Background: an optimization exercise with open tools, aiming at small area. Do not read the settings as production practice. The RTL was checked by simulation tests, not by an equivalence proof against the original design. Some runs may be left out. An edit can pass the tests and still lose a function that they never use.

run_1/flops_by_reg.png
Bar = 200 um.
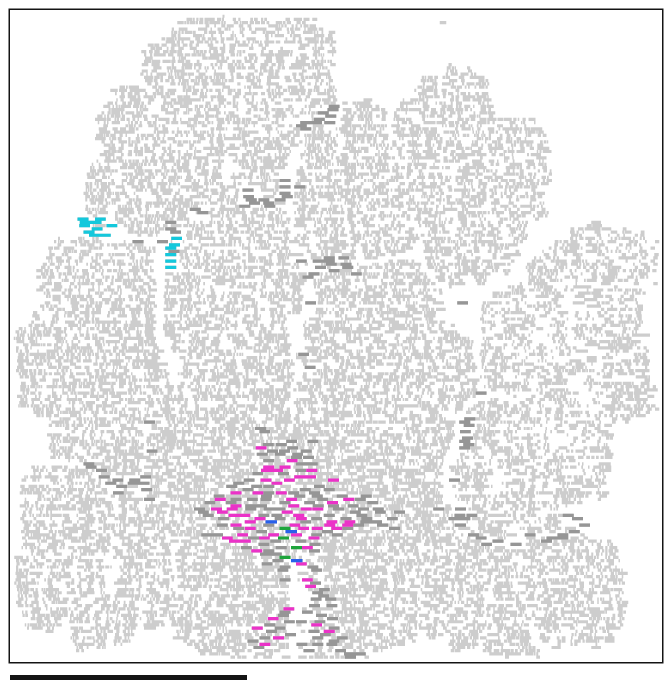
run_1/routing.png
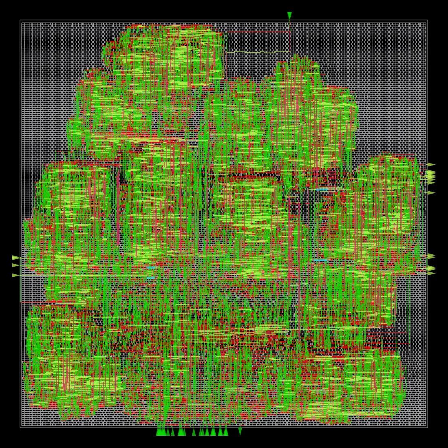
run_1/layer_met3.png
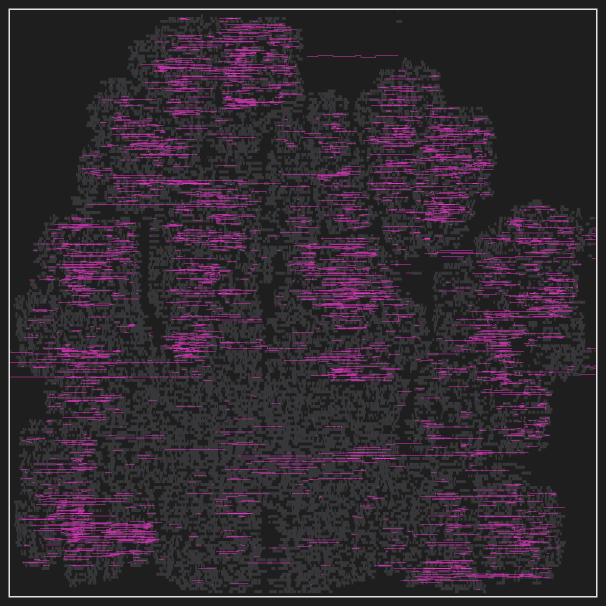
==> flow/design.v <==
module LZdetect2(
	IN,
	VALID,
	POSITION
);
	input [1:0] IN;
	output VALID, POSITION;
	assign VALID = IN[1] | IN[0];
	assign POSITION = ~IN[1];
endmodule
module LZdetect4(
	IN,
	VALID,
	POSITION
);
	input [3:0] IN;
	output VALID;
	output [1:0] POSITION;
	wire V_Upper, V_Lower, P_Upper, P_Lower;
	LZdetect2 u32 (IN[3:2], V_Upper, P_Upper);
	LZdetect2 u10 (IN[1:0], V_Lower, P_Lower);
	assign VALID = V_Upper | V_Lower;
	assign POSITION[1] = ~V_Upper;
	assign POSITION[0] = V_Upper? P_Upper : P_Lower;
endmodule
module LZdetect8(
	IN,
	VALID,
	POSITION
);
	input [7:0] IN;
	output VALID;
	output [2:0] POSITION;
	wire V_Upper, V_Lower;
	wire [1:0] P_Upper, P_Lower;
	LZdetect4 u32 (IN[7:4], V_Upper, P_Upper);
	LZdetect4 u10 (IN[3:0], V_Lower, P_Lower);
	assign VALID = V_Upper | V_Lower;
	assign POSITION[2] = ~V_Upper;
	assign POSITION[1:0] = V_Upper? P_Upper : P_Lower;
endmodule
module FP_MUL(
	input [15:0] opA_i, opB_i,
	output [15:0] MUL_o
);
	reg SIGN_A, SIGN_B;  
	reg [4:0] EXPO_A, EXPO_B;  
	reg [9:0] MANT_A, MANT_B;  
	reg Sign;  
	reg [4:0] Exponent;  
	reg [9:0] Mantisa;  
	reg [10:0] Mant_val_A, Mant_val_B;  
	reg signed [6:0] Expo_result;  
	reg signed [6:0] Expo_shifted;  
	reg [21:0] Mant_result;  
	reg [32:0] Mant_rounded;  
	reg signed [6:0] Expo_shifted_plus_10;  
	reg [5:0] denorm_round_ind;  
	reg [5:0] round_bit_ind;  
	wire [2:0] zero_count1[0:2];  
	wire valid1[0:2];  
	reg [4:0] zero_detected1;  
	reg [4:0] zero_index;  
	wire [2:0] zero_count2[0:2];  
	wire valid2[0:2];  
	reg [4:0] zero_detected2;  
	reg denorm;  
	reg round_bit;  
	reg [32:0] round_val;  
	integer count;  
	reg [15:0] mul_out;  
	reg [72:0] Mant_rounded_den;
	reg unsigned [5:0] denorm_ind;  
	reg Ex_A_den, Ex_B_den;
	always @(*) begin
		SIGN_A = opA_i[15];  
		SIGN_B = opB_i[15];
		EXPO_A = opA_i[14:10];  
		EXPO_B = opB_i[14:10];	
		MANT_A = opA_i[9:0];  
		MANT_B = opB_i[9:0];
	end
	always @* begin
		if (EXPO_A == 5'b00000) Ex_A_den = 1;
		else Ex_A_den = 0;
		if (EXPO_B == 5'b00000) Ex_B_den = 1;
		else Ex_B_den = 0;
	end
	always @* begin
		Sign = SIGN_A ^ SIGN_B;  
	end
	always @* begin
		Expo_result = {1'b0, EXPO_A} + {1'b0, EXPO_B} - 15;  
	end
	always @(*)begin
		if (EXPO_A == 0) Mant_val_A = {1'b0, MANT_A};  
		else Mant_val_A = {1'b1, MANT_A};  
		if (EXPO_B == 0) Mant_val_B = {1'b0, MANT_B};  
		else Mant_val_B = {1'b1, MANT_B};  
	end
	always @* begin
		Mant_result = Mant_val_A * Mant_val_B;
	end
	LZdetect8 u1(.IN(Mant_result[21:14]), .VALID(valid1[0]), .POSITION(zero_count1[0]));  
	LZdetect8 u2(.IN(Mant_result[13:6]), .VALID(valid1[1]), .POSITION(zero_count1[1]));  
	LZdetect8 u3(.IN({Mant_result[5:0], 2'b00}), .VALID(valid1[2]), .POSITION(zero_count1[2]));  
	LZdetect8 u11(.IN(Mant_rounded[32:25]), .VALID(valid2[0]), .POSITION(zero_count2[0]));  
	LZdetect8 u12(.IN(Mant_rounded[24:17]), .VALID(valid2[1]), .POSITION(zero_count2[1]));  
	LZdetect8 u13(.IN({Mant_rounded[16:9]}), .VALID(valid2[2]), .POSITION(zero_count2[2]));  
	always @(*)begin
		if (valid1[0] == 1) zero_detected1 = zero_count1[0];
		else if (valid1[1] == 1) zero_detected1 = zero_count1[1] + 8;
		else if (valid1[2] == 1) zero_detected1 = zero_count1[2] + 16;
		else zero_detected1 = 5'b11111;  
		if (valid2[0] == 1) zero_detected2 = zero_count2[0];
		else if (valid2[1] == 1) zero_detected2 = zero_count2[1] + 8;
		else if (valid2[2] == 1) zero_detected2 = zero_count2[2] + 16;
		else zero_detected2 = 5'b11111;
	end
	always @*begin
		zero_index = 21-zero_detected1;
	end
	always @*begin
		Expo_shifted = Expo_result + 1 - zero_detected1 + Ex_A_den + Ex_B_den;
		Expo_shifted_plus_10 = Expo_shifted + 10;
	end
	always @(*) begin
		if (EXPO_A == 5'b11111 || EXPO_B == 5'b11111) begin  
			Exponent = 5'b11111;
			denorm = 0;
		end else if(zero_detected1 == 0) begin  
			if (Expo_result + 1 >= 31) begin  
				Exponent = 5'b11111;  
			end else begin  
				Exponent = Expo_result + 1;  
			end
			denorm = 0;
		end else if (Expo_shifted > 0) begin  
			Exponent = Expo_shifted;
			denorm = 0;
		end else begin
			Exponent = 5'b00000;
			denorm = 1;
		end
	end
	always @*begin
		denorm_round_ind = 21-zero_detected1-Expo_shifted+1;
		round_bit_ind = 21-zero_detected1 - 10 - Expo_shifted;
	end
	always @(*) begin
		round_bit = 1'b0;
		count = 0;
		round_val = 33'b0;
		if (denorm == 1) begin  
			if (zero_index < Expo_shifted_plus_10) begin  
				Mant_rounded = {1'b0, Mant_result, 10'b0};
			end else begin 
				round_bit = Mant_result[round_bit_ind];
				for (count = 0; count < 33; count++)begin
					if (count == denorm_round_ind) round_val[count] = 1;
					else round_val[count] = 0;
				end
				Mant_rounded = {1'b0, Mant_result, 10'b0} + ((round_bit == 0)? {32'b0}:round_val);
			end
		end else if (21-zero_detected1 < 11) begin  
			Mant_rounded = {1'b0, Mant_result, 10'b0};  
		end else begin  
			round_bit = Mant_result[21-zero_detected1-11];  
			for (count = 0; count < 33; count++)begin
				if (count == 21-zero_detected1) round_val[count] = 1;
				else round_val[count] = 0;
			end
			Mant_rounded = {1'b0, Mant_result, 10'b0} + ((round_bit == 0)? {32'b0}:round_val);
		end
	end
	always @*begin
		Mant_rounded_den = {31'b0, Mant_rounded, 9'b0};
	end
	always @*begin
		denorm_ind = 32 - zero_detected2 - Expo_shifted;
	end
	always @(*) begin
		if (zero_detected1 == 5'b11111) begin  
			Mantisa = 10'b0000_0000_00;
		end else if (denorm == 1) begin  
			Mantisa = Mant_rounded_den[denorm_ind + 9 -: 10];
		end else begin  
			Mantisa = Mant_rounded_den[32 - zero_detected2 - 1 + 9 -: 10];
		end
	end
	always @(*) begin
		if (EXPO_A != 5'b11111 && EXPO_B != 5'b11111) mul_out = {Sign, Exponent, Mantisa};  
		else mul_out = 16'b0_11111_0000000000;  
	end
	assign MUL_o = mul_out;
endmodule
module FP_ADD(
	input [15:0] opA_i, opB_i,
	output [15:0] ADD_o
);
	reg SIGN_A, SIGN_B;  
	reg [4:0] EXPO_A, EXPO_B;  
	reg [9:0] MANT_A, MANT_B;  
	reg Sign;  
	reg [4:0] Exponent;  
	reg [9:0] Mantisa;  
	reg [21:0] Mant_val_A, Mant_val_B;  
	reg [21:0] Mant_A_shifted, Mant_B_shifted;  
	reg [21:0] Mant_result;  
	reg [41:0] Mant_rounded;  
	reg [4:0] Expo_result;  
	reg signed [6:0] Expo_shifted;  
	reg signed [6:0] Expo_shifted_plus_10;  
	reg [5:0] denorm_round_ind;  
	reg [5:0] round_bit_ind;  
	reg [1:0] AB_abs;  
	reg [1:0] AB_sign;  
	parameter AB_same = 2'b00, A_bigger_B = 2'b01, B_bigger_A = 2'b10;  
	parameter nA_nB = 2'b00, nA_pB = 2'b01, pA_nB = 2'b10, pA_pB = 2'b11;  
	wire [2:0] zero_count[0:2];  
	wire valid[0:2];  
	reg [4:0] zero_detected;  
	reg [4:0] zero_index;  
	reg denorm;  
	reg unsigned [5:0] denorm_ind;  
	reg round_bit;  
	reg [41:0] round_val;  
	integer count;  
	wire [72:0] Mant_rounded_pad;
	reg [15:0] add_out;  
	always @(*) begin
		SIGN_A = opA_i[15];  
		SIGN_B = opB_i[15];
		EXPO_A = opA_i[14:10];  
		EXPO_B = opB_i[14:10];	
		MANT_A = opA_i[9:0];  
		MANT_B = opB_i[9:0];
	end
	always @*begin
		if (EXPO_A == 0) Mant_val_A = {2'b00, MANT_A, 10'b0};  
		else Mant_val_A = {1'b0, 1'b1, MANT_A, 10'b0};  
		if (EXPO_B == 0) Mant_val_B = {2'b00, MANT_B, 10'b0};  
		else Mant_val_B = {1'b0, 1'b1, MANT_B, 10'b0};  
	end
	always @*begin
		if (EXPO_A == EXPO_B)begin  
			Mant_A_shifted = Mant_val_A;
			Mant_B_shifted = Mant_val_B;
		end else if (EXPO_A > EXPO_B)begin
			Mant_A_shifted = Mant_val_A;
			Mant_B_shifted = Mant_val_B >> (EXPO_A - EXPO_B);
		end else begin
			Mant_A_shifted = Mant_val_A >> (EXPO_B - EXPO_A);
			Mant_B_shifted = Mant_val_B;
		end
	end
	always @*begin
		if (EXPO_A == EXPO_B)begin  
			Expo_result = EXPO_A;
			if (Mant_A_shifted == Mant_B_shifted) AB_abs = AB_same;
			else if (Mant_A_shifted > Mant_B_shifted) AB_abs = A_bigger_B;
			else AB_abs = B_bigger_A;
		end else if (EXPO_A > EXPO_B)begin
			Expo_result = EXPO_A;
			AB_abs = A_bigger_B;
		end else begin
			Expo_result = EXPO_B;
			AB_abs = B_bigger_A;
		end
	end
	always @*begin
		if (SIGN_A == 1'b1 && SIGN_B == 1'b1) AB_sign = nA_nB;
		else if (SIGN_A == 1'b1 && SIGN_B == 1'b0) AB_sign = nA_pB;
		else if (SIGN_A == 1'b0 && SIGN_B == 1'b1) AB_sign = pA_nB;
		else AB_sign = pA_pB;
	end
	always @*begin
		Sign = 1'b0;
		Mant_result = 22'b0;
		case(AB_sign)
			nA_nB : begin
				Sign = 1'b1;
				Mant_result = Mant_A_shifted + Mant_B_shifted;
			end
			nA_pB : begin
				case(AB_abs)
					AB_same : begin
						Sign = 1'b0;
						Mant_result = 22'b0;
					end
					A_bigger_B : begin
						Sign = 1'b1;
						Mant_result = Mant_A_shifted - Mant_B_shifted;
					end
					B_bigger_A : begin
						Sign = 1'b0;
						Mant_result = Mant_B_shifted - Mant_A_shifted;
					end
				endcase
			end
			pA_nB : begin
				case(AB_abs)
					AB_same : begin
						Sign = 1'b0;
						Mant_result = 22'b0;
					end
					A_bigger_B : begin
						Sign = 1'b0;
						Mant_result = Mant_A_shifted - Mant_B_shifted;
					end
					B_bigger_A : begin
						Sign = 1'b1;
						Mant_result = Mant_B_shifted - Mant_A_shifted;
					end
				endcase
			end
			pA_pB : begin
				Sign = 1'b0;
				Mant_result = Mant_A_shifted + Mant_B_shifted;
			end
		endcase
	end
	LZdetect8 u1(.IN(Mant_result[21:14]), .VALID(valid[0]), .POSITION(zero_count[0]));  
	LZdetect8 u2(.IN(Mant_result[13:6]), .VALID(valid[1]), .POSITION(zero_count[1]));  
	LZdetect8 u3(.IN({Mant_result[5:0], 2'b00}), .VALID(valid[2]), .POSITION(zero_count[2]));  
	always @(*)begin
		if (valid[0] == 1) zero_detected = zero_count[0];
		else if (valid[1] == 1) zero_detected = zero_count[1] + 8;
		else if (valid[2] == 1) zero_detected = zero_count[2] + 16;
		else zero_detected = 5'b11111;  
	end
	always @*begin
		zero_index = 21-zero_detected;
	end
	always @*begin
		Expo_shifted = Expo_result + 1 - zero_detected;
		Expo_shifted_plus_10 = Expo_shifted + 10;
	end
	always @(*) begin
		if (EXPO_A == 5'b11111 || EXPO_B == 5'b11111) begin  
			Exponent = 5'b11111;
			denorm = 0;
		end else if (zero_detected == 0) begin  
			if (Expo_result + 1 >= 31) begin  
				Exponent = 5'b11111;  
			end else begin  
				Exponent = Expo_result + 1;  
			end
			denorm = 0;
		end else if (Expo_shifted > 0) begin  
			Exponent = Expo_shifted;
			denorm = 0;
		end else begin
			Exponent = 5'b00000;
			denorm = 1;
		end
	end
	always @*begin
		denorm_round_ind = 21-zero_detected-Expo_shifted+1;
		round_bit_ind = 21-zero_detected - 10 - Expo_shifted;
	end
	always @(*) begin
		round_bit = 1'b0;
		count = 0;
		round_val = 42'b0;
		if (denorm == 1)begin  
			if (zero_index < Expo_shifted_plus_10) begin  
				Mant_rounded = {10'b0, Mant_result, 10'b0};
			end else begin 
				round_bit = Mant_result[round_bit_ind];
				for (count = 0; count < 42; count++)begin
					if (count == denorm_round_ind) round_val[count] = 1;
					else round_val[count] = 0;
				end
				Mant_rounded = {10'b0, Mant_result, 10'b0} + ((round_bit == 0)? {42'b0}:round_val);
			end
		end else if (21-zero_detected < 11) begin  
			Mant_rounded = {10'b0, Mant_result, 10'b0};  
		end else begin  
			round_bit = Mant_result[21-zero_detected-11];  
			for (count = 0; count < 42; count++)begin
				if (count == 21-zero_detected) round_val[count] = 1;
				else round_val[count] = 0;
			end
			Mant_rounded = {10'b0, Mant_result, 10'b0} + ((round_bit == 0)? {32'b0}:round_val);
		end
	end
	assign Mant_rounded_pad = {22'b0, Mant_rounded, 9'b0};
	always @*begin
		denorm_ind = 21 - zero_detected + 20 - Expo_shifted - 1;
	end
	always @(*) begin
		if (zero_detected == 5'b11111) begin  
			Mantisa = 10'b0000_0000_00;
		end else if (denorm == 1) begin  
			Mantisa = Mant_rounded_pad[denorm_ind + 9 -: 10];
		end else begin  
			Mantisa = Mant_rounded[21 - zero_detected + 10 - 1 -: 10];  
		end
	end
	always @(*) begin
		if (EXPO_A != 5'b11111 && EXPO_B != 5'b11111) add_out = {Sign, Exponent, Mantisa};  
		else add_out = 16'b0_11111_0000000000;  
	end
	assign ADD_o = add_out;
endmodule
module FP_MAC(
	input clk, 
	input reset_n, 
	input val_MAC, 
	input enA, enB, 
	input [15:0] opA, opB,
	input enADD, 
	input [15:0] opADD, 
	output val_o, 
	output [15:0] out_o
);
	reg [15:0] Ain_r0, Bin_r0;
	reg [15:0] ADDin_r1;
	wire [15:0] mul_out, sum_out;
	reg [15:0] mul_r1;
	reg val_AB;
	reg val_out;
	always @(posedge clk or negedge reset_n) begin
		if (~reset_n) begin
			Ain_r0 <= 0;
			Bin_r0 <= 0;
		end else begin
			if (enA == 1 && val_MAC == 1) Ain_r0 <= opA;
			else Ain_r0 <= Ain_r0;
			if (enB == 1 && val_MAC == 1) Bin_r0 <= opB;
			else Bin_r0 <= Bin_r0;
		end
	end
	FP_MUL u1(.opA_i(Ain_r0), .opB_i(Bin_r0), .MUL_o(mul_out));
	always @(posedge clk or negedge reset_n) begin
		if (~reset_n) begin
			mul_r1 <= 0;
			ADDin_r1 <= 0;
		end else begin
			mul_r1 <= mul_out;
			if(enADD == 1 && val_MAC == 1) ADDin_r1 <= opADD;
			else ADDin_r1 <= 16'b0;
		end
	end
	FP_ADD u2(.opA_i(mul_r1), .opB_i(ADDin_r1), .ADD_o(sum_out));
	assign out_o = sum_out;
	always @(posedge clk or negedge reset_n)begin
		if (~reset_n) begin
			val_AB <= 0;
			val_out <= 0;
		end else begin
			if (enA == 1 && enB == 1 && val_MAC == 1) val_AB <= 1;
			else val_AB <= 0;
			if (val_AB == 1 && enADD == 1 && val_MAC == 1) val_out <= 1;
			else val_out <= 0;
		end
	end
	assign val_o = val_out;
endmodule
module macrow4(
	input clk, 
	input reset_n, 
	input enX, 
	input [3:0] enW, 
	input [15:0] X_i, W_i,
	output valid_o, 
	output [15:0] Y_o
);
	parameter w3 = 4'b1000, w2 = 4'b0100, w1 = 4'b0010, w0 = 4'b0001;
	reg [15:0] Xin;
	reg [15:0] Win[0:3];
	integer i;
	reg enA[0:3];
	reg enB[0:3];
	reg enADD[0:3];
	wire [15:0] Wout[0:3];
	reg val_to[0:3];
	wire val_from[0:3];
	reg [3:0] count;
	parameter mac0 = 4'b0000, mac1 = 4'b1000, mac2 = 4'b0100, mac3 = 4'b0010, mac4 = 4'b0001;
	always @(posedge clk or negedge reset_n)begin
		if (~reset_n) Xin <= 0;
		else if (enX == 1) Xin <= X_i;
		else Xin <= Xin;
	end
	always @(posedge clk or negedge reset_n)begin
		if (~reset_n) begin
			for (i = 0; i < 4; i = i + 1) Win[i] <= 0;
		end else begin
			case(enW)
				w0: Win[0] <= W_i;
				w1: Win[1] <= W_i;
				w2: Win[2] <= W_i;
				w3: Win[3] <= W_i;
			endcase
		end
	end
	always @(posedge clk or negedge reset_n)begin
		if (~reset_n) begin
			for (i = 0; i < 4; i = i + 1) begin
				enA[i] <= 0;
				enB[i] <= 0;
				enADD[i] <= 0;
				val_to[i] <= 0;
			end
			count <= 0;
		end else if (enX == 1) begin
			case(count)
				mac0: begin
					enA[0] <= 1;
					enB[0] <= 1;
					enADD[0] <= 1;
					val_to[0] <= 1;
					count <= mac1;
				end
				mac1: begin
					enA[1] <= 1;
					enB[1] <= 1;
					enADD[1] <= 1;
					val_to[1] <= 1;
					count <= mac2;
				end
				mac2: begin
					enA[2] <= 1;
					enB[2] <= 1;
					enADD[2] <= 1;
					val_to[2] <= 1;
					count <= mac3;
				end
				mac3: begin
					enA[3] <= 1;
					enB[3] <= 1;
					enADD[3] <= 1;
					val_to[3] <= 1;
					count <= mac4;
				end
				mac4: count <= mac4;
			endcase
		end
	end
	FP_MAC u1(.clk(clk),  .reset_n(reset_n), .val_MAC(val_to[0]), .enA(enA[0]), .enB(enB[0]), .opA(Xin), .opB(Win[0]), .enADD(enADD[0]), .opADD(16'b0), .val_o(val_from[0]), .out_o(Wout[0]));
	FP_MAC u2(.clk(clk),  .reset_n(reset_n), .val_MAC(val_to[1]), .enA(enA[1]), .enB(enB[1]), .opA(Xin), .opB(Win[1]), .enADD(enADD[1]), .opADD(Wout[0]), .val_o(val_from[1]), .out_o(Wout[1]));
	FP_MAC u3(.clk(clk),  .reset_n(reset_n), .val_MAC(val_to[2]), .enA(enA[2]), .enB(enB[2]), .opA(Xin), .opB(Win[2]), .enADD(enADD[2]), .opADD(Wout[1]), .val_o(val_from[2]), .out_o(Wout[2]));
	FP_MAC u4(.clk(clk),  .reset_n(reset_n), .val_MAC(val_to[3]), .enA(enA[3]), .enB(enB[3]), .opA(Xin), .opB(Win[3]), .enADD(enADD[3]), .opADD(Wout[2]), .val_o(val_from[3]), .out_o(Wout[3]));
	assign valid_o = val_from[3];
	assign Y_o = Wout[3];
endmodule
==> flow/run.sh <==
#!/bin/bash
# synth_recipe.tcl (not shown) runs the flow's synth.tcl, then flattens the netlist and writes it again
# the make line also repeats each setting of config.mk as NAME=value (left out here)
make -C /OpenROAD-flow-scripts/flow DESIGN_CONFIG=/design/flow/config.mk WORK_HOME=/design/flow/orfs CLKGATE_MAP_FILE= SYNTH_SCRIPT=/design/flow/synth_recipe.tcl finish
==> flow/config.mk <==
export PLATFORM = sky130hd
export DESIGN_NAME = macrow4
export DESIGN_NICKNAME = macrow4
export VERILOG_FILES = /design/flow/design.v
export SDC_FILE = /design/flow/constraint.sdc
export NUM_CORES = 4
export LEC_CHECK = 0
export CAP_MARGIN = 20
export CORE_MARGIN = 2
export CORE_UTILIZATION = 40
export SLEW_MARGIN = 20
==> flow/constraint.sdc <==
create_clock -name core_clock -period 24.0 [get_ports {clk}]
set_input_delay 4.8000 -clock core_clock [delete_from_list [all_inputs] [get_ports {clk}]]
set_output_delay 4.8000 -clock core_clock [all_outputs]
set_load 0.01 [all_outputs]
==> summary.txt, run 1 <==
Run status
  • Status: complete, no violations

Floorplanning
  • I/O pin cnt: 56
  • Num rows: 200
  • Die Height: between 500 and 600 um
  • Tap cells: roughly 3900
  • Die area: 303000 um^2
  • Initial core utilization: between 40% and 50%
  • Die width: between 500 and 600 um

STA
  • Slew @ Worst Pin: between 1000 and 1500 ps
  • Final WS setup: about 1200 ps
  • Relative slew slack: about a quarter
  • Tcrit/Tclk final: a little over nine tenths
  • RSZ-0062 raised after global routing: false
  • Fin. Hold Viols: 0
  • Setup_tns: 0 ps
  • Final Slew Violations: 0
  • Final Hold Slack: about 450 ps
  • Final setup viols: 0
  • Max Clk Rate: approximately 0.044 GHz
  • Clock skew: 91.6 ps
  • Minimum clock period: around 23000 ps

Drt
  • DR WL met2: 198 mm
  • Drt first pass iters: 9
  • Wire length per cell: 22.3 um
  • Top routing layer used: met5
  • M1 WL: slightly below 200 mm
  • Routed vias/inst: ~6.3
  • Detail Route Antenna Nets: 0
  • Initial DRC count: about 14000
  • DRC viols: 0

Finish
  • # diodes: 4
  • Signal buf overhead: 2.22%
  • Multi-input gate area: 103000 um^2
  • Multi-input combinational area share: between 80% and 90%
  • Share of layout cells above drive strength 1: approximately 8.1%
  • Seq/total area: under 10%
  • Final nets: roughly 18000
  • Area Overhead vs Synth: 5.30%
  • Seq. cell area: between 8000 and 9000 um^2
  • Final std cells w/o fill: ~20000
  • FILL cells: just over 30000
  • Highest-count cells in the layout ignoring fill and taps: nand2_1 (1677), nor2_1 (1608), inv_1 (1275)
  • Sequential cells: 330
  • Most common cell after layout, fill and taps aside: nand2_1
  • Signal buffers: between 300 and 400
  • ClkCell Share: 1.19%
  • Largest reg by FF count: Win
  • Cell area after layout: 126000 um^2
  • Inverters, non-clock: 1323
  • Max-area cell class: multi-input combinational cells
  • Max reg flops: 64

Global route
  • Grt ovf: 0
  • First-pass GRT wire length: 695 mm
  • Vias in the first global route: 117000
  • GRT met1 Usage: between 30% and 40%
  • Initial antenna violation count: 10
  • Largest net degree at the start of global routing: 161
  • Tot GR Track Use: approximately 28%
  • Busiest layer in global routing: met2
  • GR Util met2: between 40% and 50%

Synthesis
  • Yosys warning total: 14
  • Netlist cell types: approximately 150
  • Synthesized area: 120000 um^2
  • EDFF count, synth: 0
  • Yosys top cell area share: roughly 12%
  • Mapped Cells: between 15000 and 20000
  • Adder-cell share of the synthesized area: about a fifth
  • Commonest cells post-synth: nand2_1 (1678), nor2_1 (1611), inv_1 (1276), ha_1 (1185), a21oi_1 (1095)
  • Mux cell area share after synthesis: between 10% and 20%
  • Dominant cell type by area after synthesis: ha_1
  • Syn Area/Cell: around 7.2 um^2
  • Synth Area in Compound Gates: 27.4%
  • Post-synthesis sequential area ratio: 6.91%
  • Largest family of logic cells by synthesized area: compound AO/OA/AOI/OAI gates
  • Synth Area in XOR/XNOR: approximately 5.3%
  • Count leader, synth: nand2_1
  • Post-synth top flop: dfrtp_1
  • Largest cells by area after synthesis: ha_1 (12%), dfrtp_1 (6.9%), fa_1 (6.5%)
  • Simple-gate share of the synthesized area: about a quarter
  • Synthesized flop and latch total: 330

Min path
  • Hold/Removal Path Class: flop to flop
  • HP Start: Win[2][3]$_DFFE_PN0N_
  • WHS Endpoint: u3.Bin_r0[3]$_DFFE_PN0P_
  • Worst hold path stage count: 1

Critical path
  • CP required: about 19000 ps
  • Crit path depth: 80
  • Critical path type: flop to output pin
  • CP startpoint: u4.mul_r1[11]$_DFF_PN0_
  • CP max FO: 20
  • Reg2Reg Launch Point: u3.Bin_r0[11]$_DFFE_PN0P_
  • Worst r2r path cells: 64
  • Bufs and invs on worst path: 13
  • Worst R2R Setup Slack: around 2600 ps
  • Crit-path slowest cell: clkdlybuf4s50_1
  • Top Family by Delay on Critical Path: compound AO/OA/AOI/OAI gates
  • Crit start category: flop
  • Crit path top cell by count: ha_1
  • CP max stage delay: approximately 530 ps
  • Crit end category: output pin
  • Terminus of the critical flop-to-flop path: u3.mul_r1[5]$_DFF_PN0_
  • Worst EP arrival: 18000 ps
  • Critical Path Sink: Y_o[5]

Clocking
  • CTS clock-pin slew for the worst setup and hold paths: around 60 ps
  • Root Driver: clkbuf_16
  • Clock sinks: 330
  • Postcts setup bufs: 0
  • Worst-Skew Late Latency: ~700 ps
  • CTS Hold Bufs: 0
  • Clk buf depth: 3
  • H-Tree Depth: 2
  • # resized after CTS: 0
  • CTS tree: done
  • TritonCTS Buffers: between 40 and 50

Placed design
  • DP HPWL: between 300 and 400 mm
  • Cells after DPL: around 20000
  • RePlAce Congestion: ~1.0
  • Placed cell areas: roughly 120000 um^2
  • Count of input and output buffers: 55
  • Pre-CTS setup slack: between 1000 and 1500 ps

Job
  • Max cap viols: 0
Back to the opening pictures, flops_by_reg.png:
colour	signal	placed flops
green	count	4
cyan	u2.ADDin_r1	16
blue	enADD	3
magenta	Win	64
not coloured	243

Back to the opening pictures, routing.png:
routed vias: 126000
Routed met3 length: 34.5 mm

Back to the opening pictures, layer_met3.png:
main direction	horizontal
longest straight run	172 um
nets with wire on the layer	2031
total routed wirelength: 447 mm
M3 GR Usage: 3.23%

run_1/detail.png
Bar = 10 um. Window x 400 to 425, y 125 to 150 um. Cells in grey, sequential cells in the stronger grey; small squares are vias.
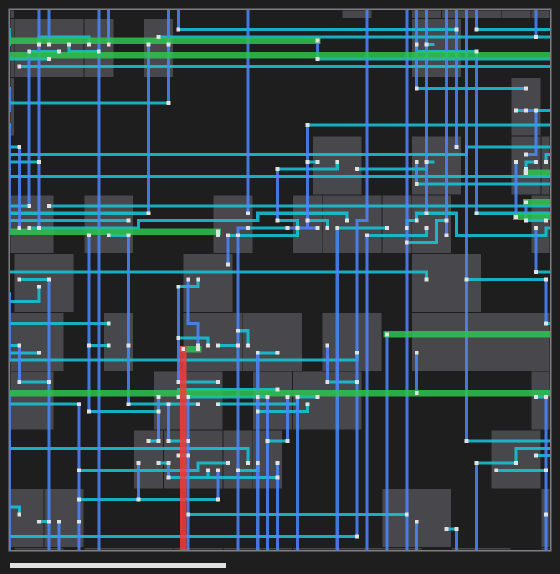

==> run 2: a larger rewrite; changed files in full <==
==> flow/design.v <==
module LZdetect2(
	IN,
	VALID,
	POSITION
);
	input [1:0] IN;
	output VALID, POSITION;
	assign VALID = IN[1] | IN[0];
	assign POSITION = ~IN[1];
endmodule
module LZdetect4(
	IN,
	VALID,
	POSITION
);
	input [3:0] IN;
	output VALID;
	output [1:0] POSITION;
	wire V_Upper, V_Lower, P_Upper, P_Lower;
	LZdetect2 u32 (IN[3:2], V_Upper, P_Upper);
	LZdetect2 u10 (IN[1:0], V_Lower, P_Lower);
	assign VALID = V_Upper | V_Lower;
	assign POSITION[1] = ~V_Upper;
	assign POSITION[0] = V_Upper? P_Upper : P_Lower;
endmodule
module LZdetect8(
	IN,
	VALID,
	POSITION
);
	input [7:0] IN;
	output VALID;
	output [2:0] POSITION;
	wire V_Upper, V_Lower;
	wire [1:0] P_Upper, P_Lower;
	LZdetect4 u32 (IN[7:4], V_Upper, P_Upper);
	LZdetect4 u10 (IN[3:0], V_Lower, P_Lower);
	assign VALID = V_Upper | V_Lower;
	assign POSITION[2] = ~V_Upper;
	assign POSITION[1:0] = V_Upper? P_Upper : P_Lower;
endmodule
module FP_NORM(
	input [15:0] in_i,
	output [16:0] out_o
);
	wire [4:0] E = in_i[14:10];
	wire [9:0] M = in_i[9:0];
	reg [3:0] lz;
	integer k;
	always @* begin
		lz = 4'd0;
		for (k = 0; k < 10; k = k + 1)
			if (M[k]) lz = 4'd9 - k[3:0];
	end
	wire [9:0] Msh = M << lz;           
	wire nz = |E;
	wire [5:0] q = nz ? {1'b1, E} : ((|M) ? (6'd32 - {2'b00, lz}) : 6'd0);
	wire [9:0] m = nz ? M : {Msh[8:0], 1'b0};
	assign out_o = {in_i[15], q, m};
endmodule
module FP_MUL(
	input [16:0] opA_i, opB_i,
	output [15:0] MUL_o
);
	wire sA = opA_i[16], sB = opB_i[16];
	wire [5:0] qA = opA_i[15:10], qB = opB_i[15:10];
	wire [9:0] mA = opA_i[9:0], mB = opB_i[9:0];
	wire sat  = (&qA) | (&qB);
	wire zero = ~(qA[5] | qA[4]) | ~(qB[5] | qB[4]);
	wire denA = ~qA[5] | ~(|qA[4:0]);
	wire denB = ~qB[5] | ~(|qB[4:0]);
	wire sign = sA ^ sB;
	wire [21:0] P = {1'b1, mA} * {1'b1, mB};
	wire lzn = ~P[21];
	wire [7:0] Ep = {2'b00, qA} + {2'b00, qB} - 8'd78 - {7'b0, lzn};
	wire lz0 = ~denA & ~denB & P[21];
	wire Epos = ~Ep[7] & (|Ep[6:0]);
	wire Ege31 = ~Ep[7] & (Ep[6:0] >= 7'd31);
	wire den = ~lz0 & ~Epos;
	reg [4:0] expo;
	always @* begin
		if (lz0) expo = Ege31 ? 5'd31 : Ep[4:0];
		else if (Epos) expo = Ep[4:0];
		else expo = 5'd0;
	end
	wire [7:0] sh = 8'd1 - Ep;
	wire [11:0] N = lzn ? P[20:9] : P[21:10];
	wire [11:0] D = den ? ((|sh[7:4]) ? 12'd0 : (N >> sh[3:0])) : N;
	wire [10:0] X11 = D[11:1];
	wire rb = D[0];
	wire [11:0] T = {1'b0, X11} + {11'b0, rb};
	wire ovf = rb & ~(|(X11 & T[10:0]));
	wire [9:0] Mo = ovf ? T[10:1] : T[9:0];
	assign MUL_o = sat ? 16'h7C00 : (zero ? {sign, 15'b0} : {sign, expo, Mo});
endmodule
module FP_ADD(
	input [15:0] opA_i, opB_i,
	output [15:0] ADD_o
);
	wire SA = opA_i[15], SB = opB_i[15];
	wire [4:0] EA = opA_i[14:10], EB = opB_i[14:10];
	wire [9:0] MA = opA_i[9:0], MB = opB_i[9:0];
	wire sat = (&EA) | (&EB);
	wire a_ge = (EA > EB) | ((EA == EB) & (MA >= MB));
	wire Sbig = a_ge ? SA : SB;
	wire [4:0] Ebig = a_ge ? EA : EB;
	wire [4:0] Esml = a_ge ? EB : EA;
	wire [9:0] Mbig = a_ge ? MA : MB;
	wire [9:0] Msml = a_ge ? MB : MA;
	wire [4:0] d = Ebig - Esml;
	wire sub = SA ^ SB;
	wire [13:0] bigw = {1'b0, |Ebig, Mbig, 2'b00};
	wire [21:0] smlx = {1'b0, |Esml, Msml, 10'b0} >> d;
	wire [13:0] smlw = smlx[21:8];
	wire sticky = |smlx[7:0];
	wire [13:0] MR = sub ? (bigw - smlw - {13'b0, sticky}) : (bigw + smlw);
	wire mrzero = ~(|MR);
	reg [3:0] lz;
	integer k;
	always @* begin
		lz = 4'd0;
		for (k = 0; k < 14; k = k + 1)
			if (MR[k]) lz = 4'd13 - k[3:0];
	end
	wire [13:0] Nw = MR << lz;
	wire [11:0] N = Nw[13:2];           
	wire [6:0] Es = {2'b00, Ebig} + 7'd1 - {3'b000, lz};
	wire Epos = ~Es[6] & (|Es[5:0]);
	wire norm = (lz == 4'd0) | Epos;
	wire [9:0] Mn = N[10:1] + {9'b0, N[0]};
	wire Es0 = (Es == 7'd0);
	wire Esm1 = (Es == 7'h7f);
	wire [9:0] Md = Es0 ? {8'b0, &N[10:1], ~(&N[10:1])} : {9'b0, Esm1 & (&N[10:2])};
	wire [4:0] expo = (lz == 4'd0) ? (Ebig + 5'd1) : (Epos ? Es[4:0] : 5'd0);
	wire [9:0] Mo = mrzero ? 10'd0 : (norm ? Mn : Md);
	wire [4:0] Eo = mrzero ? 5'd0 : expo;
	wire So = Sbig & ~(sub & mrzero);
	assign ADD_o = sat ? 16'h7C00 : {So, Eo, Mo};
endmodule
module FP_ADD0(
	input [15:0] opA_i,
	output [15:0] ADD_o
);
	wire [4:0] EA = opA_i[14:10];
	wire [9:0] MA = opA_i[9:0];
	assign ADD_o = (&EA) ? 16'h7C00 :
	               (|EA) ? opA_i : {opA_i[15] & (|MA), 14'b0, &MA};
endmodule
module FP_MAC(
	input [16:0] opA, opB,
	input [15:0] opADD,
	output [15:0] out_o
);
	wire [15:0] mul_out;
	FP_MUL u1(.opA_i(opA), .opB_i(opB), .MUL_o(mul_out));
	FP_ADD u2(.opA_i(mul_out), .opB_i(opADD), .ADD_o(out_o));
endmodule
module FP_MAC0(
	input [16:0] opA, opB,
	output [15:0] out_o
);
	wire [15:0] mul_out;
	FP_MUL u1(.opA_i(opA), .opB_i(opB), .MUL_o(mul_out));
	FP_ADD0 u2(.opA_i(mul_out), .ADD_o(out_o));
endmodule
module macrow4(
	input clk, 
	input reset_n, 
	input enX, 
	input [3:0] enW, 
	input [15:0] X_i, W_i,
	output valid_o, 
	output [15:0] Y_o
);
	wire [16:0] xn, wn;
	FP_NORM nx(.in_i(X_i), .out_o(xn));
	FP_NORM nw(.in_i(W_i), .out_o(wn));
	reg [16:0] Xin;
	reg [16:0] W0, W1, W2, W3;
	reg [15:0] S0, S1, S2, S3, Yr;
	reg [2:0] count;
	reg v1, v2;
	always @(posedge clk)
		if (enX) Xin <= xn;
	always @(posedge clk or negedge reset_n) begin
		if (~reset_n) begin
			W0 <= 17'd0;
			W1 <= 17'd0;
			W2 <= 17'd0;
			W3 <= 17'd0;
		end else begin
			case (enW)
				4'b0001: W0 <= wn;
				4'b0010: W1 <= wn;
				4'b0100: W2 <= wn;
				4'b1000: W3 <= wn;
				default: ;
			endcase
		end
	end
	wire [15:0] s0, s1, s2, s3;
	FP_MAC0 u1(.opA(Xin), .opB(W0), .out_o(s0));
	FP_MAC  u2(.opA(Xin), .opB(W1), .opADD(S0), .out_o(s1));
	FP_MAC  u3(.opA(Xin), .opB(W2), .opADD(S1), .out_o(s2));
	FP_MAC  u4(.opA(Xin), .opB(W3), .opADD(S2), .out_o(s3));
	always @(posedge clk) begin
		S0 <= s0;
		S1 <= s1;
		S2 <= s2;
		S3 <= s3;
		Yr <= S3;
	end
	always @(posedge clk or negedge reset_n) begin
		if (~reset_n) begin
			count <= 3'd0;
			v1 <= 1'b0;
			v2 <= 1'b0;
		end else begin
			if (enX && !count[2]) count <= count + 3'd1;
			v1 <= count[2];
			v2 <= v1;
		end
	end
	assign valid_o = v2;
	assign Y_o = Yr;
endmodule
==> flow/config.mk <==
export PLATFORM = sky130hd
export DESIGN_NAME = macrow4
export DESIGN_NICKNAME = macrow4
export VERILOG_FILES = /design/flow/design.v
export SDC_FILE = /design/flow/constraint.sdc
export NUM_CORES = 4
export LEC_CHECK = 0
export ABC_AREA = 1
export CAP_MARGIN = 20
export CORE_MARGIN = 2
export CORE_UTILIZATION = 40
export SLEW_MARGIN = 20
run_2/detail.png
Bar = 10 um. Window x 234 to 259, y 70 to 95 um. Cells in grey, sequential cells in the stronger grey; small squares are vias.
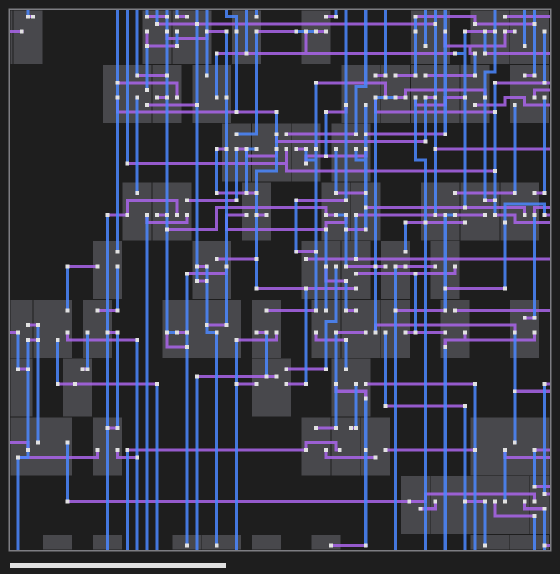
colour	layer
blue	metal 2
purple	metal 1
cells with their middle in the window	54
sequential cells in the window	0
most frequent	nand2_1 (23), nand3_1 (19), inv_1 (4)

==> summary.txt, run 2 <==
Run status
  • Status: complete, no violations

Floorplanning
  • Core area: between 100000 and 150000 um^2
  • Die Height: 328 um
  • I/O pin cnt: between 50 and 60
  • Initial core utilization: slightly above 40%
  • Tap cells: roughly 1400
  • Die width: between 300 and 400 um
  • Die area: about 110000 um^2
  • Num rows: between 100 and 150

STA
  • Final WS setup: between 2000 and 2500 ps
  • Clock skew: between 20 and 30 ps
  • Tcrit/Tclk final: approximately 91%
  • Relative slew slack: 28.9%
  • Final Slew Violations: 0
  • Fin. Hold Viols: 0
  • Final setup viols: 0
  • Slew @ Worst Pin: roughly 1100 ps
  • Final Hold Slack: approximately 320 ps
  • Max Clk Rate: 0.0456 GHz
  • Setup_tns: 0 ps
  • RSZ-0062 raised after global routing: false
  • Minimum clock period: roughly 22000 ps

Drt
  • Initial DRC count: roughly 2700
  • Routed met3 length: roughly 4.6 mm
  • Top routing layer used: met4
  • DR WL met2: about 56 mm
  • DRC viols: 0
  • Total routed wirelength: 118 mm
  • M1 WL: about 55 mm
  • Drt first pass iters: 6
  • Detail Route Antenna Nets: 0
  • Routed vias/inst: about 5.1

Finish
  • Seq. cell area: between 3000 and 4000 um^2
  • Area Overhead vs Synth: 5.16%
  • Util after Layout: a little over two fifths
  • Multi-input combinational area share: 72.3%
  • Sequential cells: 170
  • Seq/total area: between 8 and 9%
  • Inverters, non-clock: roughly 1400
  • # diodes: 0
  • Cell area after layout: 44300 um^2
  • Final std cells w/o fill: 7896
  • Most common cell after layout, fill and taps aside: nand2_1
  • Signal buffers: 82
  • Multi-input gate area: roughly 32000 um^2
  • Highest-count cells in the layout ignoring fill and taps: nand2_1 (1736), inv_1 (1367), nand3_1 (655)
  • Signal buf overhead: under 10%
  • ClkCell Share: 1.32%
  • Max-area cell class: multi-input combinational cells
  • CLK BUF: 21
  • Share of layout cells above drive strength 1: 4.10%
  • #MultiIn Comb: just under 5000
  • FILL cells: between 10000 and 15000
  • Final nets: about 7400

Synthesis
  • Netlist cell types: 74
  • Post-synthesis sequential area ratio: a little under a tenth
  • Ys async rst share: 42.9%
  • Count leader, synth: nand2_1
  • Dominant cell type by area after synthesis: fa_1
  • Syn Area/Cell: 6.38 um^2
  • Commonest cells post-synth: nand2_1 (1736), inv_1 (1367), nand3_1 (655), ha_1 (521), nor2_1 (375)
  • Yosys warning total: 4
  • Synthesized flop and latch total: 170
  • Synth Area in Compound Gates: approximately 10%
  • Synth Area in XOR/XNOR: under 10%
  • EDFF count, synth: 17
  • Synthesized area: around 42000 um^2
  • Largest family of logic cells by synthesized area: simple AND/OR/NAND/NOR gates
  • Largest cells by area after synthesis: fa_1 (16%), ha_1 (15%), nand2_1 (15%)
  • Mux cell area share after synthesis: 0.0505%
  • Mapped Cells: approximately 6600
  • Simple-gate share of the synthesized area: 32.2%
  • Post-synth top flop: dfxtp_1
  • Yosys top cell area share: ~16%
  • Adder-cell share of the synthesized area: 31.4%

Critical path
  • Top Family by Delay on Critical Path: adder cells
  • Crit end category: flop
  • Crit start category: flop
  • Worst R2R Setup Slack: about 2100 ps
  • Critical Path Sink: S2[0]$_SDFF_PP0_
  • CP startpoint: Xin[9]$_DFFE_PP_
  • Critical path type: flop to flop
  • CP max stage delay: between 800 and 900 ps
  • Worst EP arrival: about 22000 ps
  • Crit path depth: approximately 110
  • Worst r2r path cells: roughly 110
  • Reg2Reg Launch Point: Xin[9]$_DFFE_PP_
  • Crit-path slowest cell: edfxtp_1
  • CP max FO: 26
  • Bufs and invs on worst path: 17
  • Terminus of the critical flop-to-flop path: S2[0]$_SDFF_PP0_
  • CP required: between 20000 and 25000 ps
  • Crit path top cell by count: nand2_1

Placed design
  • Placed cell areas: 43700 um^2
  • Cells after DPL: ~7900
  • DP HPWL: 98.4 mm
  • RePlAce Congestion: between 0.9 and 1
  • Pre-CTS setup slack: between 2000 and 2500 ps
  • Count of input and output buffers: 55

Clocking
  • CTS tree: done
  • H-Tree Depth: 4
  • Postcts setup bufs: 0
  • # resized after CTS: 0
  • CTS clock-pin slew for the worst setup and hold paths: around 80 ps
  • Clock sinks: 170
  • TritonCTS Buffers: 17
  • CTS Hold Bufs: 0
  • Clk buf depth: 2
  • Worst-Skew Late Latency: between 500 and 600 ps
  • Root Driver: clkbuf_16

Global route
  • GR Util met2: 38.3%
  • GRT met1 Usage: just under 30%
  • Largest net degree at the start of global routing: 56
  • Grt ovf: 0
  • M3 GR Usage: 2.21%
  • Tot GR Track Use: between 20% and 30%
  • Busiest layer in global routing: met2
  • Vias in the first global route: slightly below 40000
  • Initial antenna violation count: 0
  • First-pass GRT wire length: slightly below 200 mm

Min path
  • Hold/Removal Path Class: flop to flop
  • WHS Endpoint: Yr[3]$_DFF_P_
  • Worst hold path stage count: 0
  • HP Start: S3[3]$_SDFF_PP0_

Job
  • Max cap viols: 0
run_2/routing.png
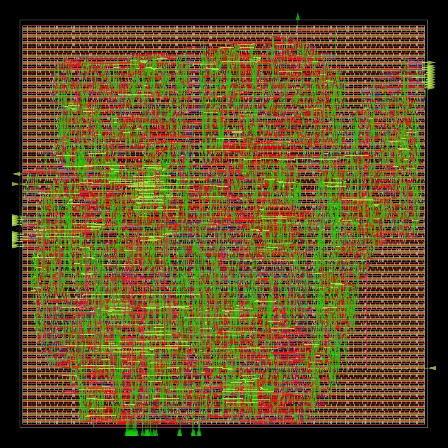
wire length per cell: 15.0 um
routed vias: 40300

run_2/layer_met3.png
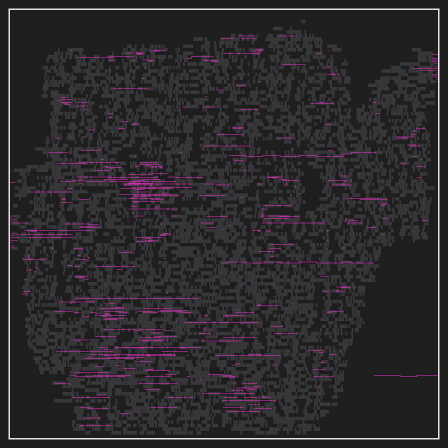

==> run 3: a larger rewrite; changed files in full <==
==> flow/design.v <==
module LZdetect2(
	IN,
	VALID,
	POSITION
);
	input [1:0] IN;
	output VALID, POSITION;
	assign VALID = IN[1] | IN[0];
	assign POSITION = ~IN[1];
endmodule
module LZdetect4(
	IN,
	VALID,
	POSITION
);
	input [3:0] IN;
	output VALID;
	output [1:0] POSITION;
	wire V_Upper, V_Lower, P_Upper, P_Lower;
	LZdetect2 u32 (IN[3:2], V_Upper, P_Upper);
	LZdetect2 u10 (IN[1:0], V_Lower, P_Lower);
	assign VALID = V_Upper | V_Lower;
	assign POSITION[1] = ~V_Upper;
	assign POSITION[0] = V_Upper? P_Upper : P_Lower;
endmodule
module LZdetect8(
	IN,
	VALID,
	POSITION
);
	input [7:0] IN;
	output VALID;
	output [2:0] POSITION;
	wire V_Upper, V_Lower;
	wire [1:0] P_Upper, P_Lower;
	LZdetect4 u32 (IN[7:4], V_Upper, P_Upper);
	LZdetect4 u10 (IN[3:0], V_Lower, P_Lower);
	assign VALID = V_Upper | V_Lower;
	assign POSITION[2] = ~V_Upper;
	assign POSITION[1:0] = V_Upper? P_Upper : P_Lower;
endmodule
module FP_NORM(
	input [15:0] in_i,
	output [16:0] out_o
);
	wire [4:0] E = in_i[14:10];
	wire [9:0] M = in_i[9:0];
	reg [3:0] lz;
	integer k;
	always @* begin
		lz = 4'd0;
		for (k = 0; k < 10; k = k + 1)
			if (M[k]) lz = 4'd9 - k[3:0];
	end
	wire [9:0] Msh = M << lz;           
	wire nz = |E;
	wire [5:0] q = nz ? {1'b1, E} : ((|M) ? (6'd32 - {2'b00, lz}) : 6'd0);
	wire [9:0] m = nz ? M : {Msh[8:0], 1'b0};
	assign out_o = {in_i[15], q, ~m};
endmodule
module FP_MUL(
	input [16:0] opA_i, opB_i,
	input [9:0] mA_i, mB_i,             
	output [15:0] MUL_o
);
	wire sA = opA_i[16], sB = opB_i[16];
	wire [5:0] qA = opA_i[15:10], qB = opB_i[15:10];
	wire sat  = (&qA) | (&qB);
	wire zero = ~(qA[5] | qA[4]) | ~(qB[5] | qB[4]);
	wire denA = ~qA[5] | ~(|qA[4:0]);
	wire denB = ~qB[5] | ~(|qB[4:0]);
	wire sign = sA ^ sB;
	wire [12:0] Ph;
	MUL11 um(.a(mA_i), .b(mB_i), .na(opA_i[9:0]), .nb(opB_i[9:0]), .p(Ph));
	wire lzn = ~Ph[12];
	genvar i;
	wire [6:0] qs;
	wire [6:0] cq;
	HA_CELL hq(.a(qA[0]), .b(qB[0]), .s(qs[0]), .co(cq[1]));
	generate for (i = 1; i < 6; i = i + 1) begin : g_q
		FA_CELL fq(.a(qA[i]), .b(qB[i]), .c(cq[i]), .s(qs[i]), .co(cq[i+1]));
	end endgenerate
	assign qs[6] = cq[6];
	wire [7:0] K = {6'b101100, ~lzn, lzn};
	wire [7:0] qx = {1'b0, qs};
	wire [7:0] Ep;
	wire [8:0] ck;
	assign ck[0] = 1'b0;
	generate for (i = 0; i < 8; i = i + 1) begin : g_k
		assign Ep[i] = qx[i] ^ K[i] ^ ck[i];
		assign ck[i+1] = (qx[i] & K[i]) | (ck[i] & (qx[i] ^ K[i]));
	end endgenerate
	wire lz0 = ~denA & ~denB & Ph[12];
	wire Epos = ~Ep[7] & (|Ep[6:0]);
	wire Ege31 = ~Ep[7] & ((|Ep[6:5]) | (&Ep[4:0]));
	wire den = ~lz0 & ~Epos;
	wire [4:0] expo = lz0 ? (Ege31 ? 5'd31 : Ep[4:0]) : (Epos ? Ep[4:0] : 5'd0);
	wire [7:0] nE = ~Ep;
	wire [7:0] sh;
	wire [7:0] cs;
	assign sh[0] = nE[0];
	assign cs[1] = 1'b1;
	generate for (i = 1; i < 8; i = i + 1) begin : g_sh
		assign sh[i] = nE[i] ^ cs[i];
		if (i < 7) begin : g_c
			assign cs[i+1] = nE[i] & cs[i];
		end
	end endgenerate
	wire [11:0] N = lzn ? Ph[11:0] : Ph[12:1];
	wire [11:0] r1 = sh[0] ? {1'b0, N[11:1]} : N;
	wire [11:0] r2 = sh[1] ? {2'b0, r1[11:2]} : r1;
	wire [11:0] r3 = sh[2] ? {4'b0, r2[11:4]} : r2;
	wire [11:0] r4 = sh[3] ? {8'b0, r3[11:8]} : r3;
	wire [11:0] D = den ? ((|sh[7:4]) ? 12'd0 : r4) : N;
	wire [10:0] X11 = D[11:1];
	wire rb = D[0];
	wire [11:0] T;
	wire [11:0] cr;
	assign cr[0] = rb;
	generate for (i = 0; i < 11; i = i + 1) begin : g_r
		HA_CELL hr(.a(X11[i]), .b(cr[i]), .s(T[i]), .co(cr[i+1]));
	end endgenerate
	assign T[11] = cr[11];
	wire ovf = rb & ~(|(X11 & T[10:0]));
	wire [9:0] Mo = ovf ? T[10:1] : T[9:0];
	assign MUL_o = sat ? 16'h7C00 : (zero ? {sign, 15'b0} : {sign, expo, Mo});
endmodule
module MUL11(input [9:0] a, b, na, nb, output [12:0] p);
	wire t1, t2;
	HA_CELL h_t1(.a(~(na[0] | nb[9])), .b(~(na[1] | nb[8])), .s(t1), .co(t2));
	wire t3, t4;
	FA_CELL f_t3(.a(~(na[1] | nb[9])), .b(~(na[2] | nb[8])), .c(~(na[3] | nb[7])), .s(t3), .co(t4));
	wire t5, t6;
	HA_CELL h_t5(.a(~(na[4] | nb[6])), .b(~(na[5] | nb[5])), .s(t5), .co(t6));
	wire t7, t8;
	FA_CELL f_t7(.a(~(na[2] | nb[9])), .b(~(na[3] | nb[8])), .c(~(na[4] | nb[7])), .s(t7), .co(t8));
	wire t9, t10;
	HA_CELL h_t9(.a(~(na[5] | nb[6])), .b(~(na[6] | nb[5])), .s(t9), .co(t10));
	wire t11, t12;
	FA_CELL f_t11(.a(~(na[3] | nb[9])), .b(~(na[4] | nb[8])), .c(~(na[5] | nb[7])), .s(t11), .co(t12));
	wire t13, t14;
	HA_CELL h_t13(.a(~(na[0] | nb[6])), .b(~(na[1] | nb[5])), .s(t13), .co(t14));
	wire t15, t16;
	FA_CELL f_t15(.a(~(na[0] | nb[7])), .b(~(na[1] | nb[6])), .c(~(na[2] | nb[5])), .s(t15), .co(t16));
	wire t17, t18;
	HA_CELL h_t17(.a(~(na[3] | nb[4])), .b(~(na[4] | nb[3])), .s(t17), .co(t18));
	wire t19, t20;
	FA_CELL f_t19(.a(~(na[0] | nb[8])), .b(~(na[1] | nb[7])), .c(~(na[2] | nb[6])), .s(t19), .co(t20));
	wire t21, t22;
	FA_CELL f_t21(.a(~(na[3] | nb[5])), .b(~(na[4] | nb[4])), .c(~(na[5] | nb[3])), .s(t21), .co(t22));
	wire t23, t24;
	HA_CELL h_t23(.a(~(na[6] | nb[2])), .b(~(na[7] | nb[1])), .s(t23), .co(t24));
	wire t25, t26;
	FA_CELL f_t25(.a(t1), .b(~(na[2] | nb[7])), .c(~(na[3] | nb[6])), .s(t25), .co(t26));
	wire t27, t28;
	FA_CELL f_t27(.a(~(na[4] | nb[5])), .b(~(na[5] | nb[4])), .c(~(na[6] | nb[3])), .s(t27), .co(t28));
	wire t29, t30;
	FA_CELL f_t29(.a(~(na[7] | nb[2])), .b(~(na[8] | nb[1])), .c(~(na[9] | nb[0])), .s(t29), .co(t30));
	wire t31, t32;
	FA_CELL f_t31(.a(t2), .b(t3), .c(t5), .s(t31), .co(t32));
	wire t33, t34;
	FA_CELL f_t33(.a(~(na[6] | nb[4])), .b(~(na[7] | nb[3])), .c(~(na[8] | nb[2])), .s(t33), .co(t34));
	wire t35, t36;
	FA_CELL f_t35(.a(~(na[9] | nb[1])), .b(a[0]), .c(b[0]), .s(t35), .co(t36));
	wire t37, t38;
	FA_CELL f_t37(.a(t4), .b(t6), .c(t7), .s(t37), .co(t38));
	wire t39, t40;
	FA_CELL f_t39(.a(t9), .b(~(na[7] | nb[4])), .c(~(na[8] | nb[3])), .s(t39), .co(t40));
	wire t41, t42;
	FA_CELL f_t41(.a(~(na[9] | nb[2])), .b(a[1]), .c(b[1]), .s(t41), .co(t42));
	wire t43, t44;
	FA_CELL f_t43(.a(t8), .b(t10), .c(t11), .s(t43), .co(t44));
	wire t45, t46;
	FA_CELL f_t45(.a(~(na[6] | nb[6])), .b(~(na[7] | nb[5])), .c(~(na[8] | nb[4])), .s(t45), .co(t46));
	wire t47, t48;
	FA_CELL f_t47(.a(~(na[9] | nb[3])), .b(a[2]), .c(b[2]), .s(t47), .co(t48));
	wire t49, t50;
	FA_CELL f_t49(.a(t12), .b(~(na[4] | nb[9])), .c(~(na[5] | nb[8])), .s(t49), .co(t50));
	wire t51, t52;
	FA_CELL f_t51(.a(~(na[6] | nb[7])), .b(~(na[7] | nb[6])), .c(~(na[8] | nb[5])), .s(t51), .co(t52));
	wire t53, t54;
	FA_CELL f_t53(.a(~(na[9] | nb[4])), .b(a[3]), .c(b[3]), .s(t53), .co(t54));
	wire t55, t56;
	FA_CELL f_t55(.a(~(na[5] | nb[9])), .b(~(na[6] | nb[8])), .c(~(na[7] | nb[7])), .s(t55), .co(t56));
	wire t57, t58;
	FA_CELL f_t57(.a(~(na[8] | nb[6])), .b(~(na[9] | nb[5])), .c(a[4]), .s(t57), .co(t58));
	wire t59, t60;
	FA_CELL f_t59(.a(~(na[6] | nb[9])), .b(~(na[7] | nb[8])), .c(~(na[8] | nb[7])), .s(t59), .co(t60));
	wire t61, t62;
	HA_CELL h_t61(.a(~(na[0] | nb[4])), .b(~(na[1] | nb[3])), .s(t61), .co(t62));
	wire t63, t64;
	FA_CELL f_t63(.a(~(na[0] | nb[5])), .b(~(na[1] | nb[4])), .c(~(na[2] | nb[3])), .s(t63), .co(t64));
	wire t65, t66;
	HA_CELL h_t65(.a(~(na[3] | nb[2])), .b(~(na[4] | nb[1])), .s(t65), .co(t66));
	wire t67, t68;
	FA_CELL f_t67(.a(t13), .b(~(na[2] | nb[4])), .c(~(na[3] | nb[3])), .s(t67), .co(t68));
	wire t69, t70;
	FA_CELL f_t69(.a(~(na[4] | nb[2])), .b(~(na[5] | nb[1])), .c(~(na[6] | nb[0])), .s(t69), .co(t70));
	wire t71, t72;
	FA_CELL f_t71(.a(t14), .b(t15), .c(t17), .s(t71), .co(t72));
	wire t73, t74;
	FA_CELL f_t73(.a(~(na[5] | nb[2])), .b(~(na[6] | nb[1])), .c(~(na[7] | nb[0])), .s(t73), .co(t74));
	wire t75, t76;
	FA_CELL f_t75(.a(t16), .b(t18), .c(t19), .s(t75), .co(t76));
	wire t77, t78;
	FA_CELL f_t77(.a(t21), .b(t23), .c(~(na[8] | nb[0])), .s(t77), .co(t78));
	wire t79, t80;
	FA_CELL f_t79(.a(t20), .b(t22), .c(t24), .s(t79), .co(t80));
	wire t81, t82;
	FA_CELL f_t81(.a(t25), .b(t27), .c(t29), .s(t81), .co(t82));
	wire t83, t84;
	FA_CELL f_t83(.a(t26), .b(t28), .c(t30), .s(t83), .co(t84));
	wire t85, t86;
	FA_CELL f_t85(.a(t31), .b(t33), .c(t35), .s(t85), .co(t86));
	wire t87, t88;
	FA_CELL f_t87(.a(t32), .b(t34), .c(t36), .s(t87), .co(t88));
	wire t89, t90;
	FA_CELL f_t89(.a(t37), .b(t39), .c(t41), .s(t89), .co(t90));
	wire t91, t92;
	FA_CELL f_t91(.a(t38), .b(t40), .c(t42), .s(t91), .co(t92));
	wire t93, t94;
	FA_CELL f_t93(.a(t43), .b(t45), .c(t47), .s(t93), .co(t94));
	wire t95, t96;
	FA_CELL f_t95(.a(t44), .b(t46), .c(t48), .s(t95), .co(t96));
	wire t97, t98;
	FA_CELL f_t97(.a(t49), .b(t51), .c(t53), .s(t97), .co(t98));
	wire t99, t100;
	FA_CELL f_t99(.a(t50), .b(t52), .c(t54), .s(t99), .co(t100));
	wire t101, t102;
	FA_CELL f_t101(.a(t55), .b(t57), .c(b[4]), .s(t101), .co(t102));
	wire t103, t104;
	FA_CELL f_t103(.a(t56), .b(t58), .c(t59), .s(t103), .co(t104));
	wire t105, t106;
	FA_CELL f_t105(.a(~(na[9] | nb[6])), .b(a[5]), .c(b[5]), .s(t105), .co(t106));
	wire t107, t108;
	FA_CELL f_t107(.a(t60), .b(~(na[7] | nb[9])), .c(~(na[8] | nb[8])), .s(t107), .co(t108));
	wire t109, t110;
	FA_CELL f_t109(.a(~(na[9] | nb[7])), .b(a[6]), .c(b[6]), .s(t109), .co(t110));
	wire t111, t112;
	FA_CELL f_t111(.a(~(na[8] | nb[9])), .b(~(na[9] | nb[8])), .c(a[7]), .s(t111), .co(t112));
	wire t113, t114;
	HA_CELL h_t113(.a(~(na[0] | nb[3])), .b(~(na[1] | nb[2])), .s(t113), .co(t114));
	wire t115, t116;
	FA_CELL f_t115(.a(t61), .b(~(na[2] | nb[2])), .c(~(na[3] | nb[1])), .s(t115), .co(t116));
	wire t117, t118;
	FA_CELL f_t117(.a(t62), .b(t63), .c(t65), .s(t117), .co(t118));
	wire t119, t120;
	FA_CELL f_t119(.a(t64), .b(t66), .c(t67), .s(t119), .co(t120));
	wire t121, t122;
	FA_CELL f_t121(.a(t68), .b(t70), .c(t71), .s(t121), .co(t122));
	wire t123, t124;
	FA_CELL f_t123(.a(t72), .b(t74), .c(t75), .s(t123), .co(t124));
	wire t125, t126;
	FA_CELL f_t125(.a(t76), .b(t78), .c(t79), .s(t125), .co(t126));
	wire t127, t128;
	FA_CELL f_t127(.a(t80), .b(t82), .c(t83), .s(t127), .co(t128));
	wire t129, t130;
	FA_CELL f_t129(.a(t84), .b(t86), .c(t87), .s(t129), .co(t130));
	wire t131, t132;
	FA_CELL f_t131(.a(t88), .b(t90), .c(t91), .s(t131), .co(t132));
	wire t133, t134;
	FA_CELL f_t133(.a(t92), .b(t94), .c(t95), .s(t133), .co(t134));
	wire t135, t136;
	FA_CELL f_t135(.a(t96), .b(t98), .c(t99), .s(t135), .co(t136));
	wire t137, t138;
	FA_CELL f_t137(.a(t100), .b(t102), .c(t103), .s(t137), .co(t138));
	wire t139, t140;
	FA_CELL f_t139(.a(t104), .b(t106), .c(t107), .s(t139), .co(t140));
	wire t141, t142;
	FA_CELL f_t141(.a(t108), .b(t110), .c(t111), .s(t141), .co(t142));
	wire t143, t144;
	FA_CELL f_t143(.a(t112), .b(~(na[9] | nb[9])), .c(a[8]), .s(t143), .co(t144));
	wire t145, t146;
	HA_CELL h_t145(.a(~(na[0] | nb[2])), .b(~(na[1] | nb[1])), .s(t145), .co(t146));
	wire t147, t148;
	FA_CELL f_t147(.a(t113), .b(~(na[2] | nb[1])), .c(~(na[3] | nb[0])), .s(t147), .co(t148));
	wire t149, t150;
	FA_CELL f_t149(.a(t114), .b(t115), .c(~(na[4] | nb[0])), .s(t149), .co(t150));
	wire t151, t152;
	FA_CELL f_t151(.a(t116), .b(t117), .c(~(na[5] | nb[0])), .s(t151), .co(t152));
	wire t153, t154;
	FA_CELL f_t153(.a(t118), .b(t119), .c(t69), .s(t153), .co(t154));
	wire t155, t156;
	FA_CELL f_t155(.a(t120), .b(t121), .c(t73), .s(t155), .co(t156));
	wire t157, t158;
	FA_CELL f_t157(.a(t122), .b(t123), .c(t77), .s(t157), .co(t158));
	wire t159, t160;
	FA_CELL f_t159(.a(t124), .b(t125), .c(t81), .s(t159), .co(t160));
	wire t161, t162;
	FA_CELL f_t161(.a(t126), .b(t127), .c(t85), .s(t161), .co(t162));
	wire t163, t164;
	FA_CELL f_t163(.a(t128), .b(t129), .c(t89), .s(t163), .co(t164));
	wire t165, t166;
	FA_CELL f_t165(.a(t130), .b(t131), .c(t93), .s(t165), .co(t166));
	wire t167, t168;
	FA_CELL f_t167(.a(t132), .b(t133), .c(t97), .s(t167), .co(t168));
	wire t169, t170;
	FA_CELL f_t169(.a(t134), .b(t135), .c(t101), .s(t169), .co(t170));
	wire t171, t172;
	FA_CELL f_t171(.a(t136), .b(t137), .c(t105), .s(t171), .co(t172));
	wire t173, t174;
	FA_CELL f_t173(.a(t138), .b(t139), .c(t109), .s(t173), .co(t174));
	wire t175, t176;
	FA_CELL f_t175(.a(t140), .b(t141), .c(b[7]), .s(t175), .co(t176));
	wire t177, t178;
	FA_CELL f_t177(.a(t142), .b(t143), .c(b[8]), .s(t177), .co(t178));
	wire t179, t180;
	FA_CELL f_t179(.a(t144), .b(a[9]), .c(b[9]), .s(t179), .co(t180));
	wire t181 = ~(na[0] | nb[1]) & ~(na[1] | nb[0]);
	wire t182 = (t145 & ~(na[2] | nb[0])) | (t181 & (t145 | ~(na[2] | nb[0])));
	wire t183 = (t146 & t147) | (t182 & (t146 | t147));
	wire t184 = (t148 & t149) | (t183 & (t148 | t149));
	wire t185 = (t150 & t151) | (t184 & (t150 | t151));
	wire t186 = (t152 & t153) | (t185 & (t152 | t153));
	wire t187 = (t154 & t155) | (t186 & (t154 | t155));
	wire t188 = (t156 & t157) | (t187 & (t156 | t157));
	wire t189, t190;
	FA_CELL f_t189(.a(t158), .b(t159), .c(t188), .s(t189), .co(t190));
	wire t191, t192;
	FA_CELL f_t191(.a(t160), .b(t161), .c(t190), .s(t191), .co(t192));
	wire t193, t194;
	FA_CELL f_t193(.a(t162), .b(t163), .c(t192), .s(t193), .co(t194));
	wire t195, t196;
	FA_CELL f_t195(.a(t164), .b(t165), .c(t194), .s(t195), .co(t196));
	wire t197, t198;
	FA_CELL f_t197(.a(t166), .b(t167), .c(t196), .s(t197), .co(t198));
	wire t199, t200;
	FA_CELL f_t199(.a(t168), .b(t169), .c(t198), .s(t199), .co(t200));
	wire t201, t202;
	FA_CELL f_t201(.a(t170), .b(t171), .c(t200), .s(t201), .co(t202));
	wire t203, t204;
	FA_CELL f_t203(.a(t172), .b(t173), .c(t202), .s(t203), .co(t204));
	wire t205, t206;
	FA_CELL f_t205(.a(t174), .b(t175), .c(t204), .s(t205), .co(t206));
	wire t207, t208;
	FA_CELL f_t207(.a(t176), .b(t177), .c(t206), .s(t207), .co(t208));
	wire t209, t210;
	FA_CELL f_t209(.a(t178), .b(t179), .c(t208), .s(t209), .co(t210));
	wire t211 = ~(t180 ^ t210);
	wire t212 = t180 | t210;
	assign p = {t212, t211, t209, t207, t205, t203, t201, t199, t197, t195, t193, t191, t189};
endmodule
module FP_ADD(
	input [15:0] opA_i, opB_i,
	output [15:0] ADD_o
);
	wire SA = opA_i[15], SB = opB_i[15];
	wire [4:0] EA = opA_i[14:10], EB = opB_i[14:10];
	wire sat = (&EA) | (&EB);
	wire [15:0] cg;
	assign cg[0] = 1'b1;
	genvar i;
	generate for (i = 0; i < 15; i = i + 1) begin : g_cmp
		assign cg[i+1] = (opA_i[i] & ~opB_i[i]) | (cg[i] & (opA_i[i] | ~opB_i[i]));
	end endgenerate
	wire a_ge = cg[15];
	wire [14:0] big = a_ge ? opA_i[14:0] : opB_i[14:0];
	wire [14:0] sml = a_ge ? opB_i[14:0] : opA_i[14:0];
	wire Sbig = a_ge ? SA : SB;
	wire [4:0] Ebig = big[14:10];
	wire [4:0] Esml = sml[14:10];
	wire sub = SA ^ SB;
	wire [5:0] cd;
	wire [4:0] d;
	assign cd[0] = 1'b1;
	generate for (i = 0; i < 5; i = i + 1) begin : g_d
		FA_CELL fd(.a(Ebig[i]), .b(~Esml[i]), .c(cd[i]), .s(d[i]), .co(cd[i+1]));
	end endgenerate
	wire [10:0] ssig = {|Esml, sml[9:0]};
	wire [21:0] a0 = {1'b0, ssig, 10'b0};
	wire [21:0] a1 = d[4] ? {16'b0, a0[21:16]} : a0;
	wire [21:0] a2 = d[3] ? {8'b0, a1[21:8]} : a1;
	wire [21:0] a3 = d[2] ? {4'b0, a2[21:4]} : a2;
	wire [21:0] a4 = d[1] ? {2'b0, a3[21:2]} : a3;
	wire [21:0] a5 = d[0] ? {1'b0, a4[21:1]} : a4;
	wire [13:0] smlw = a5[21:8];
	wire sticky = |a5[7:0];
	wire [13:0] bigw = {1'b0, |Ebig, big[9:0], 2'b00};
	wire [13:0] y = smlw ^ {14{sub}};
	wire [13:0] cm;
	wire [13:0] MR;
	assign cm[0] = sub & ~sticky;
	assign MR[0] = y[0] ^ cm[0];
	assign cm[1] = y[0] & cm[0];
	assign MR[1] = y[1] ^ cm[1];
	assign cm[2] = y[1] & cm[1];
	generate for (i = 2; i < 13; i = i + 1) begin : g_add
		FA_CELL fm(.a(bigw[i]), .b(y[i]), .c(cm[i]), .s(MR[i]), .co(cm[i+1]));
	end endgenerate
	assign MR[13] = y[13] ^ cm[13];
	wire mrzero = ~(|MR);
	wire z8 = ~(|MR[13:6]);
	wire [13:0] n1 = z8 ? {MR[5:0], 8'b0} : MR;
	wire z4 = ~(|n1[13:10]);
	wire [13:0] n2 = z4 ? {n1[9:0], 4'b0} : n1;
	wire z2 = ~(|n2[13:12]);
	wire [13:0] n3 = z2 ? {n2[11:0], 2'b0} : n2;
	wire z1 = ~n3[13];
	wire [13:0] n4 = z1 ? {n3[12:0], 1'b0} : n3;
	wire [3:0] lz = {z8, z4, z2, z1};
	wire [11:0] N = n4[13:2];           
	wire [6:0] eb1 = {2'b00, Ebig};
	wire [6:0] nlz = ~{3'b000, lz};
	wire [7:0] ce;
	wire [6:0] Es;
	assign ce[0] = 1'b0;
	wire [6:0] two = 7'd2;
	wire [6:0] t1;
	wire [7:0] ct;
	assign ct[0] = 1'b0;
	generate for (i = 0; i < 7; i = i + 1) begin : g_es
		assign t1[i] = eb1[i] ^ nlz[i] ^ ct[i];
		assign ct[i+1] = (eb1[i] & nlz[i]) | (ct[i] & (eb1[i] ^ nlz[i]));
	end endgenerate
	generate for (i = 0; i < 7; i = i + 1) begin : g_es2
		assign Es[i] = t1[i] ^ two[i] ^ ce[i];
		assign ce[i+1] = (t1[i] & two[i]) | (ce[i] & (t1[i] ^ two[i]));
	end endgenerate
	wire Epos = ~Es[6] & (|Es[5:0]);
	wire lzz = ~(|lz);
	wire norm = lzz | Epos;
	wire [10:0] ci;
	wire [9:0] Mn;
	assign ci[0] = N[0];
	generate for (i = 0; i < 9; i = i + 1) begin : g_rnd
		HA_CELL hr(.a(N[i+1]), .b(ci[i]), .s(Mn[i]), .co(ci[i+1]));
	end endgenerate
	assign Mn[9] = N[10] ^ ci[9];
	wire Es0 = ~(|Es);
	wire Esm1 = &Es;
	wire all11 = &N[10:1];
	wire [9:0] Md = Es0 ? {8'b0, all11, ~all11} : {9'b0, Esm1 & (&N[10:2])};
	wire [4:0] ebp1;
	wire [5:0] cp;
	assign cp[0] = 1'b1;
	generate for (i = 0; i < 5; i = i + 1) begin : g_ep
		assign ebp1[i] = Ebig[i] ^ cp[i];
		assign cp[i+1] = Ebig[i] & cp[i];
	end endgenerate
	wire [4:0] expo = lzz ? ebp1 : (Epos ? Es[4:0] : 5'd0);
	wire [9:0] Mo = mrzero ? 10'd0 : (norm ? Mn : Md);
	wire [4:0] Eo = mrzero ? 5'd0 : expo;
	wire So = Sbig & ~(sub & mrzero);
	assign ADD_o = sat ? 16'h7C00 : {So, Eo, Mo};
endmodule
module FP_ADD0(
	input [15:0] opA_i,
	output [15:0] ADD_o
);
	wire [4:0] EA = opA_i[14:10];
	wire [9:0] MA = opA_i[9:0];
	assign ADD_o = (&EA) ? 16'h7C00 :
	               (|EA) ? opA_i : {opA_i[15] & (|MA), 14'b0, &MA};
endmodule
module FA_CELL(input a, b, c, output s, co);
	assign s = a ^ b ^ c;
	assign co = (a & b) | (c & (a ^ b));
endmodule
module HA_CELL(input a, b, output s, co);
	assign s = a ^ b;
	assign co = a & b;
endmodule
module macrow4(
	input clk, 
	input reset_n, 
	input enX, 
	input [3:0] enW, 
	input [15:0] X_i, W_i,
	output valid_o, 
	output [15:0] Y_o
);
	wire [16:0] xn, wn;
	FP_NORM nx(.in_i(X_i), .out_o(xn));
	FP_NORM nw(.in_i(W_i), .out_o(wn));
	reg [16:0] Xin;
	reg [16:0] W0, W1, W2, W3;
	reg [15:0] M0, M1, M2, M3;
	reg [15:0] S0, S1, S2, S3;
	reg [2:0] count;
	reg v1, v2;
	always @(posedge clk)
		if (enX) Xin <= xn;
	always @(posedge clk or negedge reset_n) begin
		if (~reset_n) begin
			W0 <= 17'd0;
			W1 <= 17'd0;
			W2 <= 17'd0;
			W3 <= 17'd0;
		end else begin
			case (enW)
				4'b0001: W0 <= wn;
				4'b0010: W1 <= wn;
				4'b0100: W2 <= wn;
				4'b1000: W3 <= wn;
				default: ;
			endcase
		end
	end
	wire [9:0] xm = ~Xin[9:0];
	wire [9:0] w0m = ~W0[9:0], w1m = ~W1[9:0], w2m = ~W2[9:0], w3m = ~W3[9:0];
	wire [15:0] m0, m1, m2, m3, s0, s1, s2, s3;
	FP_MUL u1(.opA_i(Xin), .opB_i(W0), .mA_i(xm), .mB_i(w0m), .MUL_o(m0));
	FP_MUL u2(.opA_i(Xin), .opB_i(W1), .mA_i(xm), .mB_i(w1m), .MUL_o(m1));
	FP_MUL u3(.opA_i(Xin), .opB_i(W2), .mA_i(xm), .mB_i(w2m), .MUL_o(m2));
	FP_MUL u4(.opA_i(Xin), .opB_i(W3), .mA_i(xm), .mB_i(w3m), .MUL_o(m3));
	FP_ADD0 a1(.opA_i(M0), .ADD_o(s0));
	FP_ADD  a2(.opA_i(M1), .opB_i(S0), .ADD_o(s1));
	FP_ADD  a3(.opA_i(M2), .opB_i(S1), .ADD_o(s2));
	FP_ADD  a4(.opA_i(M3), .opB_i(S2), .ADD_o(s3));
	always @(posedge clk) begin
		M0 <= m0;
		M1 <= m1;
		M2 <= m2;
		M3 <= m3;
		S0 <= s0;
		S1 <= s1;
		S2 <= s2;
		S3 <= s3;
	end
	always @(posedge clk or negedge reset_n) begin
		if (~reset_n) begin
			count <= 3'd0;
			v1 <= 1'b0;
			v2 <= 1'b0;
		end else begin
			if (enX && !count[2]) count <= count + 3'd1;
			v1 <= count[2];
			v2 <= v1;
		end
	end
	assign valid_o = v2;
	assign Y_o = S3;
endmodule
run_3/layer_met3.png
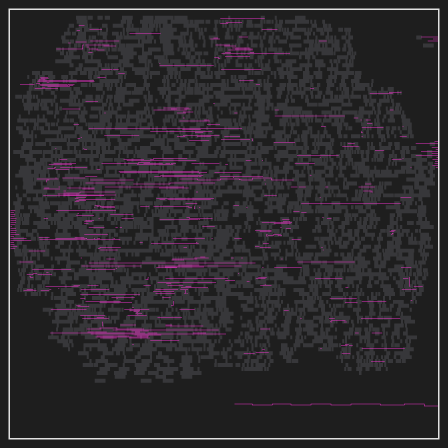
longest straight run	115 um
main direction	horizontal
nets with wire on the layer	287
share of all routed wire	5.3%
wire length on this layer	5000 um
routed vias: 30200
total routed wirelength: 94.9 mm
M3 GR Usage: 2.83%

run_3/detail.png
Bar = 10 um. Window x 209 to 234, y 61 to 86 um. Cells in grey, sequential cells in the stronger grey; small squares are vias.
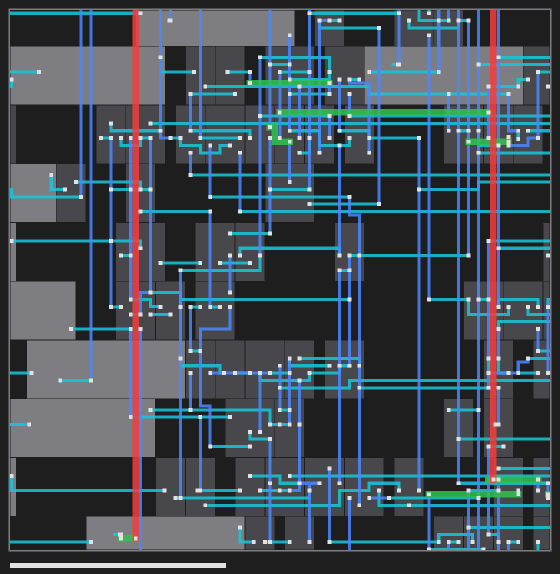

==> summary.txt, run 3 <==
Synthesis
  • Synthesized flop and latch total: around 220
  • Yosys top cell area share: ~25%
  • Largest cells by area after synthesis: fa_1 (25%), nand2_1 (13%), inv_1 (9.4%)
  • Count leader, synth: nand2_1
  • Yosys warning total: 2
  • Largest family of logic cells by synthesized area: adder cells
  • Synthesized area: 33900 um^2
  • Synth Area in XOR/XNOR: less than 1%
  • Mapped Cells: slightly below 5000
  • EDFF count, synth: 17
  • Syn Area/Cell: 7.03 um^2
  • Commonest cells post-synth: nand2_1 (1203), inv_1 (853), o21ai_0 (480), nor2_1 (460), fa_1 (430)

Min path
  • WHS Endpoint: v2$_DFF_PN0_
  • HP Start: v1$_DFF_PN0_

Finish
  • Seq/total area: a little over an eighth
  • FILL cells: ~8800
  • Highest-count cells in the layout ignoring fill and taps: nand2_1 (1203), inv_1 (853), o21ai_0 (479)
  • Final nets: ~5500
  • Cell area after layout: ~36000 um^2
  • #MultiIn Comb: 3537
  • Seq. cell area: ~4900 um^2
  • Max-area cell class: multi-input combinational cells
  • Sequential cells: about 220
  • Final std cells w/o fill: 5915
  • Share of layout cells above drive strength 1: around 3.7%
  • Multi-input gate area: roughly 25000 um^2
  • ClkCell Share: approximately 2.6%

Drt
  • DRC viols: 0
  • Detail Route Antenna Nets: 0
  • DR WL met2: 43.7 mm
  • Drt first pass iters: 5
  • Top routing layer used: met5
  • M1 WL: between 40 and 50 mm
  • Initial DRC count: 2230

Floorplanning
  • Initial core utilization: 40.4%
  • Tap cells: about 1100
  • Die Height: ~300 um

Clocking
  • CTS clock-pin slew for the worst setup and hold paths: approximately 70 ps
  • CTS tree: done
  • Root Driver: clkbuf_16
  • CTS Hold Bufs: 0
  • H-Tree Depth: 1
  • TritonCTS Buffers: 28
  • # resized after CTS: 0

Critical path
  • CP startpoint: Xin[2]$_DFFE_PP_
  • CP required: about 24000 ps
  • Crit start category: flop
  • Worst R2R Setup Slack: 8970 ps
  • Worst r2r path cells: 52
  • Critical Path Sink: M2[9]$_SDFF_PP0_
  • Crit path top cell by count: ha_1
  • Reg2Reg Launch Point: Xin[2]$_DFFE_PP_
  • Top Family by Delay on Critical Path: adder cells
  • Crit-path slowest cell: fa_1
  • Terminus of the critical flop-to-flop path: M2[9]$_SDFF_PP0_
  • Crit path depth: 52
  • Critical path type: flop to flop
  • CP max stage delay: between 700 and 800 ps
  • Worst EP arrival: approximately 16000 ps
  • Crit end category: flop

STA
  • Final Slew Violations: 0
  • Final setup viols: 0
  • Relative slew slack: 23.4%
  • Max Clk Rate: ~0.067 GHz
  • Tcrit/Tclk final: roughly 63%
  • Final WS setup: about 9000 ps

Placed design
  • DP HPWL: 76.5 mm
  • Pre-CTS setup slack: between 9000 and 10000 ps
  • Cells after DPL: about 6000

Global route
  • Initial antenna violation count: 2
  • First-pass GRT wire length: between 150 and 200 mm
  • GRT met1 Usage: between 30% and 40%
  • GR Util met2: about 37%
  • Vias in the first global route: between 20000 and 30000
  • Grt ovf: 0

Job
  • Max cap viols: 0

Run status
  • Status: complete, no violations

==> gallery <==
Signal wires on met1.
Plate I
Bar = 100 um. Supply wires on this layer in grey.
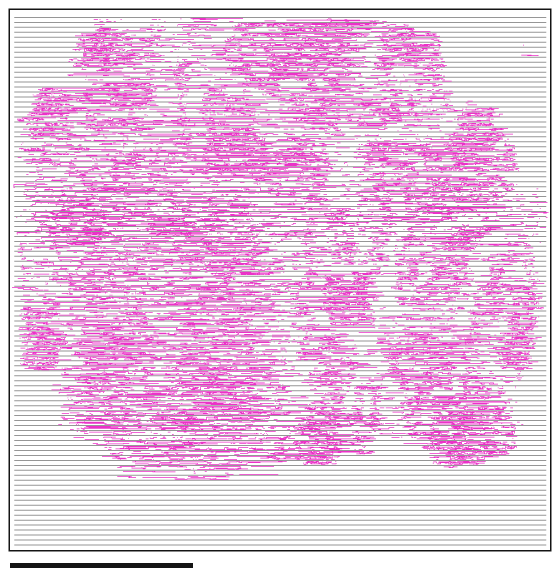
Plate II
Bar = 100 um. Supply wires on this layer in grey.
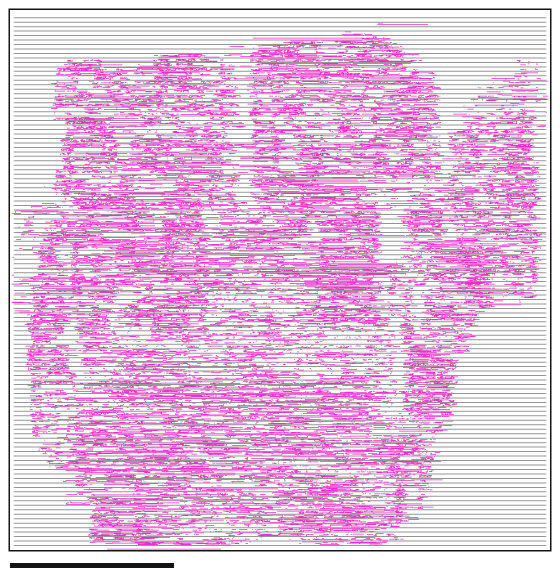
Plate III
Bar = 200 um. Supply wires on this layer in grey.
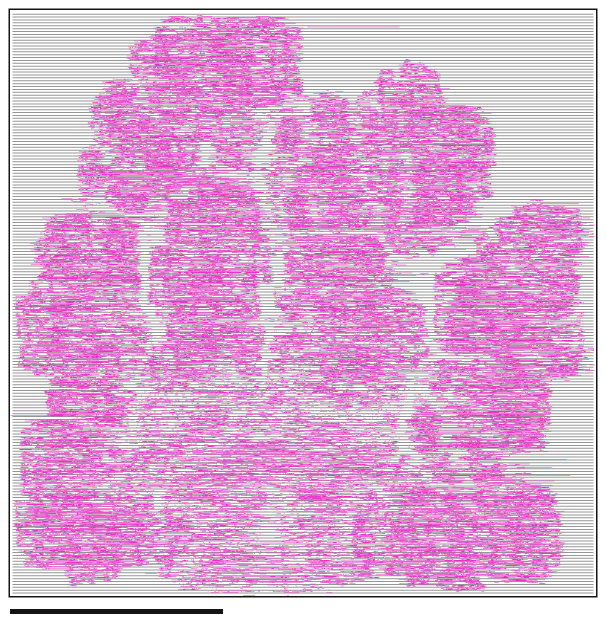
Plate III -> run 1
Plate II -> run 2
Plate I -> run 3
The one with the largest die is Plate III.
The one with the smallest die is Plate I.

Key to Plate I:
wire length on this layer	44.0 mm
nets with wire on the layer	5164
main direction	horizontal

[port drivers added, routing unchanged]
The flow's constraints put no driver on any port. The routed layouts listed below were extracted and timed again, unchanged, in two steps.
Step 1, drivers: a clkbuf_16 drives clk and a buf_2 each remaining input, both assumed.
Step 2, shift: input delay + t, output delay - t, t = (earliest + latest rising clock arrival at the registers) / 2. This alone moves slack from input paths to output paths.
a / b / c = ideal / step 1 / step 2; a / b = the first two.
run	shift t [ns]	slack for setup (ns)	latest minus earliest clock arrival (ns)	cell pins on the clock port's net
run 1	0.743	1.202 / 1.108 / 1.851	0.092 / 0.092	1
run 2	0.570	2.084 / 2.084 / 2.084	0.029 / 0.029	1
run 3	0.642	8.966 / 8.966 / 8.966	0.052 / 0.052	1
After both steps setup and hold are still met in every run listed.
